Source: an optimization exercise on an open RTL-to-GDS flow (aim: small area). Production flows keep margins and buffers that such runs may drop.
Function was checked by simulation only, so behaviour that the tests miss may differ from the original.
Not every run is shown, and edits may drop behaviour that the tests do not exercise.
In run 7 the design's own scripts or RTL, not TritonCTS, make the clock network.
No driver is modelled on the clock port, so clock power and skew are understated where the tree is cut down; a real chip needs a root buffer or a tree.

<file path="flow/config.mk">
export PLATFORM = sky130hd
export DESIGN_NAME = dianti_top
export DESIGN_NICKNAME = dianti_top
export VERILOG_FILES = /design/flow/design.v
export SDC_FILE = /design/flow/constraint.sdc
export NUM_CORES = 4
export LEC_CHECK = 0
export CAP_MARGIN = 20
export CORE_MARGIN = 2
export CORE_UTILIZATION = 40
export SLEW_MARGIN = 20
</file>
<file path="flow/constraint.sdc">
create_clock -name core_clock -period 6.0 [get_ports {clk}]
set_input_delay 1.2000 -clock core_clock [delete_from_list [all_inputs] [get_ports {clk}]]
set_output_delay 1.2000 -clock core_clock [all_outputs]
set_load 0.01 [all_outputs]
</file>
<file path="flow/design.v">
module dianti(
	input 		clk,
	input 		rst_n,
	input 		kin1, 
	input 		kin2, 
	input 		kin3, 
	input 		kin4, 
	input 		kin1_up, 
	input 		kin2_up, 
	input 		kin2_down, 
	input 		kin3_up, 
	input 		kin3_down, 
	input 		kin4_down, 
	output reg  led_up, 
	output reg  led_down, 
	output reg  led_open, 
	output reg	led_close, 
	output reg  led1_up, 
	output reg	led1_down,
	output reg  led2_up, 
	output reg  led2_down, 
	output reg  led3_up, 
	output reg  led3_down, 
	output reg	led4_up,
	output reg  led4_down, 
	output	reg [7:0] curr_st,
	output	reg	[7:0] fl_num
	);
	reg k1_up_buf ;
	reg k1_buf ;
	reg k2_up_buf ;
	reg k2_down_buf ;
	reg k2_buf ;
	reg k3_up_buf ;
	reg k3_down_buf ;
	reg k3_buf ;
	reg k4_down_buf ;
	reg k4_buf ;
	reg[31:0] wait_open_close_cnt;
	reg[31:0] wait_close_cnt;
	reg[31:0] wait_up_cnt;
	reg[31:0] wait_down_cnt;
	reg[1:0]dir_flag;
	reg		led_open_close;
	parameter stop=0;
	parameter up=1;
	parameter down=2;
	parameter wait_open_close_time=32'd1900; 
	parameter wait_up_time=190; 
	parameter wait_down_time=190; 
	parameter
	        F1            =8'd0,  
	        F1_OPEN_UP    =8'd1,   
	        F1_READY_UP   =8'd2,  
	        F1_UP         =8'd3,  
	        F2            =8'd4,  
	        F2_OPEN_UP    =8'd5,  
	        F2_READY_UP   =8'd6,  
	        F2_OPEN_DOWN  =8'd7,    
	        F2_READY_DOWN =8'd8,  
	        F2_UP         =8'd9,  
	        F2_DOWN       =8'd10,  
	        F3            =8'd11,  
	        F3_OPEN_UP    =8'd12,   
	        F3_READY_UP   =8'd13,  
	        F3_OPEN_DOWN  =8'd14,    
	        F3_READY_DOWN =8'd15,  
	        F3_UP         =8'd16,  
	        F3_DOWN       =8'd17,  
	        F4            =8'd18,  
	        F4_OPEN_DOWN  =8'd19,   
	        F4_READY_DOWN =8'd20,   
	        F4_DOWN       =8'd21;
	assign	k1=~kin1;
	assign	k2=~kin2;
	assign	k3=~kin3;
	assign	k4=~kin4;
	assign	k1_up=~kin1_up;
	assign	k2_up=~kin2_up;
	assign	k2_down=~kin2_down;
	assign	k3_up=~kin3_up;
	assign	k3_down=~kin3_down;
	assign	k4_down=~kin4_down;
	always@(posedge clk or negedge rst_n)
		begin
			if(!rst_n)begin
				led_open<=0;
				led_close<=0;
			end else if(curr_st==F1_OPEN_UP||curr_st==F2_OPEN_UP||curr_st==F3_OPEN_UP||
						curr_st==F2_OPEN_DOWN||curr_st==F3_OPEN_DOWN||curr_st==F4_OPEN_DOWN)
				begin
					if(wait_open_close_cnt<=wait_open_close_time[31:1])
						begin
							led_open<=1;
							led_close<=0;
						end
					else
						begin
							led_open<=0;
							led_close<=1;
						end
				end
			else
				;
		end
	always@(posedge clk or negedge rst_n)
		begin
			if(!rst_n)
				k1_up_buf<=1;
			else if (k1_up==0)
			   k1_up_buf<=0;
			else if (curr_st==F1_READY_UP)
			   k1_up_buf<=1; 
			else
			  ;
		end
	always@(posedge clk or negedge rst_n)
		begin
			if(!rst_n)
				begin
					led1_up			<=0;
					led1_down		<=0;
					led2_up     <=0;
					led2_down   <=0;
					led3_up     <=0;
					led3_down   <=0;
					led4_up			<=0;
					led4_down   <=0;
				end
			else 
				begin
					led1_up			<=led_up;
					led1_down		<=led_down;
					led2_up     <=led_up;
					led2_down   <=led_down;
					led3_up     <=led_up;
					led3_down   <=led_down;
					led4_up			<=led_up;
					led4_down   <=led_down;
				end
		end
	always@(posedge clk or negedge rst_n)
		begin
			if(!rst_n)
				k2_up_buf<=1;
			else if (k2_up==0)
			   k2_up_buf<=0;
			else if (curr_st==F2_READY_UP)
			   k2_up_buf<=1; 
			else
			  ;
		end
	always@(posedge clk or negedge rst_n)
		begin
			if(!rst_n)
				k2_down_buf<=1;
			else if (k2_down==0)
			   k2_down_buf<=0;
			else if (curr_st==F2_READY_DOWN)
			   k2_down_buf<=1; 
			else
			  ;
		end
	always@(posedge clk or negedge rst_n)
		begin
			if(!rst_n)
				k3_up_buf<=1;
			else if (k3_up==0)
			   k3_up_buf<=0;
			else if (curr_st==F3_READY_UP)
			   k3_up_buf<=1; 
			else
			  ;
		end
	always@(posedge clk or negedge rst_n)
		begin
			if(!rst_n)
				k3_down_buf<=1;
			else if (k3_down==0)
			   k3_down_buf<=0;
			else if (curr_st==F3_READY_DOWN)
			   k3_down_buf<=1; 
			else
			  ;
		end
	always@(posedge clk or negedge rst_n)
		begin
			if(!rst_n)
				k4_down_buf<=1;
			else if (k4_down==0)
			   k4_down_buf<=0;
			else if (curr_st==F4_READY_DOWN)
			   k4_down_buf<=1; 
			else
			  ;
		end
	always@(posedge clk or negedge rst_n)
		begin
			if(!rst_n)
				k1_buf<=1;
			else if (k1==0)
			   k1_buf<=0;
			else if (curr_st==F1_OPEN_UP)
			   k1_buf<=1; 
			else
			  ;
		end
	always@(posedge clk or negedge rst_n)
		begin
			if(!rst_n)
				k2_buf<=1;
			else if (k2==0)
			   k2_buf<=0;
			else if (curr_st==F2_OPEN_UP|curr_st==F2_OPEN_DOWN)
			   k2_buf<=1; 
			else
			  ;
		end
	always@(posedge clk or negedge rst_n)
		begin
			if(!rst_n)
				k3_buf<=1;
			else if (k3==0)
			   k3_buf<=0;
			else if (curr_st==F3_OPEN_UP|curr_st==F3_OPEN_DOWN)
			   k3_buf<=1; 
			else
			  ;
		end
	always@(posedge clk or negedge rst_n)
		begin
			if(!rst_n)
				k4_buf<=1;
			else if (k4==0)
			   k4_buf<=0;
			else if (curr_st==F4_OPEN_DOWN)
			   k4_buf<=1; 
			else
			  ;
		end
	always@(posedge clk or negedge rst_n)
		begin
			if(!rst_n)
				begin
					curr_st<=F1;
					fl_num<=1;
					led_open_close<=0;
					led_up<=0;
					led_down<=0;
					dir_flag<=stop;
				end
			else
				begin
					case(curr_st)
						F1:
							begin
								led_up<=0;
								led_down<=0;
								led_open_close<=0;
								fl_num<=1;
								if(!k1_up_buf|!k1_buf)
									curr_st<=F1_OPEN_UP;
								else if(!k2_up_buf|!k3_up_buf|!k2_down_buf|!k3_down_buf|!k4_down_buf)
									curr_st<=F1_UP;
								else if(!k2_buf|!k3_buf|!k4_buf)
									curr_st<=F1_UP;
								else
									;
							end
						F1_OPEN_UP:
							begin
								led_up<=0;
								led_down<=0;
								led_open_close<=1;
								if(wait_open_close_cnt==wait_open_close_time)
									curr_st<=F1_READY_UP;
								else
									;
							end
						F1_READY_UP:
							begin
								led_up<=0;
								led_down<=0;
								led_open_close<=0;
								if(!k2_buf|!k3_buf|!k4_buf)
									begin
										curr_st<=F1_UP;
									end
								else if(!k2_up_buf|!k3_up_buf|
												!k2_down_buf|!k3_down_buf|!k4_down_buf)
									begin
										curr_st<=F1_UP;
									end
								else if(!k1_up_buf|!k1_buf)
									curr_st<=F1_OPEN_UP;
								else
									;
							end
						F1_UP:
							begin
								led_open_close<=0;
								led_up<=1;
								led_down<=0;
								dir_flag<=up;
								if(wait_up_cnt==wait_up_time)
									curr_st<=F2;
								else
									;
							end
						F2:
							begin
								led_open_close<=0;
								led_up<=0;
								led_down<=0;
								fl_num<=2;
								if(dir_flag==up)
									begin
										if(!k2_up_buf|!k2_buf)
											curr_st<=F2_OPEN_UP;
										else if(!k3_up_buf|!k3_down_buf|!k4_down_buf)
											curr_st<=F2_UP;
										else if(!k3_buf|!k4_buf)
											curr_st<=F2_UP;
										else if(!k2_down_buf&(k3_up_buf|k3_down_buf|k4_down_buf))
											curr_st<=F2_OPEN_DOWN;
										else if(!k1_up_buf)
											curr_st<=F2_DOWN;
										else if(!k1_buf)
											curr_st<=F2_DOWN;
										else
											;
									end
								else if(dir_flag==down)
									begin
										if(!k2_down_buf|!k2_buf)
											curr_st<=F2_OPEN_DOWN;
										else if(!k1_up_buf)
											curr_st<=F2_DOWN;
										else if(!k1_buf)
											curr_st<=F2_DOWN;
										else if(!k2_up_buf)
											curr_st<=F2_OPEN_UP;
										else if(!k3_up_buf|!k3_down_buf|!k4_down_buf)
											curr_st<=F2_UP;
										else if(!k3_buf|!k4_buf)
											curr_st<=F2_UP;
										else 
											;
									end
								else
									;
							end
					F2_OPEN_UP:
						begin
							led_up<=0;
							led_down<=0;
							led_open_close<=1;
							if(wait_open_close_cnt==wait_open_close_time)
								curr_st<=F2_READY_UP;
							else
								;
						end	
					F2_READY_UP:
						begin
							led_open_close<=0;
							led_up<=0;
							led_down<=0;
							dir_flag<=up;
							if(!k3_up_buf|!k3_down_buf|!k4_down_buf)
								curr_st<=F2_UP;
							else if(!k3_buf|!k4_buf)
								curr_st<=F2_UP;
							else if(!k1_up_buf)
								curr_st<=F2_DOWN;
							else if(!k1_buf)
								curr_st<=F2_DOWN;
							else if(!k2_up_buf|!k2_buf)
									curr_st<=F2_OPEN_UP;
							else
									;
						end
					F2_OPEN_DOWN:
						begin
							led_open_close<=1;
							led_up<=0;
							led_down<=0;
							if(wait_open_close_cnt==wait_open_close_time)
								curr_st<=F2_READY_DOWN;
							else
								;
						end
					F2_READY_DOWN:
						begin
							led_open_close<=0;
							led_up<=0;
							led_down<=0;
							dir_flag<=down;
							if(!k1_up_buf)
								curr_st<=F2_DOWN;
							else if(!k1_buf)
								curr_st<=F2_DOWN;
							else if(!k3_up_buf|!k3_down_buf|!k4_down_buf)
								curr_st<=F2_UP;
							else if(!k3_buf|!k4_buf)
								curr_st<=F2_UP;
							else if(!k2_down_buf|!k2_buf)
								curr_st<=F2_OPEN_DOWN;
								else
									;
						end
					F2_UP:
						begin
							led_open_close<=0;
							led_up<=1;
							led_down<=0;
							dir_flag<=up;
							if(wait_up_cnt==wait_up_time)
								curr_st<=F3;
							else
								;
						end
					F2_DOWN:
						begin
							led_open_close<=0;
							led_up<=0;
							led_down<=1;
							dir_flag<=down;
							if(wait_down_cnt==wait_down_time)
								curr_st<=F1;
							else
								;
						end
					F3:
						begin
								led_open_close<=0;
								led_up<=0;
								led_down<=0;
								fl_num<=3;
								if(dir_flag==down)
									begin
										if(!k3_down_buf|!k3_buf)
											curr_st<=F3_OPEN_DOWN;
										else if(!k1_up_buf|!k2_up_buf|!k2_down_buf)
											curr_st<=F3_DOWN;
										else if(!k2_buf|!k1_buf)
											curr_st<=F3_DOWN;
										else if(!k3_up_buf)
											curr_st<=F3_OPEN_UP;
										else if(!k4_down_buf)
											curr_st<=F3_UP;
										else if(!k4_buf)
											curr_st<=F3_UP;
										else 
											;
									end
								else if(dir_flag==up)
									begin
										if(!k3_up_buf|!k3_buf)
											curr_st<=F3_OPEN_UP;
										else if(!k4_down_buf)
											curr_st<=F3_UP;
										else if(!k4_buf)
											curr_st<=F3_UP;
										else if(!k3_down_buf)
											curr_st<=F3_OPEN_DOWN;
										else if(!k1_up_buf|!k2_up_buf|!k2_down_buf)
											curr_st<=F3_DOWN;
										else if(!k2_buf|!k1_buf)
											curr_st<=F3_DOWN;
										else
											;
									end
								else
									;
						end	
					F3_OPEN_UP:
						begin
							led_up<=0;
							led_down<=0;
							led_open_close<=1;
							if(wait_open_close_cnt==wait_open_close_time)
								curr_st<=F3_READY_UP;
							else
								;
						end
					F3_READY_UP:
						begin
							led_open_close<=0;
							led_up<=0;
							led_down<=0;
							dir_flag<=up;
							if(!k4_down_buf)
								curr_st<=F3_UP;
							else if(!k4_buf)
								curr_st<=F3_UP;
							else if(!k3_down_buf)
								curr_st<=F3_OPEN_DOWN;
							else if(!k1_up_buf|!k2_up_buf|!k2_down_buf)
								curr_st<=F3_DOWN;
							else if(!k2_buf|!k1_buf)
								curr_st<=F3_DOWN;
							else if(!k3_up_buf|!k3_buf)
								curr_st<=F3_OPEN_UP;
							else
								;
						end
					F3_OPEN_DOWN:
						begin
							led_open_close<=1;
							led_up<=0;
							led_down<=0;
							if(wait_open_close_cnt==wait_open_close_time)
								curr_st<=F3_READY_DOWN;
							else
								;
						end
					F3_READY_DOWN:
						begin
							led_open_close<=0;
							led_up<=0;
							led_down<=0;
							dir_flag<=down;
							if(!k1_up_buf|!k2_up_buf|!k2_down_buf)
								curr_st<=F3_DOWN;
							else if(!k2_buf|!k1_buf)
								curr_st<=F3_DOWN;
							else if(!k4_down_buf)
								curr_st<=F3_UP;
							else if(!k4_buf)
								curr_st<=F3_UP;
							else if(!k3_down_buf|!k3_buf)
								curr_st<=F3_OPEN_DOWN;
							else
								;
						end
					F3_UP:
						begin
							led_open_close<=0;
							led_up<=1;
							led_down<=0;
							dir_flag<=up;
							if(wait_up_cnt==wait_up_time)
								curr_st<=F4;
							else
								;
						end
					F3_DOWN:
						begin
							led_open_close<=0;
							led_down<=1;
							led_up<=0;
							dir_flag<=down;
							if(wait_down_cnt==wait_down_time)
								curr_st<=F2;
							else
								;
						end
					F4:
						begin
							led_open_close<=0;
							led_up<=0;
							led_down<=0;
							fl_num<=4;
							if(!k4_down_buf|!k4_buf)
								curr_st<=F4_OPEN_DOWN;
							else if(!k1_up_buf|!k2_up_buf|!k2_down_buf|!k3_up_buf|!k3_down_buf)
								curr_st<=F4_DOWN;
							else if(!k3_buf|!k2_buf|!k1_buf)
								curr_st<=F4_DOWN;
							else
								;
						end
					F4_OPEN_DOWN:
						begin
							led_up<=0;
							led_down<=0;
							led_open_close<=1;
							if(wait_open_close_cnt==wait_open_close_time)
								curr_st<=F4_READY_DOWN;
							else
								;
						end
					F4_READY_DOWN:
						begin
							led_open_close<=0;
							led_up<=0;
							led_down<=0;
							if(!k1_buf|!k2_buf|!k3_buf)
								begin
									curr_st<=F4_DOWN;
									dir_flag<=down;
								end
							else if(!k1_up_buf|!k2_up_buf|!k2_down_buf|!k3_up_buf|!k3_down_buf)
								begin
									curr_st<=F4_DOWN;
									dir_flag<=down;
								end
							else if(!k4_down_buf|!k4_buf)
								curr_st<=F4_OPEN_DOWN;
							else
								;
						end
					F4_DOWN:
						begin
							led_open_close<=0;
							led_down<=1;
							led_up<=0;
							dir_flag<=down;
							if(wait_down_cnt==wait_down_time)
								begin
									curr_st<=F3;
									dir_flag<=down;
								end
							else
								;
						end
					default:;
					endcase
				end
		end
		always@(posedge clk or negedge rst_n)
			begin
				if(!rst_n)
					wait_open_close_cnt<=0;
				else if(curr_st==F1_OPEN_UP|curr_st==F2_OPEN_UP|curr_st==F2_OPEN_DOWN|curr_st==F3_OPEN_UP|curr_st==F3_OPEN_DOWN|curr_st==F4_OPEN_DOWN)
					wait_open_close_cnt<=wait_open_close_cnt+1;
				else
					wait_open_close_cnt<=0;
			end
		always@(posedge clk or negedge rst_n)
			begin
				if(!rst_n)
					wait_up_cnt<=0;
				else if(curr_st==F1_UP|curr_st==F2_UP|curr_st==F3_UP)
					wait_up_cnt<=wait_up_cnt+1;
				else
					wait_up_cnt<=0;
			end
		always@(posedge clk or negedge rst_n)
			begin
				if(!rst_n)
					wait_down_cnt<=0;
				else if(curr_st==F2_DOWN|curr_st==F3_DOWN|curr_st==F4_DOWN)
					wait_down_cnt<=wait_down_cnt+1;
				else
					wait_down_cnt<=0;
			end
endmodule
module segMsg(
input clk190hz,
input rst,
input [15:0] dataBus,
output reg [3:0] pos,
output reg[7:0]seg
    );
    reg[1:0]posC;
    reg[3:0]dataP;
    always@(posedge clk190hz or posedge rst)begin
      if(rst)begin
        pos<=4'b0000;
        dataP<=4'd0;
        posC<=2'd0;
      end else begin
        case(posC)
        0:begin
            pos<=4'b0001;
            dataP<=dataBus[3:0];
          end
        1:begin
            pos<=4'b0010;
            dataP<=dataBus[7:4];
          end
        2:begin
            pos<=4'b0100;
            dataP<=dataBus[11:8];
          end
        3:begin
            pos<=4'b1000;
            dataP<=dataBus[15:12];
          end
        endcase
        posC<=posC+1;
      end
end
always@(dataP)
    case(dataP)
        0:seg=8'b0011_1111;
        1:seg=8'b0000_0110;
        2:seg=8'b0101_1011;
        3:seg=8'b0100_1111;
        4:seg=8'b0110_0110;
        5:seg=8'b0110_1101;
        6:seg=8'b0111_1101;
        7:seg=8'b0000_0111;
        8:seg=8'b0111_1111;
        9:seg=8'b0110_1111;
        10:seg=8'b0011_1110; 
        11:seg=8'b0101_1110; 
        12:seg=8'b0100_0000; 
        13:seg=8'b0111_0011; 
        14:seg=8'b0011_1001; 
        default:seg=8'b0000_1000;
     endcase
endmodule
module dianti_top(
	input 		clk,
	input 		rst,
	input 		kin1			,
	input 		kin2			,
	input 		kin3			,
	input 		kin4			,
	input 		kin1_up			,
	input 		kin2_up			,
	input 		kin2_down		,
	input 		kin3_up			,
	input 		kin3_down		,
	input 		kin4_down		,
	output	reg	[7:0]	led		,
	output  [3:0] 	pos			,
	output 	[7:0]	seg
	);
	reg	kin1_ff1,kin1_ff2;
	reg	kin2_ff1,kin2_ff2;
	reg	kin3_ff1,kin3_ff2;
	reg	kin4_ff1,kin4_ff2;
	reg	kin1_up_ff1,kin1_up_ff2;
	reg	kin2_up_ff1,kin2_up_ff2;
	reg	kin2_down_ff1,kin2_down_ff2;
	reg	kin3_up_ff1,kin3_up_ff2;
	reg	kin3_down_ff1,kin3_down_ff2;
	reg	kin4_down_ff1,kin4_down_ff2;
	wire	clk190hz;
	wire	[15:0]	dataBus;
	wire	[7:0]	curr_st	;
	wire	[7:0]	fl_num	;
	reg		[3:0]	run_state;
	reg		[3:0]	door_state;
	wire			led_close_1;
	wire			led_open_1;
	wire			led_up_1;
	wire			led_down_1;
	wire			kin1_1			;
	wire			kin2_1		    ;
	wire			kin3_1		    ;
	wire			kin4_1		    ;
	wire			kin1_up_1	    ;
	wire			kin2_up_1	    ;
	wire			kin2_down_1	    ;
	wire			kin3_up_1	    ;
	wire			kin3_down_1	    ;
	wire			kin4_down_1	    ;
	assign	clk190hz=clk;
	always@(posedge clk190hz or posedge rst)begin
		if(rst)begin
			kin1_ff1<=0;		kin1_ff2<=0;
			kin2_ff1<=0;		kin2_ff2<=0;
			kin3_ff1<=0;		kin3_ff2<=0;
			kin4_ff1<=0;		kin4_ff2<=0;
			kin1_up_ff1<=0;		kin1_up_ff2<=0;
			kin2_up_ff1<=0;		kin2_up_ff2<=0;
			kin2_down_ff1<=0;	kin2_down_ff2<=0;
			kin3_up_ff1<=0;		kin3_up_ff2<=0;
			kin3_down_ff1<=0;	kin3_down_ff2<=0;
			kin4_down_ff1<=0;	kin4_down_ff2<=0;
		end else begin
			kin1_ff1<=kin1;			kin1_ff2<=kin1_ff1;
			kin2_ff1<=kin2;			kin2_ff2<=kin2_ff1;
			kin3_ff1<=kin3;			kin3_ff2<=kin3_ff1;
			kin4_ff1<=kin4;			kin4_ff2<=kin4_ff1;
			kin1_up_ff1<=kin1_up;		kin1_up_ff2<=kin1_up_ff1;
			kin2_up_ff1<=kin2_up;		kin2_up_ff2<=kin2_up_ff1;
			kin2_down_ff1<=kin2_down;	kin2_down_ff2<=kin2_down_ff1;
			kin3_up_ff1<=kin3_up;		kin3_up_ff2<=kin3_up_ff1;
			kin3_down_ff1<=kin3_down;	kin3_down_ff2<=kin3_down_ff1;
			kin4_down_ff1<=kin4_down;	kin4_down_ff2<=kin4_down_ff1;
		end
	end
	assign	kin1_1		=(kin1_ff2!=kin1_ff1)?1:0;
	assign	kin2_1		=(kin2_ff2!=kin2_ff1)?1:0;
	assign	kin3_1		=(kin3_ff2!=kin3_ff1)?1:0;
	assign	kin4_1		=(kin4_ff2!=kin4_ff1)?1:0;
	assign	kin1_up_1	=(kin1_up_ff2!=kin1_up_ff1)?1:0;
	assign	kin2_up_1	=(kin2_up_ff2!=kin2_up_ff1)?1:0;
	assign	kin2_down_1	=(kin2_down_ff2!=kin2_down_ff1)?1:0;
	assign	kin3_up_1	=(kin3_up_ff2!=kin3_up_ff1)?1:0;
	assign	kin3_down_1	=kin3_down_ff2;
	assign	kin4_down_1	=kin4_down_ff2;
	assign	dataBus={fl_num[3:0],run_state,curr_st[3:0],door_state};
	reg	[3:0]	led_st;
	parameter	IDLE	=4'd0;
	parameter	LED_F1  =4'd1;
	parameter	LED_F2  =4'd2;
	parameter	LED_F3  =4'd3;
	parameter	LED_F4  =4'd4;
	always@(posedge clk190hz or posedge rst)begin
		if(rst)
			run_state<=0;
		else if(led_up_1)
			run_state<=10;
		else if(led_down_1)
			run_state<=11;
		else
			run_state<=12;
	end
	always@(posedge clk190hz or posedge rst)begin
		if(rst)
			door_state<=0;
		else if(led_open_1)
			door_state<=13;
		else if(led_close_1)
			door_state<=14;
		else
			;
	end
	always@(posedge clk190hz or posedge rst)begin
		if(rst)
			led_st<=IDLE;
		else
		case(led_st)
			IDLE:begin
				if(kin2_1||kin2_up_1||kin2_down_1)
					led_st<=LED_F2;
				if(kin3_1||kin3_up_1||kin3_down_1)
					led_st<=LED_F3;
				if(kin1_1||kin1_up_1)
					led_st<=LED_F1;
				if(kin4_1||kin4_down_1)
					led_st<=LED_F4;
			end
			LED_F1:begin
				if(fl_num==1)
					led_st<=IDLE;
				else
					;
			end
			LED_F2:begin
				if(fl_num==2)
					led_st<=IDLE;
				else
					;
			end
			LED_F3:begin
				if(fl_num==3)
					led_st<=IDLE;
				else
					;
			end
			LED_F4:begin
				if(fl_num==4)
					led_st<=IDLE;
				else
					;
			end
			default:;
		endcase
	end
	always@(posedge clk190hz or posedge rst)begin
		if(rst)
			led<=8'h00;
		else if(led_st==IDLE)
			led<=8'h00;
		else
			led<=8'hff;
	end
dianti Udianti_1(
	.clk		(clk190hz),
	.rst_n		(~rst),
	.kin1		(kin1_1		),
	.kin2		(kin2_1		),
	.kin3		(kin3_1		),
	.kin4		(kin4_1		),
	.kin1_up	(kin1_up_1	),
	.kin2_up	(kin2_up_1	),
	.kin2_down	(kin2_down_1),
	.kin3_up	(kin3_up_1	),
	.kin3_down	(kin3_down_1),
	.kin4_down	(kin4_down_1),
	.led_up		(led_up_1	),
	.led_down	(led_down_1	),
	.led_open	(led_open_1	),
	.led_close	(led_close_1),
	.led1_up	(),
	.led1_down	(),
	.led2_up	(),
	.led2_down	(),
	.led3_up	(),
	.led3_down	(),
	.led4_up	(),
	.led4_down	(),
	.curr_st	(curr_st	),
	.fl_num		(fl_num		)
	);
	segMsg UsegMsg(
	.clk190hz		(clk190hz),
	.rst			(rst),
	.dataBus		(dataBus),
	.pos			(pos),
	.seg            (seg)
    );
endmodule
</file>
<file path="flow/run.sh">
#!/bin/bash
# synth_recipe.tcl (not shown) runs the flow's synth.tcl, then flattens the netlist and writes it again
# the make line also repeats each setting of config.mk as NAME=value (left out here)
make -C /OpenROAD-flow-scripts/flow DESIGN_CONFIG=/design/flow/config.mk WORK_HOME=/design/flow/orfs CLKGATE_MAP_FILE= SYNTH_SCRIPT=/design/flow/synth_recipe.tcl finish
</file>
==> results.ini, run 1 <==
[run_status]
status=finished clean

[sta]
worst_hold_slack_ns=0.350
grt_setup_unrepaired=false
report.final.slew_viol_count=0
timing.final.crit_period_ns=3.46
fmax_mhz=289
finalHoldViolCount=0
worstMarginPinSlew_ns=1.09
maxSlewHeadroom_pct=27.5
setup_viol=0
period_share_pct=57.6
fin_ws_ns=2.54
fin_setup_tns_ns=0
fin_worst_skew_ns=0.0112

[setup_path]
cp_data_required_time_ns=4.80
crit_path_end=seg[3]
crit_start=UsegMsg.dataP[1]
reg2reg_depth=7
crit_path_start_kind=flop
worstPathMaxFanout=6
end_kind=output port
cp.arrival_ns=2.26
path_class=reg -> out
r2r-end=Udianti_1.curr_st[3]
ff2ff_setup_slack_ns=2.82
rr_startpoint=Udianti_1.curr_st[0]

[clock_network]
cts_buffer_depth=2
holdBufCountCts=0
cts_buffers=17
cts_setup_buffers=0
insertion_delay_ns=0.44
cts_resized=0
clock-sinks=161
cts_tree=built
clkTransAtPathRegs_ns=0.07
h-tree-depth=4
cts_root_buffer=clkbuf_16

[synth]
yosysMostFrequentCell=dfrtp_1
synthTopCellsByCount=dfrtp_1, nor2_1, nand2_1
ys_top_cells_by_area=dfrtp_1, nor2_1, xnor2_1
yosys_warnings=13
syn-cell-area_mm2=0.00860
synth-async-reset-ratio_pct=100
synth_nets=958
synthFlopType=dfrtp_1
avgSynthCellArea_um2=9.30
synth_edf_count=0
ys_seq_elements=161
syn-instance-count=925
synth_top_area_share_pct=43.6
yosysTopAreaCell=dfrtp_1
ys_seq_area_share_pct=47.0
synthDistinctLibCells=73

[final_layout]
final_util_pct=46.0
n_fill_cell=2041
instances_no_fill=1223
diodes=0
ff_latch_area_mm2=0.00404
finalNetCount=968
syn_to_final_growth_pct=12.7
multi_input_area_mm2=0.00421
drive_above_1_share_pct=7.38
fin_area_mm2=0.00969

[min_path]
hold_depth=0
hold_path.class=reg -> reg
whs_endpoint=kin4_down_ff2
min_from=kin4_down_ff1

[die]
core_area_mm2=0.0211
rows=53
fp.dieW_um=151
die-height_um=151
initial_core_util_pct=40.8
dieArea_mm2=0.0227
ios=32

[global_route]
antenna_found_initial=0
overflow=0
grt_pass1_wl_mm=31.6
grt_max_degree=85
grtUsageTotal_pct=17.4
grt_pass1_vias=6354

[route]
vias_per_cell=5.46
drt_first_pass_iters=5
avgRoutedWirePerCell_um=15.4
drt_iter0_drc=463
drcViolationCount=0
ant_nets=0

[flow_run]
maxCapViolCount=0

[place]
dpl_cell_area_mm2=0.00910
port_buffers=30
place_congestion=0.949
dp_slack_ns=2.90
place_hpwl_mm=12.7
placedCellCount=1191

==> run 1: placed cells by master, fill, tap and decap left out, types with 8 or more instances in the layout <==
| cell | count |
|---|---|
| a21oi_1 | 45 |
| nor2b_1 | 25 |
| or3_1 | 16 |
| xnor2_1 | 44 |
| dfrtp_1 | 150 |
| nor4_1 | 21 |
| nand2_1 | 57 |
| a22oi_1 | 8 |
| nor3_1 | 31 |
| and4_1 | 9 |
| clkbuf_16 | 17 |
| nand3_1 | 55 |
| clkdlybuf4s50_1 | 30 |
| nand4_1 | 28 |
| nand2b_1 | 9 |
| o21ai_0 | 38 |
| dfstp_2 | 11 |
| nor2_1 | 125 |
| xor2_1 | 40 |
| inv_1 | 37 |
| ha_1 | 21 |
==> run 1: worst max-delay path, stage by stage (launching register included) <==
cell,delay (ns)
dfrtp_1,0.43
inv_1,0.13
ha_1,0.37
o21ai_0,0.11
a22oi_1,0.22
clkdlybuf4s50_1,0.56
==> run 1: state kept, by name, summed over array words and instances, names as in the netlist, 2 cells and up <==
register	cells
Udianti_1.wait_down_cnt	32
Udianti_1.wait_open_close_cnt	32
Udianti_1.wait_up_cnt	32
Udianti_1.curr_st	5
UsegMsg.dataP	4
UsegMsg.pos	4
run_state	4
Udianti_1.fl_num	3
door_state	3
led_st	3
Udianti_1.dir_flag	2
UsegMsg.posC	2
==> run 1: cells by family after synthesis <==
group / after synthesis / synth area share [%]
other: 2 / 0.0873
xor gates and xnor gates: 84 / 8.55
and+or+nand+nor: 417 / 24.9
DFF: 161 / 47.0
adders and majority gates: 21 / 3.05
AOI/OAI and AO/OA: 148 / 11.2
buffers and inverters: 83 / 4.13
muxes: 9 / 1.12
==> run 1: per-layer routing <==
layer / wire length [um] / global-route usage (%) / vias up
met5: 0 / 0 / -
met1: 8920 / 23.8 / 3238
met2: 8690 / 27.3 / 159
li1: - / - / 3255
met4: 332 / 5.65 / 0
met3: 884 / 4.18 / 26
==> run 1: layout make-up <==
type	count	share of cell area, %
Multi-Input combinational cell	681	43.4
Sequential cell	161	41.7
Clock buffer	21	4.75
Timing Repair Buffer	36	3.69
Tap cell	275	3.55
Inverter	38	1.52
Clock inverter	11	1.34
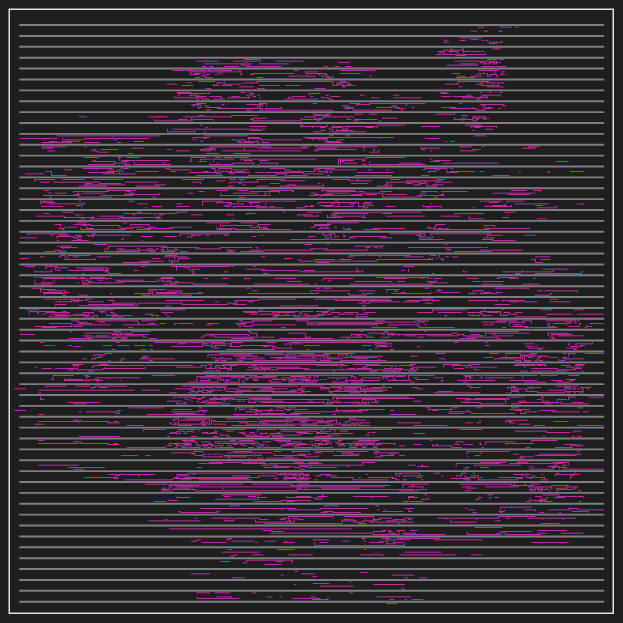
Fig. 1. Metal 1 (run 1).
(4 px per um) Supply wires on this layer in gray.
The wires run mostly horizontal. 891 nets have wire on it.
via count: 6678
met1 Track Usage GR: 23.8%

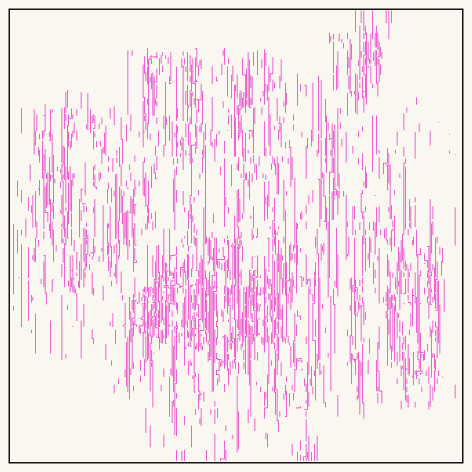
Fig. 2. Metal 2 (run 1).
(3 px per um)
783 nets have wire on it. The wires run mostly vertical. The longest straight run is 41.0 um. The layer holds 46% of the routed length. The layer carries 8690 um of wire.
met2 Usage GRT: 27.3%
drt total wl: 18.8 mm

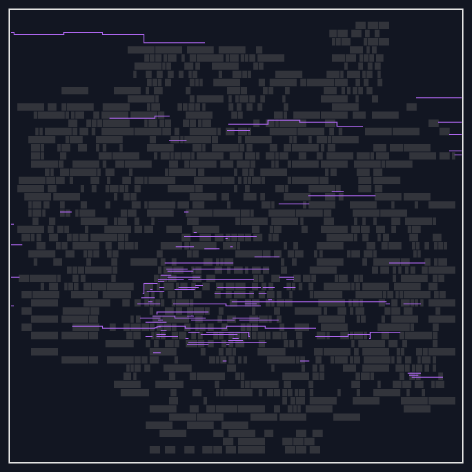
Fig. 3. Met3 routing (run 1).
(3 px per um)
The longest straight run is 51.3 um. The wires run mostly horizontal. The layer holds 4.7% of the routed length. The layer carries 885 um of wire. 61 nets have wire on it.
met3 usage: 4.18%

Fig. 4: run 1, the whole layout, all layers
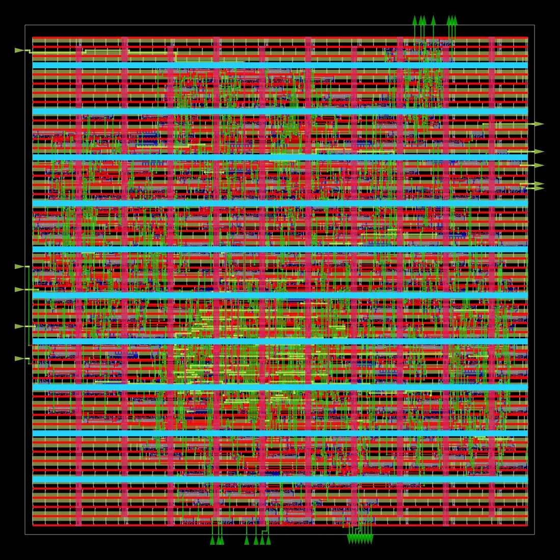

==> run 2: a larger rewrite; changed files in full <==
==> flow/design.v <==
module dianti_top(
	input		clk,
	input		rst,
	input		kin1,
	input		kin2,
	input		kin3,
	input		kin4,
	input		kin1_up,
	input		kin2_up,
	input		kin2_down,
	input		kin3_up,
	input		kin3_down,
	input		kin4_down,
	output	[7:0]	led,
	output	reg [3:0]	pos,
	output	reg [7:0]	seg
	);
	wire [9:0] kin = {kin4_down,kin3_down,kin3_up,kin2_down,kin2_up,kin1_up,kin4,kin3,kin2,kin1};
	reg [9:0] s1, s2;
	always @(posedge clk or posedge rst)
		if (rst) s1 <= 10'd0; else s1 <= kin;
	always @(posedge clk) s2 <= s1;
	wire p1 = s1[0]^s2[0], p2 = s1[1]^s2[1], p3 = s1[2]^s2[2], p4 = s1[3]^s2[3];
	wire p1u = s1[4]^s2[4], p2u = s1[5]^s2[5], p2d = s1[6]^s2[6], p3u = s1[7]^s2[7];
	wire p3d = s2[8], p4d = s2[9];
	reg [4:0] st;
	localparam F1=0, F1_OPEN_UP=1, F1_READY_UP=2, F1_UP=3, F2=4, F2_OPEN_UP=5, F2_READY_UP=6,
		F2_OPEN_DOWN=7, F2_READY_DOWN=8, F2_UP=9, F2_DOWN=10, F3=11, F3_OPEN_UP=12, F3_READY_UP=13,
		F3_OPEN_DOWN=14, F3_READY_DOWN=15, F3_UP=16, F3_DOWN=17, F4=18, F4_OPEN_DOWN=19,
		F4_READY_DOWN=20, F4_DOWN=21;
	wire isOpen = st==F1_OPEN_UP || st==F2_OPEN_UP || st==F2_OPEN_DOWN || st==F3_OPEN_UP || st==F3_OPEN_DOWN || st==F4_OPEN_DOWN;
	wire isUp   = st==F1_UP || st==F2_UP || st==F3_UP;
	wire isDown = st==F2_DOWN || st==F3_DOWN || st==F4_DOWN;
	reg r1, r1u, r2, r2u, r2d, r3, r3u, r3d, r4, r4d;
	always @(posedge clk or posedge rst)
		if (rst) {r1, r1u, r2, r2u, r2d, r3, r3u, r3d, r4, r4d} <= 10'd0;
		else begin
			r1  <= p1  | (r1  & ~(st==F1_OPEN_UP));
			r1u <= p1u | (r1u & ~(st==F1_READY_UP));
			r2  <= p2  | (r2  & ~(st==F2_OPEN_UP || st==F2_OPEN_DOWN));
			r2u <= p2u | (r2u & ~(st==F2_READY_UP));
			r2d <= p2d | (r2d & ~(st==F2_READY_DOWN));
			r3  <= p3  | (r3  & ~(st==F3_OPEN_UP || st==F3_OPEN_DOWN));
			r3u <= p3u | (r3u & ~(st==F3_READY_UP));
			r3d <= p3d | (r3d & ~(st==F3_READY_DOWN));
			r4  <= p4  | (r4  & ~(st==F4_OPEN_DOWN));
			r4d <= p4d | (r4d & ~(st==F4_READY_DOWN));
		end
	wire q1 = r1 | r1u;
	wire q2 = r2 | r2u | r2d;
	wire q3 = r3 | r3u | r3d;
	wire q4 = r4 | r4d;
	reg [10:0] cnt;
	wire counting = isOpen | isUp | isDown;
	always @(posedge clk) cnt <= counting ? cnt + 11'd1 : 11'd73;
	wire openDone = &{cnt[10:7], cnt[5:4], cnt[2], cnt[0]};    
	wire moveDone = cnt[8] & cnt[2] & cnt[1] & cnt[0];           
	reg dir;	 
	always @(posedge clk) if (isUp) dir <= 1'b1; else if (isDown) dir <= 1'b0;
	always @(posedge clk or posedge rst)
		if (rst) st <= F1;
		else case (st)
			F1: if (q1) st <= F1_OPEN_UP; else if (q2 | q3 | q4) st <= F1_UP;
			F1_OPEN_UP: if (openDone) st <= F1_READY_UP;
			F1_READY_UP: if (q2 | q3 | q4) st <= F1_UP; else if (q1) st <= F1_OPEN_UP;
			F1_UP: if (moveDone) st <= F2;
			F2: if (dir) begin
					if (r2u | r2) st <= F2_OPEN_UP;
					else if (q3 | q4) st <= F2_UP;
					else if (r2d) st <= F2_OPEN_DOWN;
					else if (q1) st <= F2_DOWN;
				end else begin
					if (r2d | r2) st <= F2_OPEN_DOWN;
					else if (q1) st <= F2_DOWN;
					else if (r2u) st <= F2_OPEN_UP;
					else if (q3 | q4) st <= F2_UP;
				end
			F2_OPEN_UP: if (openDone) st <= F2_READY_UP;
			F2_READY_UP: if (q3 | q4) st <= F2_UP; else if (q1) st <= F2_DOWN; else if (r2u | r2) st <= F2_OPEN_UP;
			F2_OPEN_DOWN: if (openDone) st <= F2_READY_DOWN;
			F2_READY_DOWN: if (q1) st <= F2_DOWN; else if (q3 | q4) st <= F2_UP; else if (r2d | r2) st <= F2_OPEN_DOWN;
			F2_UP: if (moveDone) st <= F3;
			F2_DOWN: if (moveDone) st <= F1;
			F3: if (!dir) begin
					if (r3d | r3) st <= F3_OPEN_DOWN;
					else if (q1 | q2) st <= F3_DOWN;
					else if (r3u) st <= F3_OPEN_UP;
					else if (q4) st <= F3_UP;
				end else begin
					if (r3u | r3) st <= F3_OPEN_UP;
					else if (q4) st <= F3_UP;
					else if (r3d) st <= F3_OPEN_DOWN;
					else if (q1 | q2) st <= F3_DOWN;
				end
			F3_OPEN_UP: if (openDone) st <= F3_READY_UP;
			F3_READY_UP: if (q4) st <= F3_UP; else if (r3d) st <= F3_OPEN_DOWN; else if (q1 | q2) st <= F3_DOWN; else if (r3u | r3) st <= F3_OPEN_UP;
			F3_OPEN_DOWN: if (openDone) st <= F3_READY_DOWN;
			F3_READY_DOWN: if (q1 | q2) st <= F3_DOWN; else if (q4) st <= F3_UP; else if (r3d | r3) st <= F3_OPEN_DOWN;
			F3_UP: if (moveDone) st <= F4;
			F3_DOWN: if (moveDone) st <= F2;
			F4: if (q4) st <= F4_OPEN_DOWN; else if (q1 | q2 | q3) st <= F4_DOWN;
			F4_OPEN_DOWN: if (openDone) st <= F4_READY_DOWN;
			F4_READY_DOWN: if (q1 | q2 | q3) st <= F4_DOWN; else if (q4) st <= F4_OPEN_DOWN;
			F4_DOWN: if (moveDone) st <= F3;
			default: ;
		endcase
	reg [1:0] fl;
	always @(posedge clk or posedge rst)
		if (rst) fl <= 2'd0;
		else if (st==F1) fl <= 2'd0;
		else if (st==F2) fl <= 2'd1;
		else if (st==F3) fl <= 2'd2;
		else if (st==F4) fl <= 2'd3;
	reg lo, seen, dlo, dseen;
	always @(posedge clk) lo <= isOpen & ~cnt[10];
	always @(posedge clk or posedge rst)
		if (rst) seen <= 1'b0; else seen <= seen | isOpen;
	always @(posedge clk) begin dlo <= lo; dseen <= seen; end
	reg lu, ld;
	always @(posedge clk) begin lu <= isUp; ld <= isDown; end
	reg [1:0] rs;
	always @(posedge clk or posedge rst)
		if (rst) rs <= 2'd0; else rs <= lu ? 2'd1 : ld ? 2'd2 : 2'd3;
	reg la, ledr;
	reg [1:0] lf;
	always @(posedge clk or posedge rst)
		if (rst) la <= 1'b0;
		else if (!la) la <= p1 | p1u | p2 | p2u | p2d | p3 | p3u | p3d | p4 | p4d;
		else if (lf == fl) la <= 1'b0;
	always @(posedge clk)
		if (!la) lf <= (p4 | p4d) ? 2'd3 : (p1 | p1u) ? 2'd0 : (p3 | p3u | p3d) ? 2'd2 : 2'd1;
	always @(posedge clk or posedge rst)
		if (rst) ledr <= 1'b0; else ledr <= la;
	assign led = {8{ledr}};
	wire [3:0] dn = {dseen, dseen, dseen & ~dlo, dseen & dlo};
	wire [3:0] rn = {rs != 2'd0, rs == 2'd3, rs == 2'd1 || rs == 2'd2, rs == 2'd2};
	wire [3:0] fn = {1'b0, fl == 2'd3, fl[0] ^ fl[1], ~fl[0]} ;
	reg [3:0] dataP;
	always @(posedge clk or posedge rst)
		if (rst) begin pos <= 4'd0; dataP <= 4'd0; end
		else begin
			pos <= {pos[2:0], pos[3] | ~|pos};
			dataP <= (pos[3] | ~|pos) ? dn : pos[0] ? st[3:0] : pos[1] ? rn : fn;
		end
	always @(*)
		case (dataP)
			0: seg = 8'b0011_1111;
			1: seg = 8'b0000_0110;
			2: seg = 8'b0101_1011;
			3: seg = 8'b0100_1111;
			4: seg = 8'b0110_0110;
			5: seg = 8'b0110_1101;
			6: seg = 8'b0111_1101;
			7: seg = 8'b0000_0111;
			8: seg = 8'b0111_1111;
			9: seg = 8'b0110_1111;
			10: seg = 8'b0011_1110;
			11: seg = 8'b0101_1110;
			12: seg = 8'b0100_0000;
			13: seg = 8'b0111_0011;
			14: seg = 8'b0011_1001;
			default: seg = 8'b0000_1000;
		endcase
endmodule
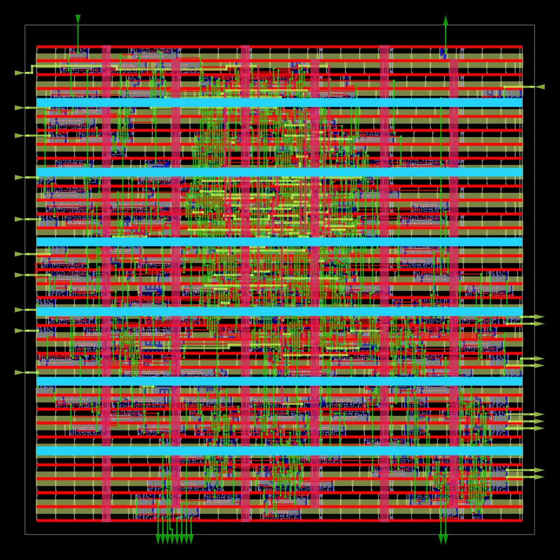
Fig. 5. The whole layout, all layers (run 2).
design area: 0.00409 mm^2
fin cells: 524
Die Span Y: 99.5 um
Placement Rows: 34
die width: 99.5 um

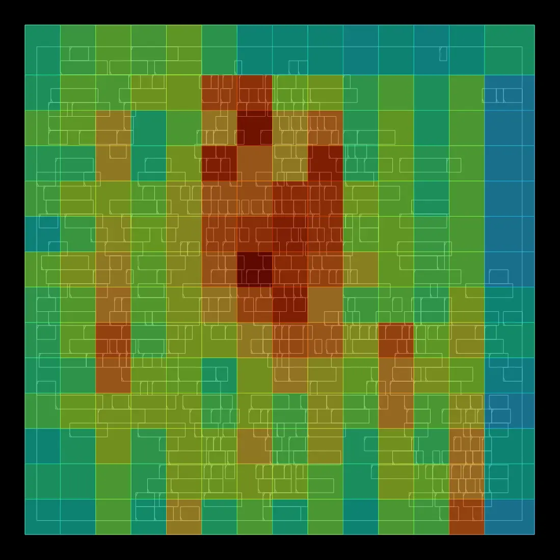
Fig. 6. Congestion heat map (run 2).
met2 Usage GRT: 27.4%
gr usage total: 17.4%
met1 Track Usage GR: 22.8%
Final Util: 46.7%
drt wl/cell: 15.5 um

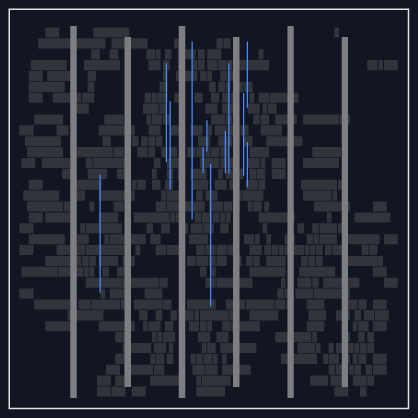
Fig. 7. M4 wires (run 2).
(4 px per um) Supply wires on this layer in gray.
The layer carries 254 um of wire. 11 nets have wire on it. The layer holds 3.1% of the routed length.
via count: 3019
drt total wl: 8.12 mm

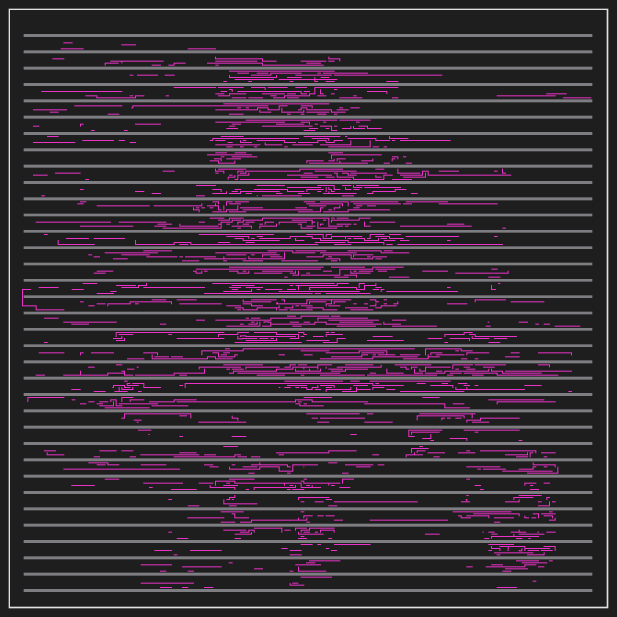
Fig. 8. Metal 1 (run 2).
(6 px per um) Supply wires on this layer in gray.
389 nets have wire on it. The wires run mostly horizontal. The layer holds 44% of the routed length. The layer carries 3530 um of wire. The longest straight run is 31.3 um.

==> results.ini, run 2 <==
[run_status]
status=finished clean

[final_layout]
drive_above_1_share_pct=7.45  ; +0.068 points
diodes=0  ; unchanged
largest_registers=cnt: 11 flops, s1: 10 flops, s2: 10 flops
most-common-layout-cells=dfrtp_1, nor2_1, o21ai_0, clkdlybuf4s50_1, dfxtp_1
finalNetCount=433  ; -55%
syn_to_final_growth_pct=12.2
largest_reg_flops=11
final_common_cell=dfrtp_1
n_fill_cell=856  ; -58%
largest_register=cnt

[global_route]
grt_pass1_vias=2802  ; -56%
overflow=0  ; unchanged
antenna_found_initial=0  ; unchanged
grt_max_degree=41  ; -52%
grt_pass1_wl_mm=13.7  ; -57%

[clock_network]
cts_resized=0  ; unchanged
cts_buffers=9  ; -8
holdBufCountCts=0  ; unchanged
clkTransAtPathRegs_ns=0.07  ; about the same
cts_buffer_depth=2  ; unchanged
cts_tree=built
cts_setup_buffers=0  ; unchanged
h-tree-depth=3  ; -1
clock-sinks=69  ; -57%
insertion_delay_ns=0.34  ; -0.10 ns
cts_root_buffer=clkbuf_8

[sta]
timing.final.crit_period_ns=3.35  ; -0.106 ns
worstMarginPinSlew_ns=0.903  ; -0.185 ns
fin_setup_tns_ns=0  ; unchanged
setup_viol=0  ; unchanged
fin_worst_skew_ns=0.0113  ; +0.000103 ns
fmax_mhz=298  ; +3.2%
report.final.slew_viol_count=0  ; unchanged
grt_setup_unrepaired=false
finalHoldViolCount=0  ; unchanged
period_share_pct=55.9  ; -1.8 points
maxSlewHeadroom_pct=39.8  ; +12 points

[synth]
synth_top_area_share_pct=27.5  ; -16 points
yosysTopAreaCell=dfrtp_1
avgSynthCellArea_um2=9.09  ; -2.3%
synthFlopType=dfrtp_1
synthDistinctLibCells=66  ; -9.6%
yosys_warnings=1  ; -12
ys_top_cells_by_area=dfrtp_1, dfxtp_1, o21ai_0
ys_seq_area_share_pct=43.9  ; -3.1 points
ys_seq_elements=69  ; -57%
syn-instance-count=401  ; -57%
syn-cell-area_mm2=0.00364  ; -58%
synthTopCellsByCount=dfrtp_1, nor2_1, o21ai_0
synth_edf_count=2  ; +2
synth-async-reset-ratio_pct=58.0  ; -42 points
synth_nets=423  ; -56%
yosysMostFrequentCell=dfrtp_1

[setup_path]
path_class=reg -> out
cp.arrival_ns=2.15  ; -0.11 ns
end_kind=output port
rr_startpoint=st[1]
cp_data_required_time_ns=4.80  ; about the same
crit_path_start_kind=flop
crit_start=dataP[1]
ff2ff_setup_slack_ns=3.23  ; +0.41 ns
worstPathMaxFanout=6  ; unchanged

[route]
drt_iter0_drc=422  ; -8.9%
drcViolationCount=0  ; unchanged
ant_nets=0  ; unchanged
drt_first_pass_iters=6  ; +1
vias_per_cell=5.76  ; +5.5%

[die]
dieArea_mm2=0.00989  ; -56%
core_area_mm2=0.00876  ; -58%
initial_core_util_pct=41.6  ; +0.80 points
ios=32  ; unchanged

[place]
place_hpwl_mm=5.72  ; -55%
placedCellCount=508  ; -57%
port_buffers=30  ; unchanged
place_congestion=0.947  ; -0.23%

[flow_run]
maxCapViolCount=0  ; unchanged

[min_path]
hold_path.class=reg -> reg
min_from=lo

## run 2: cell types whose count changed after synthesis, moves of 23 or more
cell / delta
nor2_1: -91
nand4_1: -23
nand2_1: -34
xnor2_1: -36
nand3_1: -39
dfxtp_1: +27
dfrtp_1: -110
xor2_1: -28
## run 2: area by class of cell
cell class                      instances  area [um^2]  share of cell area [%]
Clock buffer                           12          145                    3.55
Clock inverter                          4         23.8                   0.581
Inverter                               18         67.6                    1.65
Multi-Input combinational cell        281         1800                    44.1
Sequential cell                        69         1600                    39.2
Tap cell                              108          135                    3.30
Timing Repair Buffer                   32          315                    7.71
## run 2: per-stage QoR
step	hold WS [ns]	setup slack [ns]	area [um^2]	utilization, %
after global routing	0.356	2.40	4090	46.7
after global placement	0.313	3.07	3920	44.7
after floorplan	0.310	3.55	3640	-
after detailed placement	0.316	3.01	3920	44.7
after CTS	0.332	2.63	4090	46.7
final	0.329	2.65	4090	46.7
## run 2: logic make-up after synthesis
| logic type | count (synthesis) | share of synthesized area, % |
|---|---|---|
| mux | 10 | 3.06 |
| buf+inv | 51 | 6.63 |
| simple gates | 137 | 19.6 |
| other cells | 1 | 0.103 |
| flops | 69 | 43.9 |
| fa+ha+maj | 10 | 3.43 |
| xor+xnor | 20 | 4.81 |
| compound gates | 103 | 18.5 |
## run 2: metal layers
metal / up-vias / part of all wire (%) / GRT usage (%)
met5: - / 0 / 0
li1: 1435 / - / -
met3: 30 / 6.8 / 4.01
met1: 1418 / 44 / 22.8
met4: 0 / 3.1 / 8.43
met2: 136 / 47 / 27.4
## run 2: path summary, 6_finish.rpt
check                      cells past startpoint  endpoint
setup / recovery                               6    seg[0]
hold / removal                                 0       dlo
setup reg to reg                               6     st[2]
hold reg to reg                                0       dlo
max in group asynchronous                      3      ledr
min in group asynchronous                      3     st[0]
## run 2: critical path, cell delays in order (launching register included)
cell             delay (ns)
dfrtp_1                0.39
inv_1                  0.13
ha_1                   0.35
nand2b_1               0.13
o21ai_0                0.10
a21oi_1                0.17
clkdlybuf4s50_1        0.55
Fig. 9: run 2, metal 2
(4 px per um)
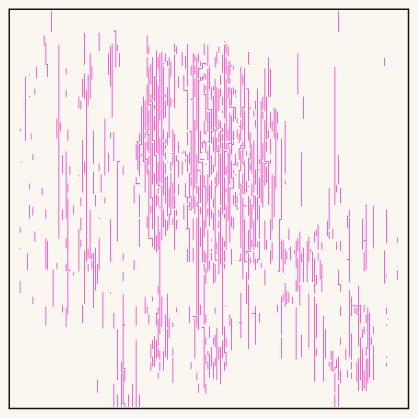

--- run 3 (changed files replaced; the others as in run 2) ---
==> flow/design.v <==
module dianti_top(
	input		clk,
	input		rst,
	input		kin1,
	input		kin2,
	input		kin3,
	input		kin4,
	input		kin1_up,
	input		kin2_up,
	input		kin2_down,
	input		kin3_up,
	input		kin3_down,
	input		kin4_down,
	output	[7:0]	led,
	output	reg [3:0]	pos,
	output	[7:0]	seg
	);
	wire [9:0] kin = {kin4_down,kin3_down,kin3_up,kin2_down,kin2_up,kin1_up,kin4,kin3,kin2,kin1};
	reg [9:0] s1, s2;
	always @(posedge clk or posedge rst)
		if (rst) s1 <= 10'd0; else s1 <= kin;
	always @(posedge clk) s2 <= s1;	 
	wire p1 = s1[0]^s2[0], p2 = s1[1]^s2[1], p3 = s1[2]^s2[2], p4 = s1[3]^s2[3];
	wire p1u = s1[4]^s2[4], p2u = s1[5]^s2[5], p2d = s1[6]^s2[6], p3u = s1[7]^s2[7];
	wire p3d = s2[8], p4d = s2[9];
	localparam FL = 2'd0, OP = 2'd3, RD = 2'd1, MV = 2'd2;
	reg [1:0] f, k;
	reg d;
	reg r1, r1u, r2, r2u, r2d, r3, r3u, r3d, r4, r4d;
	wire [3:0] fo = 4'b1 << f;
	wire io = k == OP;
	wire kfl = k == FL;
	wire krd = k == RD;
	wire kmv = k == MV;
	always @(posedge clk or posedge rst)
		if (rst) {r1, r1u, r2, r2u, r2d, r3, r3u, r3d, r4, r4d} <= 10'd0;
		else begin
			r1  <= p1  | (r1  & ~(fo[0] & io));
			r1u <= p1u | (r1u & ~(fo[0] & krd));
			r2  <= p2  | (r2  & ~(fo[1] & io));
			r2u <= p2u | (r2u & ~(fo[1] & krd & d));
			r2d <= p2d | (r2d & ~(fo[1] & krd & ~d));
			r3  <= p3  | (r3  & ~(fo[2] & io));
			r3u <= p3u | (r3u & ~(fo[2] & krd & d));
			r3d <= p3d | (r3d & ~(fo[2] & krd & ~d));
			r4  <= p4  | (r4  & ~(fo[3] & io));
			r4d <= p4d | (r4d & ~(fo[3] & krd));
		end
	wire q1 = r1 | r1u, q2 = r2 | r2u | r2d, q3 = r3 | r3u | r3d, q4 = r4 | r4d;
	wire rf  = fo[0]&r1 | fo[1]&r2 | fo[2]&r3 | fo[3]&r4;
	wire rfu = fo[0]&r1u | fo[1]&r2u | fo[2]&r3u;
	wire rfd = fo[1]&r2d | fo[2]&r3d | fo[3]&r4d;
	wire ab = fo[0]&(q2|q3|q4) | fo[1]&(q3|q4) | fo[2]&q4;
	wire be = fo[1]&q1 | fo[2]&(q1|q2) | fo[3]&(q1|q2|q3);
	wire cu = rf | rfu, cd = rf | rfd;
	wire dop = fo[0] | (~fo[3] & d);
	reg [10:0] cnt;
	always @(posedge clk) cnt <= (io | kmv) ? {cnt[9:0], cnt[10] ^ cnt[1]} : 11'd174;
	wire openDone = &{cnt[10], ~cnt[9], cnt[8], ~cnt[7], ~cnt[5], ~cnt[4], cnt[3], ~cnt[1], cnt[0]};	 
	wire moveDone = &{cnt[9], cnt[7], cnt[3], cnt[2], cnt[0]};					 
	wire k1 = &{~cnt[10], ~cnt[9], ~cnt[7], cnt[6], cnt[4], cnt[2], ~cnt[1], cnt[0]};		 
	wire k952 = &{~cnt[8], cnt[7], cnt[6], cnt[5], cnt[3], ~cnt[2], ~cnt[1], cnt[0]};		 
	wire fc = cnt[10];	 
	reg g;
	always @(posedge clk) g <= ~io | k952 | (g & ~k1);
	wire doorOpen = ~g;
	always @(posedge clk or posedge rst)
		if (rst) begin f <= 2'd0; k <= FL; d <= 1'b0; end
		else case (k)
			FL: if (rf) begin k <= OP; d <= dop; end
				else if (d) begin
					if (rfu) begin k <= OP; d <= 1'b1; end else if (ab) begin k <= MV; d <= 1'b1; end
					else if (rfd) begin k <= OP; d <= 1'b0; end else if (be) begin k <= MV; d <= 1'b0; end
				end else begin
					if (rfd) begin k <= OP; d <= 1'b0; end else if (be) begin k <= MV; d <= 1'b0; end
					else if (rfu) begin k <= OP; d <= 1'b1; end else if (ab) begin k <= MV; d <= 1'b1; end
				end
			OP: if (openDone) k <= RD;
			RD: if (d) begin
					if (ab) k <= MV; else if (fo[2] & rfd) begin k <= OP; d <= 1'b0; end
					else if (be) begin k <= MV; d <= 1'b0; end else if (cu) k <= OP;
				end else begin
					if (be) k <= MV; else if (ab) begin k <= MV; d <= 1'b1; end else if (cd) k <= OP;
				end
			MV: if (moveDone) begin k <= FL; f <= d ? f + 2'd1 : f - 2'd1; end
		endcase
	reg [3:0] nib;
	always @(*)
		case (f)
			2'd0: nib = kfl ? 4'd0 : io ? 4'd1 : krd ? 4'd2 : 4'd3;
			2'd1: nib = kfl ? 4'd4 : io ? (d ? 4'd5 : 4'd7) : krd ? (d ? 4'd6 : 4'd8) : (d ? 4'd9 : 4'd10);
			2'd2: nib = kfl ? 4'd11 : io ? (d ? 4'd12 : 4'd14) : krd ? (d ? 4'd13 : 4'd15) : (d ? 4'd0 : 4'd1);
			default: nib = kfl ? 4'd2 : io ? 4'd3 : krd ? 4'd4 : 4'd5;
		endcase
	wire [1:0] fl = (kfl & fc) ? (d ? f - 2'd1 : f + 2'd1) : f;
	reg la, ledr;
	reg [1:0] lf;
	always @(posedge clk or posedge rst)
		if (rst) la <= 1'b0;
		else if (!la) la <= p1 | p1u | p2 | p2u | p2d | p3 | p3u | p3d | p4 | p4d;
		else if (lf == fl) la <= 1'b0;
	always @(posedge clk)
		if (!la) lf <= (p4 | p4d) ? 2'd3 : (p1 | p1u) ? 2'd0 : (p3 | p3u | p3d) ? 2'd2 : 2'd1;
	always @(posedge clk or posedge rst)
		if (rst) ledr <= 1'b0; else ledr <= la;
	assign led = {8{ledr}};
	wire sel0 = pos[3] | ~|pos[2:0];
	reg mu, md;
	always @(posedge clk) if (sel0) begin mu <= kmv & d; md <= kmv & ~d; end
	reg seen;
	always @(posedge clk or posedge rst)
		if (rst) seen <= 1'b0; else if (pos[1]) seen <= seen | io;
	wire [3:0] dn = {seen, seen, seen & ~doorOpen, doorOpen};
	wire [3:0] rn = {1'b1, ~mu & ~md, mu | md, md};
	wire [3:0] fn = {1'b0, fl == 2'd3, fl[0] ^ fl[1], ~fl[0]};
	reg [3:0] dataP;
	always @(posedge clk or posedge rst)
		if (rst) begin pos <= 4'd0; dataP <= 4'd0; end
		else begin
			pos <= {pos[2:0], sel0};
			dataP <= sel0 ? dn : pos[0] ? nib : pos[1] ? rn : fn;
		end
	reg [6:0] sg;
	always @(*)
		case (dataP)
			4'd0: sg = 7'b011_1111;
			4'd1: sg = 7'b000_0110;
			4'd2: sg = 7'b101_1011;
			4'd3: sg = 7'b100_1111;
			4'd4: sg = 7'b110_0110;
			4'd5: sg = 7'b110_1101;
			4'd6: sg = 7'b111_1101;
			4'd7: sg = 7'b000_0111;
			4'd8: sg = 7'b111_1111;
			4'd9: sg = 7'b110_1111;
			4'd10: sg = 7'b011_1110;
			4'd11: sg = 7'b101_1110;
			4'd12: sg = 7'b100_0000;
			4'd13: sg = 7'b111_0011;
			4'd14: sg = 7'b011_1001;
			default: sg = 7'b000_1000;
		endcase
	assign seg = {1'b0, sg};
endmodule
==> flow/config.mk <==
export PLATFORM = sky130hd
export DESIGN_NAME = dianti_top
export DESIGN_NICKNAME = dianti_top
export VERILOG_FILES = /design/flow/design.v
export SDC_FILE = /design/flow/constraint.sdc
export NUM_CORES = 4
export LEC_CHECK = 0
export CAP_MARGIN = 20
export CORE_MARGIN = 2
export CORE_UTILIZATION = 40
export CTS_BUF_LIST = sky130_fd_sc_hd__clkbuf_8
export CTS_CLUSTER_DIAMETER = 200
export CTS_CLUSTER_SIZE = 64
export SLEW_MARGIN = 20
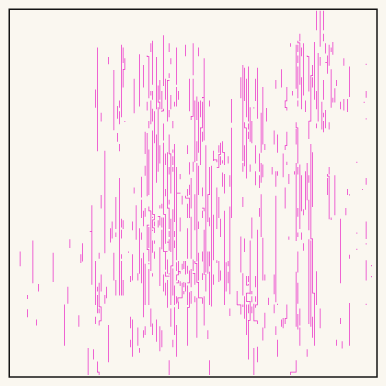
Fig. 10. Metal 2 (run 3).
(4 px per um)
283 nets have wire on it. The longest straight run is 35.0 um. The wires run mostly vertical. The layer carries 2610 um of wire.
met2 Usage GRT: 23.8%
via count: 2223

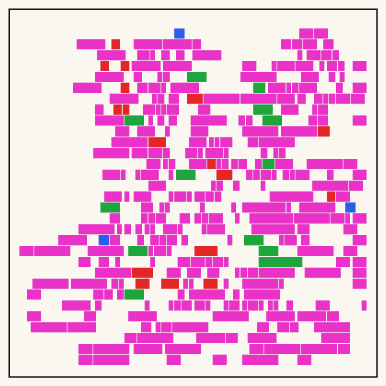
Fig. 11. Cells by drive strength (run 3).
(4 px per um)
Key: magenta = x1 and smaller [cells 298, share 90%, most used dfrtp_1]; green = x6 and larger [cells 13, share 3.9%, most used clkbuf_8]; red = x2 [cells 17, share 5.1%, most used or2_2]; blue = x3 and x4 [cells 3, share 0.91%, most used clkinvlp_4]
buffers outside the clock class: 31
area grow syn2layout: 16.6%
design area: 0.00357 mm^2

==> results.ini, run 3 <==
[clock_network]
cts_buffer_depth=2  ; unchanged
insertion_delay_ns=0.34  ; about the same
holdBufCountCts=0  ; unchanged
clock-sinks=62  ; -10%
clkTransAtPathRegs_ns=0.08  ; about the same
cts_tree=built
cts_root_buffer=clkbuf_8
h-tree-depth=3  ; unchanged
cts_setup_buffers=0  ; unchanged
cts_buffers=9  ; unchanged
cts_resized=0  ; unchanged

[final_layout]
largest_registers=cnt: 11 flops, s1: 10 flops, s2: 10 flops
largest_reg_flops=11  ; unchanged
most-common-layout-cells=dfrtp_1, nand2_1, clkdlybuf4s50_1, o21ai_0, dfxtp_1
final_util_pct=48.8  ; +2.1 points
finalNetCount=357  ; -18%
final_common_cell=dfrtp_1
diodes=0  ; unchanged
drive_above_1_share_pct=9.97  ; +2.5 points
largest_register=cnt

[global_route]
grtUsageTotal_pct=15.2  ; -2.3 points
grt_max_degree=37  ; -9.8%
grt_pass1_wl_mm=10.2  ; -25%
antenna_found_initial=0  ; unchanged
grt_pass1_vias=2114  ; -25%
overflow=0  ; unchanged

[synth]
synth-async-reset-ratio_pct=58.1  ; +0.094 points
ys_top_cells_by_area=dfrtp_1, dfxtp_1, ha_1
yosysTopAreaCell=dfrtp_1
synthMuxAreaShare_pct=3.39  ; +0.33 points
synth_fa_ha_area_share_pct=7.76  ; +4.3 points
syn-instance-count=308  ; -23%
ys_seq_area_share_pct=47.7  ; +3.7 points
synth_top_area_share_pct=29.4  ; +1.9 points
synth_compound_area_share_pct=17.1  ; -1.4 points
synth_top_family_by_area=compound AO/OA/AOI/OAI gates
synthDistinctLibCells=57  ; -14%
yosysMostFrequentCell=dfrtp_1
synth_nets=339  ; -20%
synth-xor-area-share_pct=4.00  ; -0.81 points
yosys_warnings=1  ; unchanged
synthTopCellsByCount=dfrtp_1, nand2_1, o21ai_0
synthFlopType=dfrtp_1
synth_edf_count=4  ; +2
avgSynthCellArea_um2=9.95  ; +9.5%
synth_simple_gate_area_share_pct=14.0  ; -5.6 points
syn-cell-area_mm2=0.00307  ; -16%
ys_seq_elements=62  ; -10%

[sta]
finalHoldViolCount=0  ; unchanged
grt_setup_unrepaired=false
maxSlewHeadroom_pct=58.9  ; +19 points
fmax_mhz=299  ; +0.11%
report.final.slew_viol_count=0  ; unchanged
worstMarginPinSlew_ns=0.617  ; -0.286 ns
timing.final.crit_period_ns=3.35  ; -0.00352 ns
period_share_pct=55.8  ; -0.059 points
fin_setup_tns_ns=0  ; unchanged
setup_viol=0  ; unchanged
fin_worst_skew_ns=0.0107  ; -0.000610 ns
worst_hold_slack_ns=0.335  ; +0.00531 ns

[setup_path]
path_class=reg -> out
cp_data_required_time_ns=4.80  ; about the same
slowest_delay_ns=0.54  ; about the same
end_kind=output port
cp_slowest_cell=clkdlybuf4s50_1
cp.arrival_ns=2.15  ; about the same
worstPathMaxFanout=4  ; -2
worstPathCellList=inv_1 -> ha_1 -> nand2b_1 -> o21ai_0 -> a21oi_1 -> clkdlybuf4s50_1
crit_family=buffers and inverters
crit_path_start_kind=flop
path_buf_inv=2  ; unchanged

[place]
port_buffers=30  ; unchanged
place_hpwl_mm=4.08  ; -29%
dpl_cell_area_mm2=0.00337  ; -14%
place_congestion=0.815  ; -14%

[run_status]
status=finished clean

[flow_run]
maxCapViolCount=0  ; unchanged

[route]
ant_nets=0  ; unchanged
drt_first_pass_iters=5  ; -1
avgRoutedWirePerCell_um=13.4  ; -13%
drt_iter0_drc=157  ; -63%
drcViolationCount=0  ; unchanged
vias_per_cell=5.17  ; -10%

[die]
initial_core_util_pct=41.8  ; +0.23 points
rows=31  ; -8.8%
dieArea_mm2=0.00838  ; -15%
core_area_mm2=0.00733  ; -16%

[min_path]
hold_path.class=reg -> reg

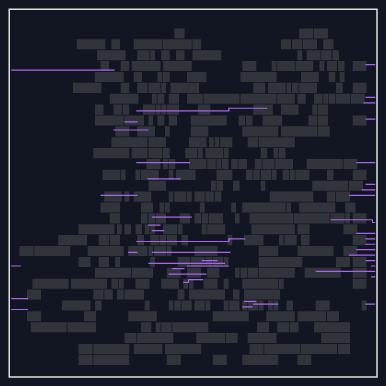
Fig. 12. Met3 routing (run 3).
(4 px per um)
The layer holds 5.4% of the routed length. The layer carries 311 um of wire. The wires run mostly horizontal.
met3 usage: 4.90%
drt total wl: 5.78 mm

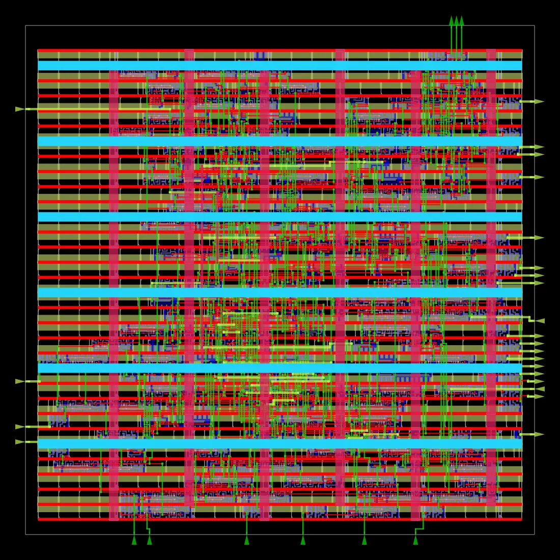
Fig. 13. The whole layout, all layers (run 3).
die width: 91.5 um
Ports: 32

## run 3: layout make-up
type                            instances  area [um^2]
Clock buffer                           10          138
Clock inverter                          6         67.6
Fill cell                             669         3760
Inverter                               15         56.3
Multi-Input combinational cell        207         1420
Sequential cell                        62         1460
Tap cell                               99          124
Timing Repair Buffer                   31          308
## run 3: cells by family (layout without fill, tap and decap cells)
logic type	Yosys count	after routing
AND/OR/NAND/NOR	89	89
AO/OA/AOI/OAI	74	74
flip-flops	62	62
buffers and inverters	39	62
adder cells (fa/ha/maj)	19	19
XOR/XNOR	14	14
multiplexers	10	10
other	1	1
## run 3: routing by layer
layer,wire length (um),track usage (%),up-vias
met5,0,0,-
met4,47,3.91,0
met3,311,4.90,8
met2,2610,23.8,62
met1,2820,20.3,1058
li1,-,-,1095
## run 3: final timing paths
kind                          start     end  slack (ns)  cells past startpoint
max reg2reg                    f[0]    k[1]        3.42                      8
min reg2reg                   s1[8]   s2[8]        0.33                      0
min                           s1[8]   s2[8]        0.33                      0
max                        dataP[0]  seg[0]        2.65                      6
min in group asynchronous       rst     r1u        1.26                      3
max in group asynchronous       rst       d        4.41                      3
## run 3: worst register-to-register path: stages (launching register included)
cell      delay, ns
dfrtp_1        0.45
inv_1          0.09
ha_1           0.35
a222oi_1       0.65
nand2_1        0.14
o21ai_1        0.10
a22oi_1        0.11
o211ai_2       0.23
mux2_1         0.34
## run 3: per-stage QoR
step	instances	setup slack [ns]
after floorplan	308	3.58
after global placement	414	3.05
after detailed placement	414	3.01
after CTS	430	2.64
after global routing	430	2.45
final	430	2.65
Fig. 14: run 3, congestion heat map
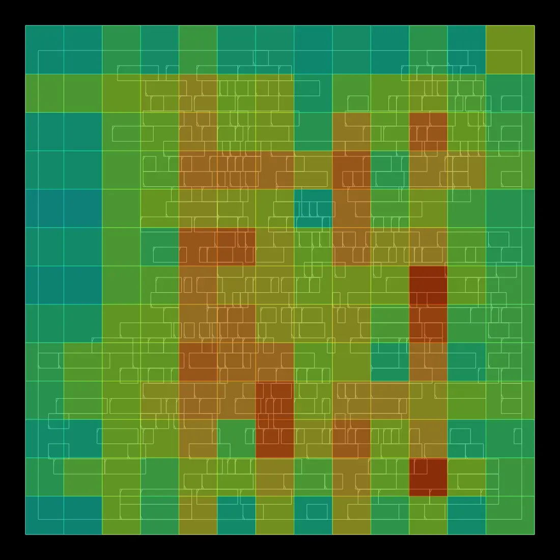

--- run 4 (diff from run 3) ---
--- a/flow/config.mk
+++ b/flow/config.mk
@@ -10,5 +10,5 @@
 export CORE_UTILIZATION = 40
-export CTS_BUF_LIST = sky130_fd_sc_hd__clkbuf_8
-export CTS_CLUSTER_DIAMETER = 200
-export CTS_CLUSTER_SIZE = 64
+export CTS_BUF_LIST = sky130_fd_sc_hd__clkbuf_16
+export CTS_CLUSTER_DIAMETER = 500
+export CTS_CLUSTER_SIZE = 100
 export SLEW_MARGIN = 20
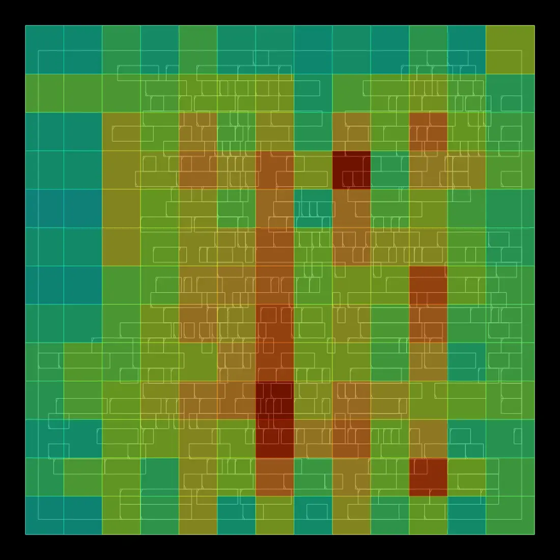
Fig. 15. Congestion heat map (run 4).
layer with the highest usage: met2
drt wl/cell: 13.7 um
met3 usage: 5.48%
gr usage total: 15.6%

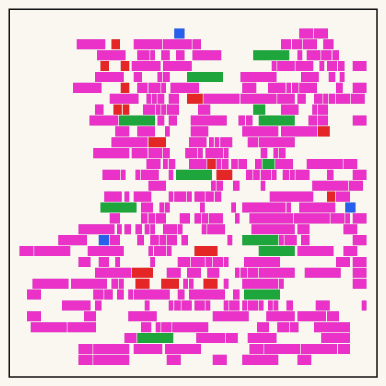
Fig. 16. Cells by drive strength (run 4).
(4 px per um)
Key: blue = x3 and x4 [cells 3, share 0.91%, most used clkinvlp_4]; magenta = x1 and smaller [cells 299, share 90%, most used dfrtp_1]; red = x2 [cells 17, share 5.1%, most used or2_2]; green = x6 and larger [cells 12, share 3.6%, most used clkbuf_16]
final worst slack: 2.66 ns
area grow syn2layout: 19.4%

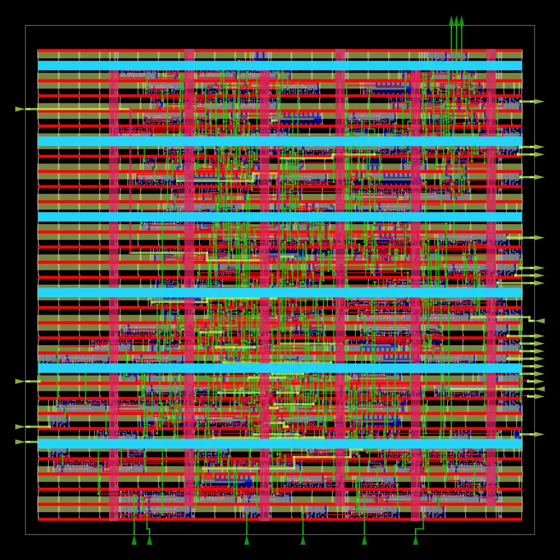
Fig. 17. The whole layout, all layers (run 4).
Final Util: 49.9%
Die ar.: 0.00838 mm^2
drt total wl: 5.91 mm
Die Span Y: 91.5 um
design area: 0.00366 mm^2

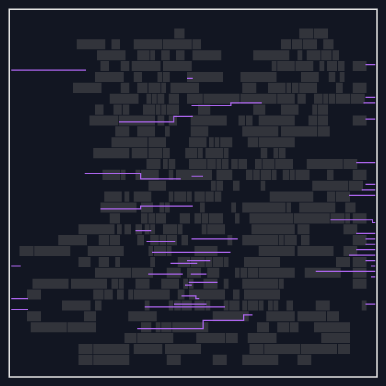
Fig. 18. Met3 routing (run 4).
(4 px per um)
The layer carries 332 um of wire. 34 nets have wire on it. The layer holds 5.6% of the routed length. The longest straight run is 19.8 um. The wires run mostly horizontal.
via count: 2228

==> results.ini, run 4 <==
[clock_network]
holdBufCountCts=0  ; unchanged
cts_buffers=9  ; unchanged
cts_resized=0  ; unchanged
cts_setup_buffers=0  ; unchanged
cts_root_buffer=clkbuf_16
clock-sinks=62  ; unchanged
h-tree-depth=3  ; unchanged
cts_tree=built

[setup_path]
worstPathMaxFanout=4  ; unchanged
end_kind=output port
cp_data_required_time_ns=4.80  ; about the same
rr_startpoint=f[0]
crit_start=dataP[0]
reg2reg_depth=8  ; unchanged
r2r-end=k[1]
ff2ff_setup_slack_ns=3.41  ; about the same
crit_path_start_kind=flop

[route]
drcViolationCount=0  ; unchanged
vias_per_cell=5.18  ; +0.22%
drt_first_pass_iters=4  ; -1
drt_iter0_drc=178  ; +13%
ant_nets=0  ; unchanged

[place]
place_congestion=0.815  ; unchanged
place_hpwl_mm=4.08  ; unchanged
dp_slack_ns=3.01  ; unchanged
placedCellCount=414  ; unchanged

[flow_run]
maxCapViolCount=0  ; unchanged

[synth]
synth_nets=339  ; unchanged
yosys_warnings=1  ; unchanged
yosysMostFrequentCell=dfrtp_1
avgSynthCellArea_um2=9.95  ; unchanged
synthFlopType=dfrtp_1
synth_top_area_share_pct=29.4  ; unchanged
syn-cell-area_mm2=0.00307  ; unchanged
ys_seq_elements=62  ; unchanged
synthTopCellsByCount=dfrtp_1, nand2_1, o21ai_0

[sta]
fin_worst_skew_ns=0.00843  ; -0.00224 ns
setup_viol=0  ; unchanged
finalHoldViolCount=0  ; unchanged
maxSlewHeadroom_pct=58.0  ; -0.86 points
timing.final.crit_period_ns=3.34  ; -0.00671 ns
fmax_mhz=299  ; +0.20%
grt_setup_unrepaired=false

[final_layout]
largest_register=cnt
largest_reg_flops=11  ; unchanged
most-common-layout-cells=dfrtp_1, nand2_1, clkdlybuf4s50_1, o21ai_0, dfxtp_1
largest_registers=cnt: 11 flops, s1: 10 flops, s2: 10 flops
drive_above_1_share_pct=9.67  ; -0.30 points
instances_no_fill=430  ; unchanged
final_common_cell=dfrtp_1
diodes=0  ; unchanged
ff_latch_area_mm2=0.00146  ; unchanged

[die]
ios=32  ; unchanged
fp.dieW_um=91.5  ; unchanged

[min_path]
whs_endpoint=s2[8]
hold_depth=0  ; unchanged
min_from=s1[8]

[global_route]
antenna_found_initial=0  ; unchanged
overflow=0  ; unchanged
grt_pass1_wl_mm=10.3  ; +1.2%

[run_status]
status=finished clean

## run 4: how the worst max path moves through the flow
| stage | to | cells past startpoint |
|---|---|---|
| 2_1_floorplan | seg[5] | 4 |
| 3_3_place_gp | seg[0] | 6 |
| 3_5_place_dp | seg[0] | 6 |
| 4_1_cts | seg[0] | 6 |
| 5_1_grt | seg[0] | 6 |
| 6_report | seg[0] | 6 |
## run 4: cell type report
cell class | instances | area share [%]
clock inverter | 6 | 1.13
tap | 99 | 3.38
timing repair buffer | 31 | 8.41
inverter | 15 | 1.54
sequential | 62 | 39.9
clock buffer | 10 | 6.84
multi-input combinational | 207 | 38.8
## run 4: logic make-up (layout without fill, tap and decap cells)
kind of cell / count (synthesis) / after routing / share of synthesized area [%]
compound gates: 74 / 74 / 17.1
xor+xnor: 14 / 14 / 4.00
fa+ha+maj: 19 / 19 / 7.76
buf+inv: 39 / 62 / 6.00
flops: 62 / 62 / 47.7
mux: 10 / 10 / 3.39
other cells: 1 / 1 / 0.122
simple gates: 89 / 89 / 14.0
## run 4: worst max-delay path, cell delays in order (launching register included)
cell             delay (ns)
dfrtp_1                0.40
inv_1                  0.11
ha_1                   0.36
nand2b_1               0.14
o21ai_0                0.09
a21oi_1                0.16
clkdlybuf4s50_1        0.54
## run 4: metal layers
| metal | up-vias | GRT usage, % | share of wire [%] |
|---|---|---|---|
| li1 | 1094 | - | - |
| met1 | 1068 | 20.8 | 49 |
| met2 | 58 | 23.2 | 45 |
| met3 | 8 | 5.48 | 5.6 |
| met4 | 0 | 5.81 | 1.1 |
| met5 | - | 0 | 0 |
## run 4: metrics by stage
stage	util (%)	hold WS, ns
after global routing	49.9	0.356
after global placement	46.0	0.326
after detailed placement	46.0	0.329
after floorplan	-	0.324
final	49.9	0.336
after CTS	49.9	0.341
Fig. 19: run 4, metal 2
(4 px per um)
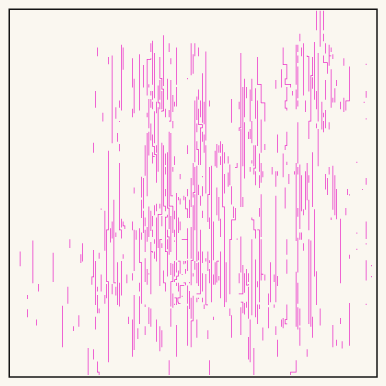

--- run 5 (diff from run 4) ---
--- a/flow/design.v
+++ b/flow/design.v
@@ -57,11 +57,7 @@
 	reg [10:0] cnt;
-	always @(posedge clk) cnt <= (io | kmv) ? {cnt[9:0], cnt[10] ^ cnt[1]} : 11'd174;
-	wire openDone = &{cnt[10], ~cnt[9], cnt[8], ~cnt[7], ~cnt[5], ~cnt[4], cnt[3], ~cnt[1], cnt[0]};	 
-	wire moveDone = &{cnt[9], cnt[7], cnt[3], cnt[2], cnt[0]};					 
-	wire k1 = &{~cnt[10], ~cnt[9], ~cnt[7], cnt[6], cnt[4], cnt[2], ~cnt[1], cnt[0]};		 
-	wire k952 = &{~cnt[8], cnt[7], cnt[6], cnt[5], cnt[3], ~cnt[2], ~cnt[1], cnt[0]};		 
-	wire fc = cnt[10];	 
-	reg g;
-	always @(posedge clk) g <= ~io | k952 | (g & ~k1);
-	wire doorOpen = ~g;
+	always @(posedge clk) cnt <= (io | kmv) ? cnt + 11'd1 : 11'd71;
+	wire openDone = &{cnt[10:7], cnt[5:4], cnt[1:0]};	 
+	wire moveDone = cnt[8] & cnt[2] & cnt[0];		 
+	wire fc = cnt[8];					 
+	wire doorOpen = io & ~cnt[10] & (|{cnt[9:7], cnt[5:4]} | (cnt[3] & |cnt[2:0]));
 	always @(posedge clk or posedge rst)
--- a/flow/config.mk
+++ b/flow/config.mk
@@ -10,5 +10,2 @@
 export CORE_UTILIZATION = 40
-export CTS_BUF_LIST = sky130_fd_sc_hd__clkbuf_16
-export CTS_CLUSTER_DIAMETER = 500
-export CTS_CLUSTER_SIZE = 100
 export SLEW_MARGIN = 20
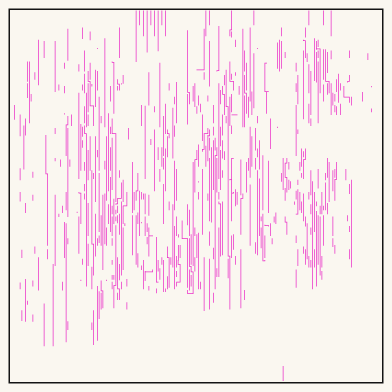
Fig. 20. Metal 2 (run 5).
(4 px per um)
The layer holds 50% of the routed length. The wires run mostly vertical. 305 nets have wire on it. The layer carries 2950 um of wire.
met2 Usage GRT: 24.5%
drt total wl: 5.87 mm
via count: 2292

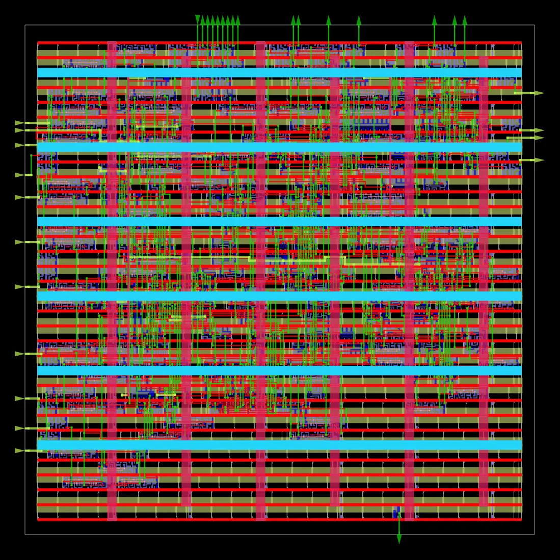
Fig. 21. The whole layout, all layers (run 5).
Placement Rows: 32
die width: 93.0 um

==> results.ini, run 5 <==
[setup_path]
end_kind=output port
crit_cells=6  ; unchanged
cp_data_required_time_ns=4.80  ; about the same
worstPathCellList=inv_1 -> ha_1 -> nand2_1 -> o211ai_1 -> o31a_1 -> clkdlybuf4s50_1
r2r-end=dataP[1]
cp_slowest_cell=clkdlybuf4s50_1
ff2ff_setup_slack_ns=3.65  ; +0.24 ns
crit_family=buffers and inverters
rr_startpoint=k[0]
crit_path_start_kind=flop
worstPathMaxFanout=8  ; +4
cp.arrival_ns=2.16
path_buf_inv=2  ; unchanged
slowest_delay_ns=0.53  ; about the same
reg2reg_depth=9  ; +1
path_class=reg -> out

[clock_network]
cts_setup_buffers=0  ; unchanged
clock-sinks=61  ; -1.6%
holdBufCountCts=0  ; unchanged
cts_resized=0  ; unchanged
cts_root_buffer=clkbuf_8
cts_buffer_depth=2
cts_buffers=9  ; unchanged
cts_tree=built
clkTransAtPathRegs_ns=0.07
insertion_delay_ns=0.35
h-tree-depth=3  ; unchanged

[final_layout]
syn_to_final_growth_pct=16.1
n_fill_cell=724
instances_no_fill=453  ; +5.3%
diodes=0  ; unchanged
most-common-layout-cells=dfrtp_1, clkdlybuf4s50_1, nand2_1, nor2_1, ha_1
largest_registers=cnt: 11 flops, s1: 10 flops, s2: 10 flops
final_common_cell=dfrtp_1
fin_area_mm2=0.00368  ; +0.55%
ff_latch_area_mm2=0.00144  ; -1.4%
largest_register=cnt
multi_input_area_mm2=0.00154
largest_reg_flops=11  ; unchanged
drive_above_1_share_pct=8.55  ; -1.1 points
finalNetCount=380
final_util_pct=47.9  ; -2.1 points

[place]
dpl_cell_area_mm2=0.00348
port_buffers=30
place_hpwl_mm=4.17  ; +2.1%
placedCellCount=437  ; +5.6%
dp_slack_ns=3.01  ; +0.00143 ns
place_congestion=0.762  ; -6.5%

[min_path]
whs_endpoint=s2[8]
min_from=s1[8]
hold_path.class=reg -> reg
hold_depth=0  ; unchanged

[die]
core_area_mm2=0.00769
initial_core_util_pct=41.2
dieArea_mm2=0.00865  ; +3.2%
ios=32  ; unchanged

[route]
drt_first_pass_iters=4  ; unchanged
drcViolationCount=0  ; unchanged
vias_per_cell=5.06  ; -2.4%
ant_nets=0  ; unchanged
avgRoutedWirePerCell_um=13.0  ; -5.6%
drt_iter0_drc=83  ; -53%

[sta]
grt_setup_unrepaired=false
fin_setup_tns_ns=0
report.final.slew_viol_count=0
worstMarginPinSlew_ns=0.650
setup_viol=0  ; unchanged
fin_ws_ns=2.64  ; -0.0227 ns
fin_worst_skew_ns=0.00617  ; -0.00225 ns
finalHoldViolCount=0  ; unchanged
timing.final.crit_period_ns=3.36  ; +0.0227 ns
period_share_pct=56.1
fmax_mhz=297  ; -0.68%
maxSlewHeadroom_pct=56.7  ; -1.3 points

[synth]
synthFlopType=dfrtp_1
ys_seq_elements=61  ; -1.6%
avgSynthCellArea_um2=9.69  ; -2.6%
yosys_warnings=1  ; unchanged
ys_top_cells_by_area=dfrtp_1, dfxtp_1, ha_1
synth_top_area_share_pct=28.4  ; -0.96 points
yosysTopAreaCell=dfrtp_1
syn-instance-count=327
syn-cell-area_mm2=0.00317  ; +3.4%
ys_seq_area_share_pct=45.5
synthDistinctLibCells=55
yosysMostFrequentCell=dfrtp_1
synth-async-reset-ratio_pct=59.0
synth_edf_count=4
synth_nets=361  ; +6.5%
synthTopCellsByCount=dfrtp_1, nand2_1, nor2_1

[run_status]
status=finished clean

[global_route]
grt_max_degree=37
grt_pass1_vias=2126
antenna_found_initial=0  ; unchanged
overflow=0  ; unchanged
grt_pass1_wl_mm=9.85  ; -4.8%

[flow_run]
maxCapViolCount=0  ; unchanged

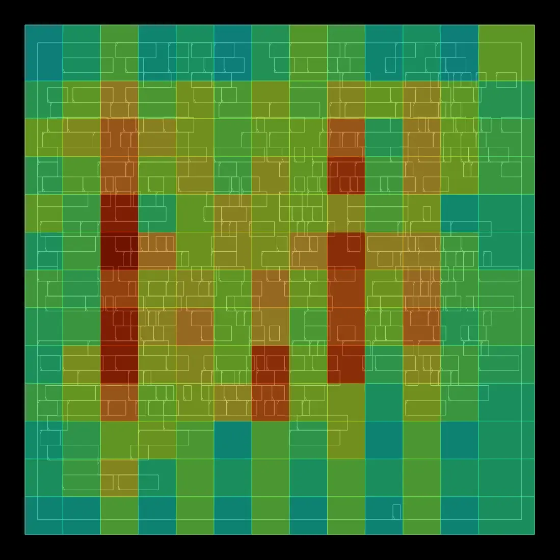
Fig. 22. Congestion heat map (run 5).
gr usage total: 14.8%
met3 usage: 4.11%

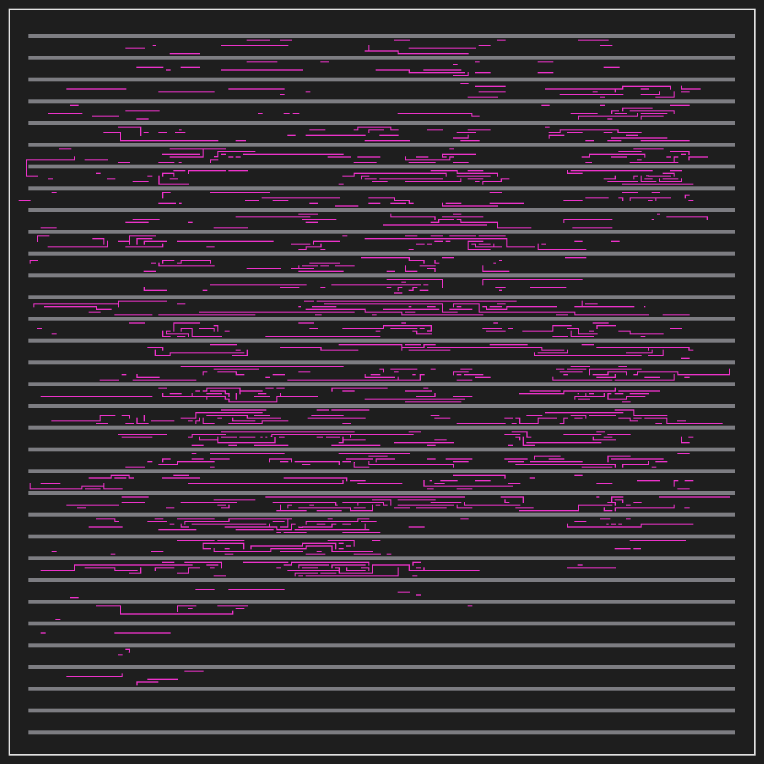
Fig. 23. Metal 1 (run 5).
(8 px per um) Supply wires on this layer in gray.
The layer holds 45% of the routed length. The layer carries 2660 um of wire. 328 nets have wire on it. The longest straight run is 24.8 um.
met1 Track Usage GR: 17.6%

-- run 5: changes by cell type in the layout (fill, tap and decap cells not counted), moves of 4 or more --
cell,change
nand3_1,+4
xnor2_1,+4
nor2_1,+6
o21ai_0,-4
or2_2,-4
clkbuf_8,+9
clkbuf_16,-10
-- run 5: final cells by class --
class / count / share of cell area (%)
Multi-Input combinational cell: 225 / 41.8
Inverter: 18 / 1.84
Clock buffer: 9 / 3.37
Tap cell: 102 / 3.47
Sequential cell: 61 / 39.2
Timing Repair Buffer: 31 / 8.36
Clock inverter: 7 / 2.01
-- run 5: worst max-delay path by stage --
stage / startpoint / to / slack, ns
2_1_floorplan: dataP[1] / seg[3] / 3.60
5_1_grt: dataP[1] / seg[5] / 2.47
6_report: dataP[1] / seg[0] / 2.64
4_1_cts: dataP[1] / seg[0] / 2.62
3_3_place_gp: dataP[1] / seg[0] / 3.06
3_5_place_dp: dataP[1] / seg[0] / 3.01
-- run 5: per-layer routing --
| metal | routed length, um | up-vias | share of wire (%) | global-route usage, % |
|---|---|---|---|---|
| li1 | - | 1156 | - | - |
| met2 | 2950 | 32 | 50 | 24.5 |
| met4 | 91 | 0 | 1.5 | 7.60 |
| met3 | 167 | 8 | 2.8 | 4.11 |
| met5 | 0 | - | 0 | 0 |
| met1 | 2660 | 1096 | 45 | 17.6 |
-- run 5: cells by family (layout without fill, tap and decap cells) --
| family | Yosys count | in the layout | synth area share, % |
|---|---|---|---|
| multiplexers | 12 | 12 | 3.87 |
| AND/OR/NAND/NOR | 100 | 100 | 15.4 |
| adder cells (fa/ha/maj) | 22 | 22 | 8.69 |
| other | 1 | 1 | 0.118 |
| flip-flops | 61 | 61 | 45.5 |
| buffers and inverters | 41 | 65 | 5.96 |
| AO/OA/AOI/OAI | 69 | 69 | 14.7 |
| XOR/XNOR | 21 | 21 | 5.80 |
-- run 5: through the flow --
stage / hold slack (ns)
final: 0.346
after global routing: 0.354
after CTS: 0.348
after detailed placement: 0.329
after global placement: 0.327
after floorplan: 0.324
Fig. 24: run 5, met3 routing
(4 px per um)
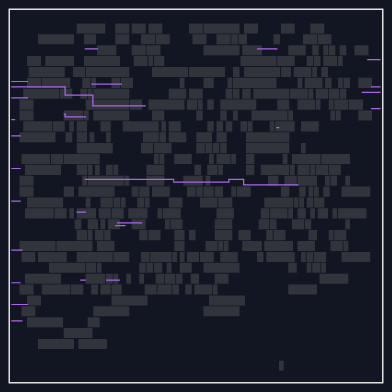

--- run 6 (diff from run 5) ---
--- a/flow/design.v
+++ b/flow/design.v
@@ -57,7 +57,11 @@
 	reg [10:0] cnt;
-	always @(posedge clk) cnt <= (io | kmv) ? cnt + 11'd1 : 11'd71;
-	wire openDone = &{cnt[10:7], cnt[5:4], cnt[1:0]};	 
-	wire moveDone = cnt[8] & cnt[2] & cnt[0];		 
-	wire fc = cnt[8];					 
-	wire doorOpen = io & ~cnt[10] & (|{cnt[9:7], cnt[5:4]} | (cnt[3] & |cnt[2:0]));
+	always @(posedge clk) cnt <= (io | kmv) ? {cnt[9:0], cnt[10] ^ cnt[1]} : 11'd174;
+	wire openDone = &{cnt[10], ~cnt[9], cnt[8], ~cnt[7], ~cnt[5], ~cnt[4], cnt[3], ~cnt[1], cnt[0]};	 
+	wire moveDone = &{cnt[9], cnt[7], cnt[3], cnt[2], cnt[0]};					 
+	wire k1 = &{~cnt[10], ~cnt[9], ~cnt[7], cnt[6], cnt[4], cnt[2], ~cnt[1], cnt[0]};		 
+	wire k952 = &{~cnt[8], cnt[7], cnt[6], cnt[5], cnt[3], ~cnt[2], ~cnt[1], cnt[0]};		 
+	wire fc = cnt[10];	 
+	reg g;
+	always @(posedge clk) g <= ~io | k952 | (g & ~k1);
+	wire doorOpen = ~g;
 	always @(posedge clk or posedge rst)
==> flow/flow/run.sh (new file) <==
#!/bin/bash
# Layout flow: the standard synthesis, then the combinational logic re-mapped
# for area by ABC (registers untouched), small port buffers, and a single-buffer
# clock tree. Every tool's output goes to a log_*.txt file in this folder.
set -euo pipefail
W=$PWD
R=$W/orfs/results/$FLOW_PLATFORM/dianti_top/base
LIB=$FLOW_HOME/platforms/sky130hd/lib/sky130_fd_sc_hd__tt_025C_1v80.lib
DONT_USE="-dont_use sky130_fd_sc_hd__lpflow_bleeder_1 -dont_use sky130_fd_sc_hd__lpflow_clkbufkapwr_1 -dont_use sky130_fd_sc_hd__lpflow_clkbufkapwr_16 -dont_use sky130_fd_sc_hd__lpflow_clkbufkapwr_2 -dont_use sky130_fd_sc_hd__lpflow_clkbufkapwr_4 -dont_use sky130_fd_sc_hd__lpflow_clkbufkapwr_8 -dont_use sky130_fd_sc_hd__lpflow_clkinvkapwr_1 -dont_use sky130_fd_sc_hd__lpflow_clkinvkapwr_16 -dont_use sky130_fd_sc_hd__lpflow_clkinvkapwr_2 -dont_use sky130_fd_sc_hd__lpflow_clkinvkapwr_4 -dont_use sky130_fd_sc_hd__lpflow_clkinvkapwr_8 -dont_use sky130_fd_sc_hd__lpflow_decapkapwr_12 -dont_use sky130_fd_sc_hd__lpflow_decapkapwr_3 -dont_use sky130_fd_sc_hd__lpflow_decapkapwr_4 -dont_use sky130_fd_sc_hd__lpflow_decapkapwr_6 -dont_use sky130_fd_sc_hd__lpflow_decapkapwr_8 -dont_use sky130_fd_sc_hd__lpflow_inputiso0n_1 -dont_use sky130_fd_sc_hd__lpflow_inputiso0p_1 -dont_use sky130_fd_sc_hd__lpflow_inputiso1n_1 -dont_use sky130_fd_sc_hd__lpflow_inputiso1p_1 -dont_use sky130_fd_sc_hd__lpflow_inputisolatch_1 -dont_use sky130_fd_sc_hd__lpflow_isobufsrc_1 -dont_use sky130_fd_sc_hd__lpflow_isobufsrc_16 -dont_use sky130_fd_sc_hd__lpflow_isobufsrc_2 -dont_use sky130_fd_sc_hd__lpflow_isobufsrc_4 -dont_use sky130_fd_sc_hd__lpflow_isobufsrc_8 -dont_use sky130_fd_sc_hd__lpflow_isobufsrckapwr_16 -dont_use sky130_fd_sc_hd__lpflow_lsbuf_lh_hl_isowell_tap_1 -dont_use sky130_fd_sc_hd__lpflow_lsbuf_lh_hl_isowell_tap_2 -dont_use sky130_fd_sc_hd__lpflow_lsbuf_lh_hl_isowell_tap_4 -dont_use sky130_fd_sc_hd__lpflow_lsbuf_lh_isowell_4 -dont_use sky130_fd_sc_hd__lpflow_lsbuf_lh_isowell_tap_1 -dont_use sky130_fd_sc_hd__lpflow_lsbuf_lh_isowell_tap_2 -dont_use sky130_fd_sc_hd__lpflow_lsbuf_lh_isowell_tap_4 -dont_use sky130_fd_sc_hd__probe_p_8 -dont_use sky130_fd_sc_hd__probec_p_8 "

cat >> config.mk <<'EOC'
export BUFFER_PORTS_ARGS = -buffer_cell sky130_fd_sc_hd__buf_1
EOC
[ -f flow/extra.mk ] && cat flow/extra.mk >> config.mk

bash standard.sh synth > log_synth.txt 2>&1
cp $R/1_2_yosys.v std_netlist.v

# re-map the combinational logic with several ABC scripts, keep the smallest
python3 flow/gen_cellmap.py $LIB std_netlist.v cellmap.v > log_cellmap.txt 2>&1
best=""; best_area=""
for s in flow/abc_*.script; do
  n=$(basename $s .script)
  cat > reopt_$n.ys <<EOY
read_liberty -lib $LIB
read_verilog std_netlist.v
hierarchy -top $FLOW_TOP
techmap -map cellmap.v
techmap
opt -fast
abc -script $W/$s -liberty $LIB $DONT_USE -D 6000
opt_clean -purge
hilomap -singleton -hicell sky130_fd_sc_hd__conb_1 HI -locell sky130_fd_sc_hd__conb_1 LO
splitnets
opt_clean -purge
insbuf -buf sky130_fd_sc_hd__buf_4 A X
tee -o stat_$n.txt stat -liberty $LIB
write_verilog -noattr -nohex -nodec net_$n.v
EOY
  if ! timeout 600 yosys -s reopt_$n.ys > log_reopt_$n.txt 2>&1; then continue; fi
  a=$(grep "Chip area" stat_$n.txt | awk '{print $NF}')
  if [ -z "$best" ] || python3 -c "import sys; sys.exit(0 if $a < $best_area else 1)"; then best=$n; best_area=$a; fi
done
echo "best netlist: $best $best_area" > log_choice.txt
if [ -n "$best" ]; then
  cp net_$best.v $R/1_2_yosys.v
  rm -f $R/1_synth.odb
  bash standard.sh synth > log_synth_odb.txt 2>&1
fi

bash standard.sh finish > log_layout.txt 2>&1
==> flow/flow/abc_s3.script (new file) <==
strash
dch
amap
==> flow/flow/abc_s4.script (new file) <==
&get -n
&st
&syn2
&dch
&nf -a
&st
&syn2
&dch
&nf -a
&st
&dch
&nf -a
&put
==> flow/flow/abc_s9.script (new file) <==
&get -n
&st
&deepsyn -T 20
&dch
&nf -a
&put
==> flow/flow/gen_cellmap.py (new file) <==
# Generate Verilog behavioural models (for yosys techmap) of the combinational cells
# of the sky130hd liberty that a netlist uses.
import re, sys
lib, netlist, out = sys.argv[1], sys.argv[2], sys.argv[3]
used = set(re.findall(r'^\s*(sky130_fd_sc_hd__\w+)\s', open(netlist).read(), re.M))
txt = open(lib).read()
mods = []
for m in re.finditer(r'\n\s*cell\s*\(\s*"?(sky130_fd_sc_hd__\w+)"?\s*\)\s*\{', txt):
    name = m.group(1)
    if name not in used: continue
    # cell body: find matching brace
    i = m.end(); depth = 1
    while depth:
        c = txt[i]
        if c == '{': depth += 1
        elif c == '}': depth -= 1
        i += 1
    body = txt[m.end():i]
    if re.search(r'\b(ff|latch|statetable)\s*\(', body): continue
    pins = []
    for pm in re.finditer(r'\bpin\s*\(\s*"?(\w+)"?\s*\)\s*\{', body):
        j = pm.end(); d = 1
        while d:
            c = body[j]
            if c == '{': d += 1
            elif c == '}': d -= 1
            j += 1
        pb = body[pm.end():j]
        dirm = re.search(r'direction\s*:\s*"?(\w+)"?', pb)
        fm = re.search(r'function\s*:\s*"([^"]*)"', pb)
        pins.append((pm.group(1), dirm.group(1) if dirm else None, fm.group(1) if fm else None))
    ins = [p for p, d, f in pins if d == 'input']
    outs = [(p, f) for p, d, f in pins if d == 'output']
    if not outs or any(f is None for p, f in outs):
        print("skip", name, file=sys.stderr); continue
    def conv(f):
        f = f.replace('!', '~').replace('*', '&').replace('+', '|')
        f = re.sub(r'(\w)\s+(?=[\w(~])', r'\1 & ', f)
        f = re.sub(r'\)\s+(?=[\w(~])', ') & ', f)
        return f
    ports = ins + [p for p, f in outs]
    s = "module %s(%s);\n" % (name, ", ".join(ports))
    for p in ins: s += "  input %s;\n" % p
    for p, f in outs: s += "  output %s;\n  assign %s = %s;\n" % (p, p, conv(f))
    s += "endmodule\n"
    mods.append(s)
open(out, 'w').write("(* techmap_celltype = \"\" *)\n".join([]) + "".join(mods))
==> flow/standard.sh (new file) <==
#!/bin/bash
# synth_recipe.tcl (not shown) runs the flow's synth.tcl, then flattens the netlist and writes it again
# the make line also repeats each setting of config.mk as NAME=value (left out here)
make -C /OpenROAD-flow-scripts/flow DESIGN_CONFIG=/design/flow/config.mk WORK_HOME=/design/flow/orfs CLKGATE_MAP_FILE= SYNTH_SCRIPT=/design/flow/synth_recipe.tcl "${@:-finish}"
--- a/flow/config.mk
+++ b/flow/config.mk
@@ -11 +11,2 @@
 export SLEW_MARGIN = 20
+export BUFFER_PORTS_ARGS = -buffer_cell sky130_fd_sc_hd__buf_1
removed: flow/run.sh
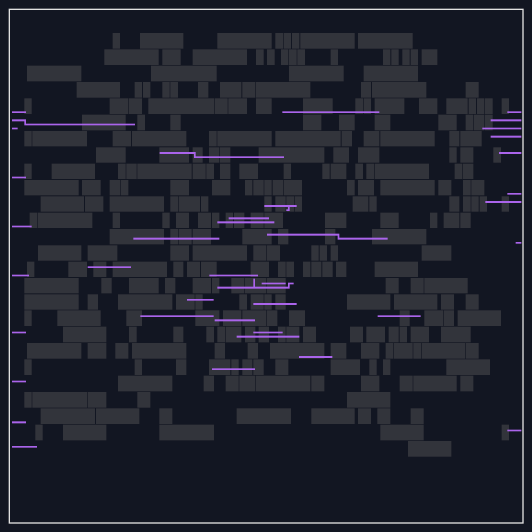
Fig. 25. Met3 routing (run 6).
(6 px per um)
The wires run mostly horizontal. The longest straight run is 18.2 um. 31 nets have wire on it. The layer carries 263 um of wire. The layer holds 5.1% of the routed length.
met3 usage: 4.47%
via count: 1970

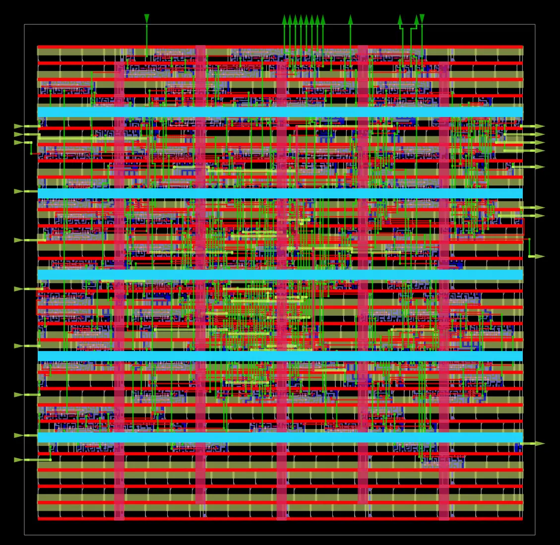
Fig. 26. The whole layout, all layers (run 6).
Final Util: 46.4%
Die Span Y: 85.4 um
Placement Rows: 29
die width: 85.4 um

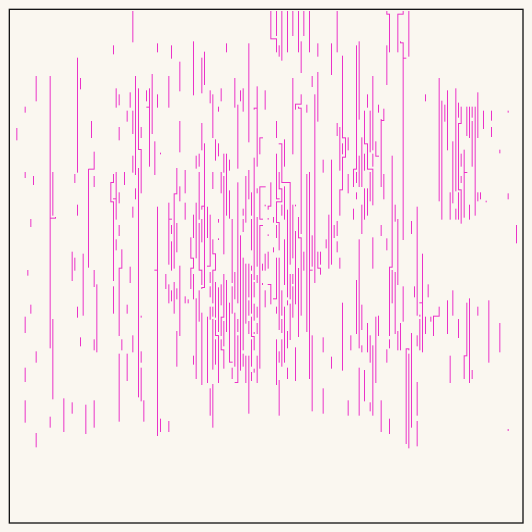
Fig. 27. Metal 2 (run 6).
(6 px per um)
The layer carries 2510 um of wire. The longest straight run is 45.2 um. The layer holds 49% of the routed length.
drt total wl: 5.13 mm
met2 Usage GRT: 24.5%

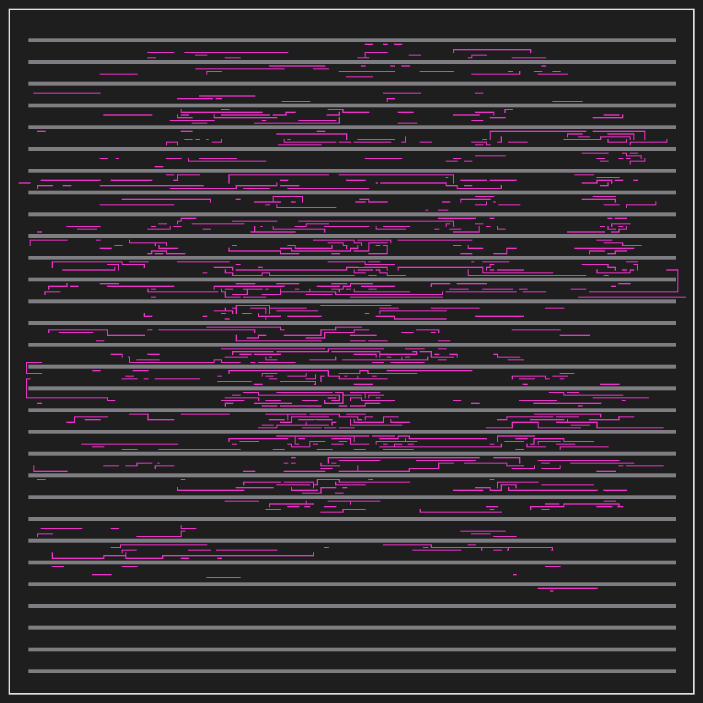
Fig. 28. Metal 1 (run 6).
(8 px per um) Supply wires on this layer in gray.
The layer holds 45% of the routed length. The layer carries 2300 um of wire. The longest straight run is 19.3 um. 265 nets have wire on it. The wires run mostly horizontal.
met1 Track Usage GR: 19.8%

==> results.ini, run 6 <==
[final_layout]
most-common-layout-cells=dfrtp_1, buf_1, nand2_1, dfxtp_1, nor2_1
diodes=0  ; unchanged
largest_registers=cnt: 11 flops, s1: 10 flops, s2: 10 flops
drive_above_1_share_pct=5.39  ; -3.2 points
finalNetCount=304  ; -20%
final_common_cell=dfrtp_1
instances_no_fill=374  ; -17%
n_fill_cell=635  ; -12%
largest_reg_flops=11  ; unchanged
largest_register=cnt
syn_to_final_growth_pct=12.0

[die]
dieArea_mm2=0.00729  ; -16%
core_area_mm2=0.00639  ; -17%
ios=32  ; unchanged
initial_core_util_pct=41.5  ; +0.25 points

[place]
place_congestion=0.880  ; +16%
place_hpwl_mm=3.64  ; -13%
placedCellCount=358  ; -18%
port_buffers=30  ; unchanged

[synth]
syn-cell-area_mm2=0.00265  ; -16%
avgSynthCellArea_um2=10.2  ; +5.1%
syn-instance-count=260  ; -20%
synth_nets=272  ; -25%
yosys_warnings=1  ; unchanged

[global_route]
grt_max_degree=37  ; unchanged
overflow=0  ; unchanged
grtUsageTotal_pct=15.4  ; +0.60 points
grt_pass1_wl_mm=8.82  ; -10%
grt_pass1_vias=1807  ; -15%
antenna_found_initial=0  ; unchanged

[setup_path]
path_class=reg -> out
crit_start=dataP[3]
crit_path_start_kind=flop
slowest_delay_ns=0.45  ; -0.08 ns
end_kind=output port
worstPathMaxFanout=8  ; unchanged
worstPathCellList=nand2b_1 -> mux2i_1 -> clkinv_1 -> o32a_1 -> buf_1
cp_data_required_time_ns=4.80  ; about the same
rr_startpoint=f[0]
cp_slowest_cell=dfrtp_1
cp.arrival_ns=1.71  ; -0.45 ns

[clock_network]
holdBufCountCts=0  ; unchanged
clock-sinks=62  ; +1.6%
cts_tree=built
cts_resized=0  ; unchanged
cts_setup_buffers=0  ; unchanged
insertion_delay_ns=0.34  ; about the same
cts_root_buffer=clkbuf_8
clkTransAtPathRegs_ns=0.07  ; about the same
cts_buffer_depth=2  ; unchanged
cts_buffers=9  ; unchanged
h-tree-depth=3  ; unchanged

[route]
vias_per_cell=5.27  ; +4.1%
drt_iter0_drc=149  ; +80%
ant_nets=0  ; unchanged
drcViolationCount=0  ; unchanged
avgRoutedWirePerCell_um=13.7  ; +5.8%
drt_first_pass_iters=4  ; unchanged

[sta]
finalHoldViolCount=0  ; unchanged
fmax_mhz=344  ; +16%
period_share_pct=48.5  ; -7.5 points
grt_setup_unrepaired=false
fin_setup_tns_ns=0  ; unchanged
report.final.slew_viol_count=0  ; unchanged
maxSlewHeadroom_pct=31.7  ; -25 points
fin_worst_skew_ns=0.0120  ; +0.00582 ns
timing.final.crit_period_ns=2.91  ; -0.453 ns
worstMarginPinSlew_ns=1.01  ; +0.361 ns
setup_viol=0  ; unchanged

[min_path]
min_from=s1[9]
hold_path.class=reg -> reg

[flow_run]
maxCapViolCount=0  ; unchanged

[run_status]
status=finished clean

-- run 6: final cells by class --
type                            count  area (um^2)  area share [%]
Multi-Input combinational cell    178         1070            36.2
Clock inverter                      5         33.8            1.14
Tap cell                           77         96.3            3.25
Sequential cell                    62         1460            49.3
Inverter                           10         37.5            1.27
Clock buffer                       11          141            4.77
Timing Repair Buffer               31          120            4.05
-- run 6: path summary, 6_finish.rpt --
| kind | endpoint | slack [ns] | cells after the start |
|---|---|---|---|
| max reg2reg | k[0] | 3.10 | 7 |
| min reg2reg | s2[9] | 0.34 | 0 |
| max | seg[5] | 3.09 | 5 |
| max in group asynchronous | r1u | 4.75 | 3 |
| min | s2[9] | 0.34 | 0 |
| min in group asynchronous | k[1] | 0.92 | 3 |
-- run 6: per-layer routing --
| layer | routed length (um) | vias to the layer above | track usage (%) |
|---|---|---|---|
| li1 | - | 977 | - |
| met1 | 2300 | 926 | 19.8 |
| met2 | 2510 | 60 | 24.5 |
| met3 | 262 | 7 | 4.47 |
| met4 | 59 | 0 | 6.06 |
| met5 | 0 | - | 0 |
-- run 6: per-stage QoR --
| step | hold WS (ns) | instance area, um^2 | worst slack, ns |
|---|---|---|---|
| final | 0.344 | 2970 | 3.09 |
| after floorplan | 0.324 | 2650 | 3.46 |
| after CTS | 0.345 | 2970 | 3.08 |
| after global routing | 0.353 | 2970 | 2.88 |
| after global placement | 0.328 | 2790 | 3.26 |
| after detailed placement | 0.327 | 2790 | 3.18 |
-- run 6: critical path, delay by kind of cell (launching register included) --
family,cells,cell delay (ns)
compound gates,1,0.29
mux,1,0.24
buf+inv,2,0.24
flops,1,0.45
simple gates,1,0.16
Fig. 29: run 6, congestion heat map
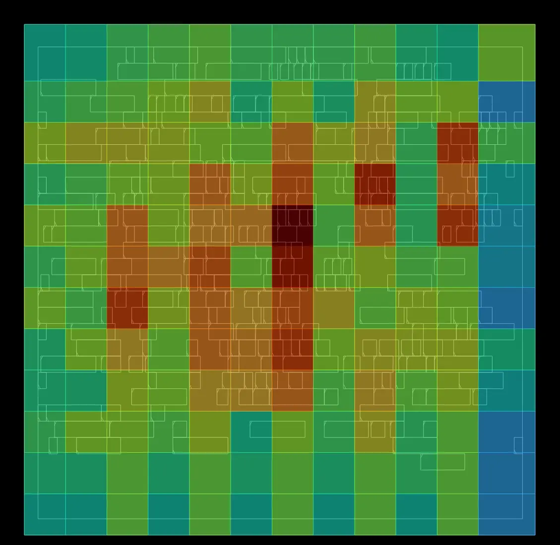

--- run 7 (diff from run 6) ---
--- a/flow/flow/run.sh
+++ b/flow/flow/run.sh
@@ -50,2 +50,5 @@
 
+bash standard.sh place > log_place.txt 2>&1
+# clock tree: four clkbuf_8 fed by the clock port, each driving a quarter of the registers
+bash standard.sh run RUN_SCRIPT=$W/flow/cts.tcl RUN_LOG_NAME_STEM=4_1_cts_my > log_cts.txt 2>&1
 bash standard.sh finish > log_layout.txt 2>&1
==> flow/flow/cts.tcl (new file) <==
proc my_split_clock { clkname bufmaster nx ny } {
  set block [ord::get_db_block]
  set db [ord::get_db]
  set clknet [$block findNet $clkname]
  set master [$db findMaster $bufmaster]
  set sinks {}
  foreach it [$clknet getITerms] {
    set i [$it getInst]
    set loc [$i getLocation]
    lappend sinks [list $it [lindex $loc 0] [lindex $loc 1]]
  }
  set sinks [lsort -integer -index 1 $sinks]
  set n [llength $sinks]
  set groups {}
  for {set a 0} {$a < $nx} {incr a} {
    set lo [expr {$a * $n / $nx}]; set hi [expr {($a + 1) * $n / $nx - 1}]
    set col [lsort -integer -index 2 [lrange $sinks $lo $hi]]
    set m [llength $col]
    for {set b 0} {$b < $ny} {incr b} {
      set lo2 [expr {$b * $m / $ny}]; set hi2 [expr {($b + 1) * $m / $ny - 1}]
      lappend groups [lrange $col $lo2 $hi2]
    }
  }
  set k 0
  foreach g $groups {
    set inst [odb::dbInst_create $block $master clkbuf_leaf_$k]
    set net [odb::dbNet_create $block clk_leaf_$k]
    $net setSigType CLOCK
    set sx 0; set sy 0
    foreach s $g {
      set it [lindex $s 0]
      $it disconnect
      $it connect $net
      set sx [expr {$sx + [lindex $s 1]}]; set sy [expr {$sy + [lindex $s 2]}]
    }
    [$inst findITerm A] connect $clknet
    [$inst findITerm X] connect $net
    $inst setLocation [expr {$sx / [llength $g]}] [expr {$sy / [llength $g]}]
    $inst setPlacementStatus PLACED
    incr k
  }
}

utl::set_metrics_stage "cts__{}"
source $::env(SCRIPTS_DIR)/load.tcl
erase_non_stage_variables cts
load_design 3_place.odb 3_place.sdc

my_split_clock clk sky130_fd_sc_hd__clkbuf_8 2 2
set_propagated_clock [all_clocks]

estimate_parasitics -placement
set_placement_padding -global \
  -left $::env(CELL_PAD_IN_SITES_DETAIL_PLACEMENT) \
  -right $::env(CELL_PAD_IN_SITES_DETAIL_PLACEMENT)
detailed_placement
estimate_parasitics -placement
repair_timing_helper
detailed_placement
check_placement -verbose
report_clock_skew
report_worst_slack -min
report_worst_slack -max
report_metrics 4 "cts final"
orfs_write_db $::env(RESULTS_DIR)/4_1_cts.odb
orfs_write_sdc $::env(RESULTS_DIR)/4_cts.sdc
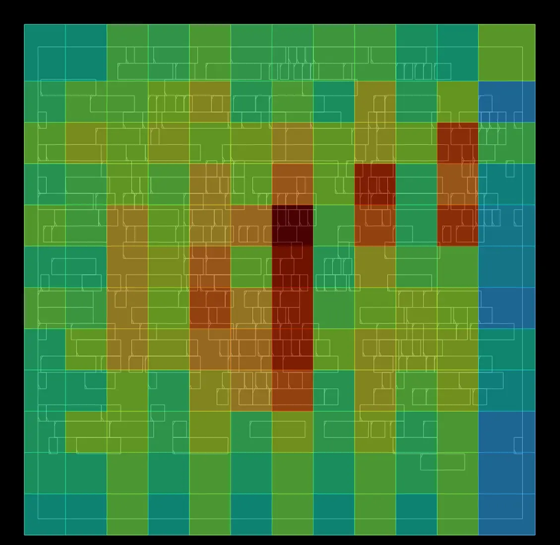
Fig. 30. Congestion heat map (run 7).
drt wl/cell: 13.7 um
met2 Usage GRT: 23.7%
met1 Track Usage GR: 19.1%

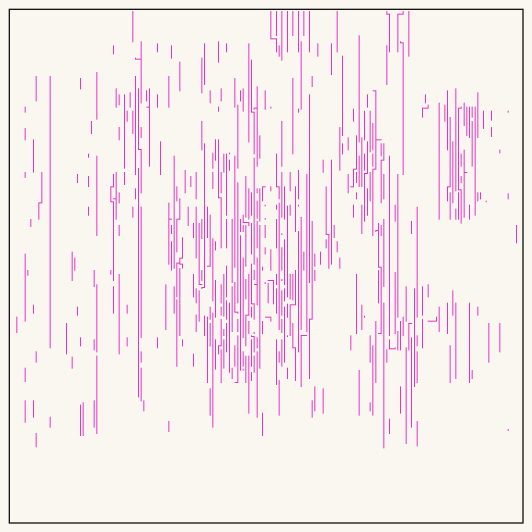
Fig. 31. Metal 2 (run 7).
(6 px per um)
The wires run mostly vertical. The layer holds 49% of the routed length.
drt total wl: 4.96 mm
via count: 1937

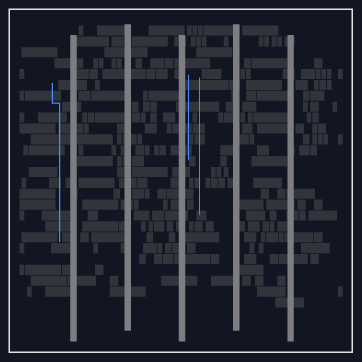
Fig. 32. M4 wires (run 7).
(4 px per um) Supply wires on this layer in gray.
The longest straight run is 34.6 um. The layer carries 96.4 um of wire. The wires run mostly vertical.

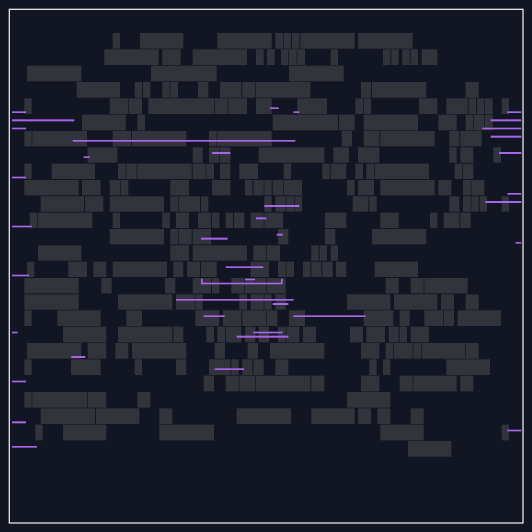
Fig. 33. Met3 routing (run 7).
(6 px per um)
33 nets have wire on it. The longest straight run is 36.8 um. The layer carries 195 um of wire.
met3 usage: 0.778%

==> results.ini, run 7 <==
[route]
vias_per_cell=5.35  ; +1.6%
ant_nets=0  ; unchanged
drt_iter0_drc=102  ; -32%
drcViolationCount=0  ; unchanged
drt_first_pass_iters=4  ; unchanged

[final_layout]
final_common_cell=dfrtp_1
finalNetCount=299  ; -1.6%
most-common-layout-cells=dfrtp_1, buf_1, nand2_1, dfxtp_1, nor2_1
ff_latch_area_mm2=0.00146  ; unchanged
multi_input_area_mm2=0.00107  ; unchanged
diodes=0  ; unchanged
n_fill_cell=628  ; -1.1%
drive_above_1_share_pct=1.75  ; -3.6 points
largest_reg_flops=11  ; unchanged
largest_register=cnt
largest_registers=cnt: 11 flops, s1: 10 flops, s2: 10 flops
syn_to_final_growth_pct=7.42

[sta]
report.final.slew_viol_count=0  ; unchanged
timing.final.crit_period_ns=2.91  ; +0.000750 ns
fmax_mhz=343  ; about the same
grt_setup_unrepaired=false
worst_hold_slack_ns=0.347  ; +0.00324 ns
setup_viol=0  ; unchanged
worstMarginPinSlew_ns=0.995  ; -0.0152 ns
fin_setup_tns_ns=0  ; unchanged
finalHoldViolCount=0  ; unchanged
maxSlewHeadroom_pct=32.7  ; +1.0 points
period_share_pct=48.5  ; about the same
fin_worst_skew_ns=0.00861  ; -0.00338 ns

[die]
core_area_mm2=0.00639  ; unchanged
die-height_um=85.4  ; unchanged
ios=32  ; unchanged
fp.dieW_um=85.4  ; unchanged
dieArea_mm2=0.00729  ; unchanged
rows=29  ; unchanged
initial_core_util_pct=41.5  ; unchanged

[place]
port_buffers=30  ; unchanged
place_hpwl_mm=3.64  ; unchanged
place_congestion=0.880  ; unchanged

[global_route]
grt_max_degree=37  ; unchanged
grt_pass1_vias=1756  ; -2.8%
antenna_found_initial=0  ; unchanged
overflow=0  ; unchanged
grtUsageTotal_pct=13.7  ; -1.7 points
grt_pass1_wl_mm=8.47  ; -4.0%

[setup_path]
worstPathMaxFanout=18  ; +10
crit_path_start_kind=flop
cp_slowest_cell=a2111oi_0
slowest_delay_ns=0.63  ; +0.18 ns
crit_family=compound AO/OA/AOI/OAI gates
path_buf_inv=0  ; -2
cp_data_required_time_ns=6.04  ; +1.24 ns
cp.arrival_ns=2.95  ; +1.24 ns
worstPathCellList=nor2b_1 -> a221o_1 -> a2111o_1 -> a2111oi_0 -> o21ai_0 -> a21boi_0 -> o22ai_1
path_class=reg -> reg
end_kind=flop

[flow_run]
maxCapViolCount=0  ; unchanged

[clock_network]
clkTransAtPathRegs_ns=0.10  ; +0.03 ns
insertion_delay_ns=0.15  ; -0.19 ns

[run_status]
status=finished clean

[min_path]
hold_path.class=reg -> reg

[synth]
avgSynthCellArea_um2=10.2  ; unchanged
synth_nets=272  ; unchanged
syn-instance-count=260  ; unchanged
yosys_warnings=1  ; unchanged
syn-cell-area_mm2=0.00265  ; unchanged

run 7: cell type report:
class / instances / area share, %
plain buffers: 4 / 1.93
inverters: 10 / 1.32
multi-input cells: 178 / 37.8
well taps: 77 / 3.39
repair buffers: 31 / 4.22
flip-flops and latches: 62 / 51.4
run 7: path summary, 6_finish.rpt:
| kind | from | endpoint | slack (ns) | depth (start not counted) |
|---|---|---|---|---|
| max in group asynchronous | rst | r4 | 4.57 | 3 |
| setup reg to reg | f[0] | k[0] | 3.09 | 7 |
| min in group asynchronous | rst | pos[3] | 1.10 | 3 |
| hold / removal | s1[9] | s2[9] | 0.35 | 0 |
| setup / recovery | f[0] | k[0] | 3.09 | 7 |
| hold reg to reg | s1[9] | s2[9] | 0.35 | 0 |
run 7: worst register-to-register path, stage by stage, from the launching register on:
cell and delay, ns:
dfrtp_1 0.57, nor2b_1 0.29, a221o_1 0.41, a2111o_1 0.36, a2111oi_0 0.63, o21ai_0 0.18, a21boi_0 0.24, o22ai_1 0.12
run 7: per-stage QoR:
stage / util [%] / cell area (um^2) / cells / worst slack [ns]
final: 44.6 / 2850 / 362 / 3.09
after floorplan: - / 2650 / 260 / 3.46
after detailed placement: 43.7 / 2790 / 358 / 3.18
after global routing: 44.6 / 2850 / 362 / 2.88
after global placement: 43.7 / 2790 / 358 / 3.26
run 7: layer usage:
metal	routed length (um)	up-vias	track usage, %
met5	0	-	0
met4	96	0	3.32
met3	194	9	0.778
met2	2430	54	23.7
met1	2240	915	19.1
li1	-	959	-

==> notes/layouts.md <==
Pictures saved along the way, in no particular order.

Metal 1.
(8 px per um) Supply wires on this layer in gray.
image #1
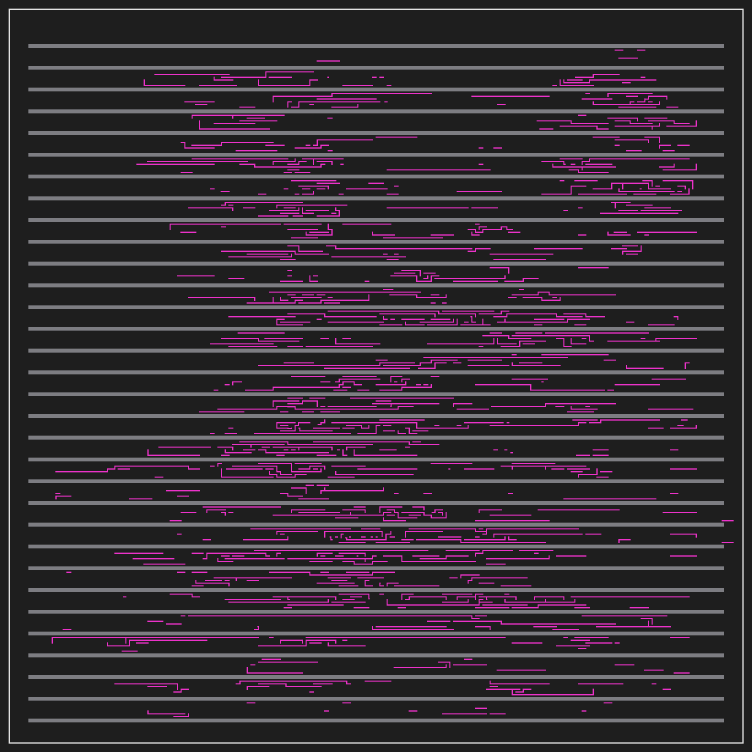
image #2
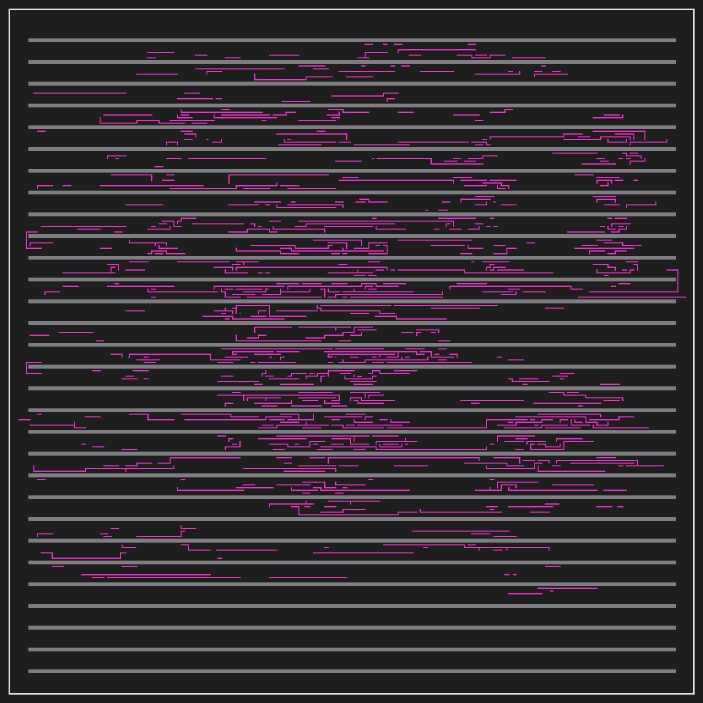
run 4 -> image #1
run 7 -> image #2

[re-timing with driven ports]
No port has a modelled driver above. Below, the same layouts with a new extraction and two added sets of constraints. Step 1, drivers: a clkbuf_16 drives clk and a buf_2 each remaining input, both assumed. Step 2 adds t to the input delays and takes it off the output delays; t is the mean of the earliest and latest rising clock arrival at the registers after step 1. Input paths then give back, and output paths get back, about the clock's delay inside the block. Three values: no drivers, after step 1, after step 2; two values: the first two.
run	shift t [ns]	setup slack, ns	latest minus earliest clock arrival (ns)
run 1	0.475	2.542 / 2.497 / 2.824	0.012 / 0.012
run 2	0.371	2.649 / 2.614 / 2.985	0.011 / 0.011
run 3	0.362	2.652 / 2.624 / 2.986	0.012 / 0.011
run 4	0.361	2.659 / 2.627 / 2.988	0.008 / 0.009
run 5	0.370	2.636 / 2.609 / 2.979	0.006 / 0.006
run 6	0.360	3.089 / 3.063 / 3.103	0.012 / 0.012
run 7	0.205	3.088 / 3.088 / 3.088	0.009 / 0.008
After both steps every run listed still meets setup and hold.
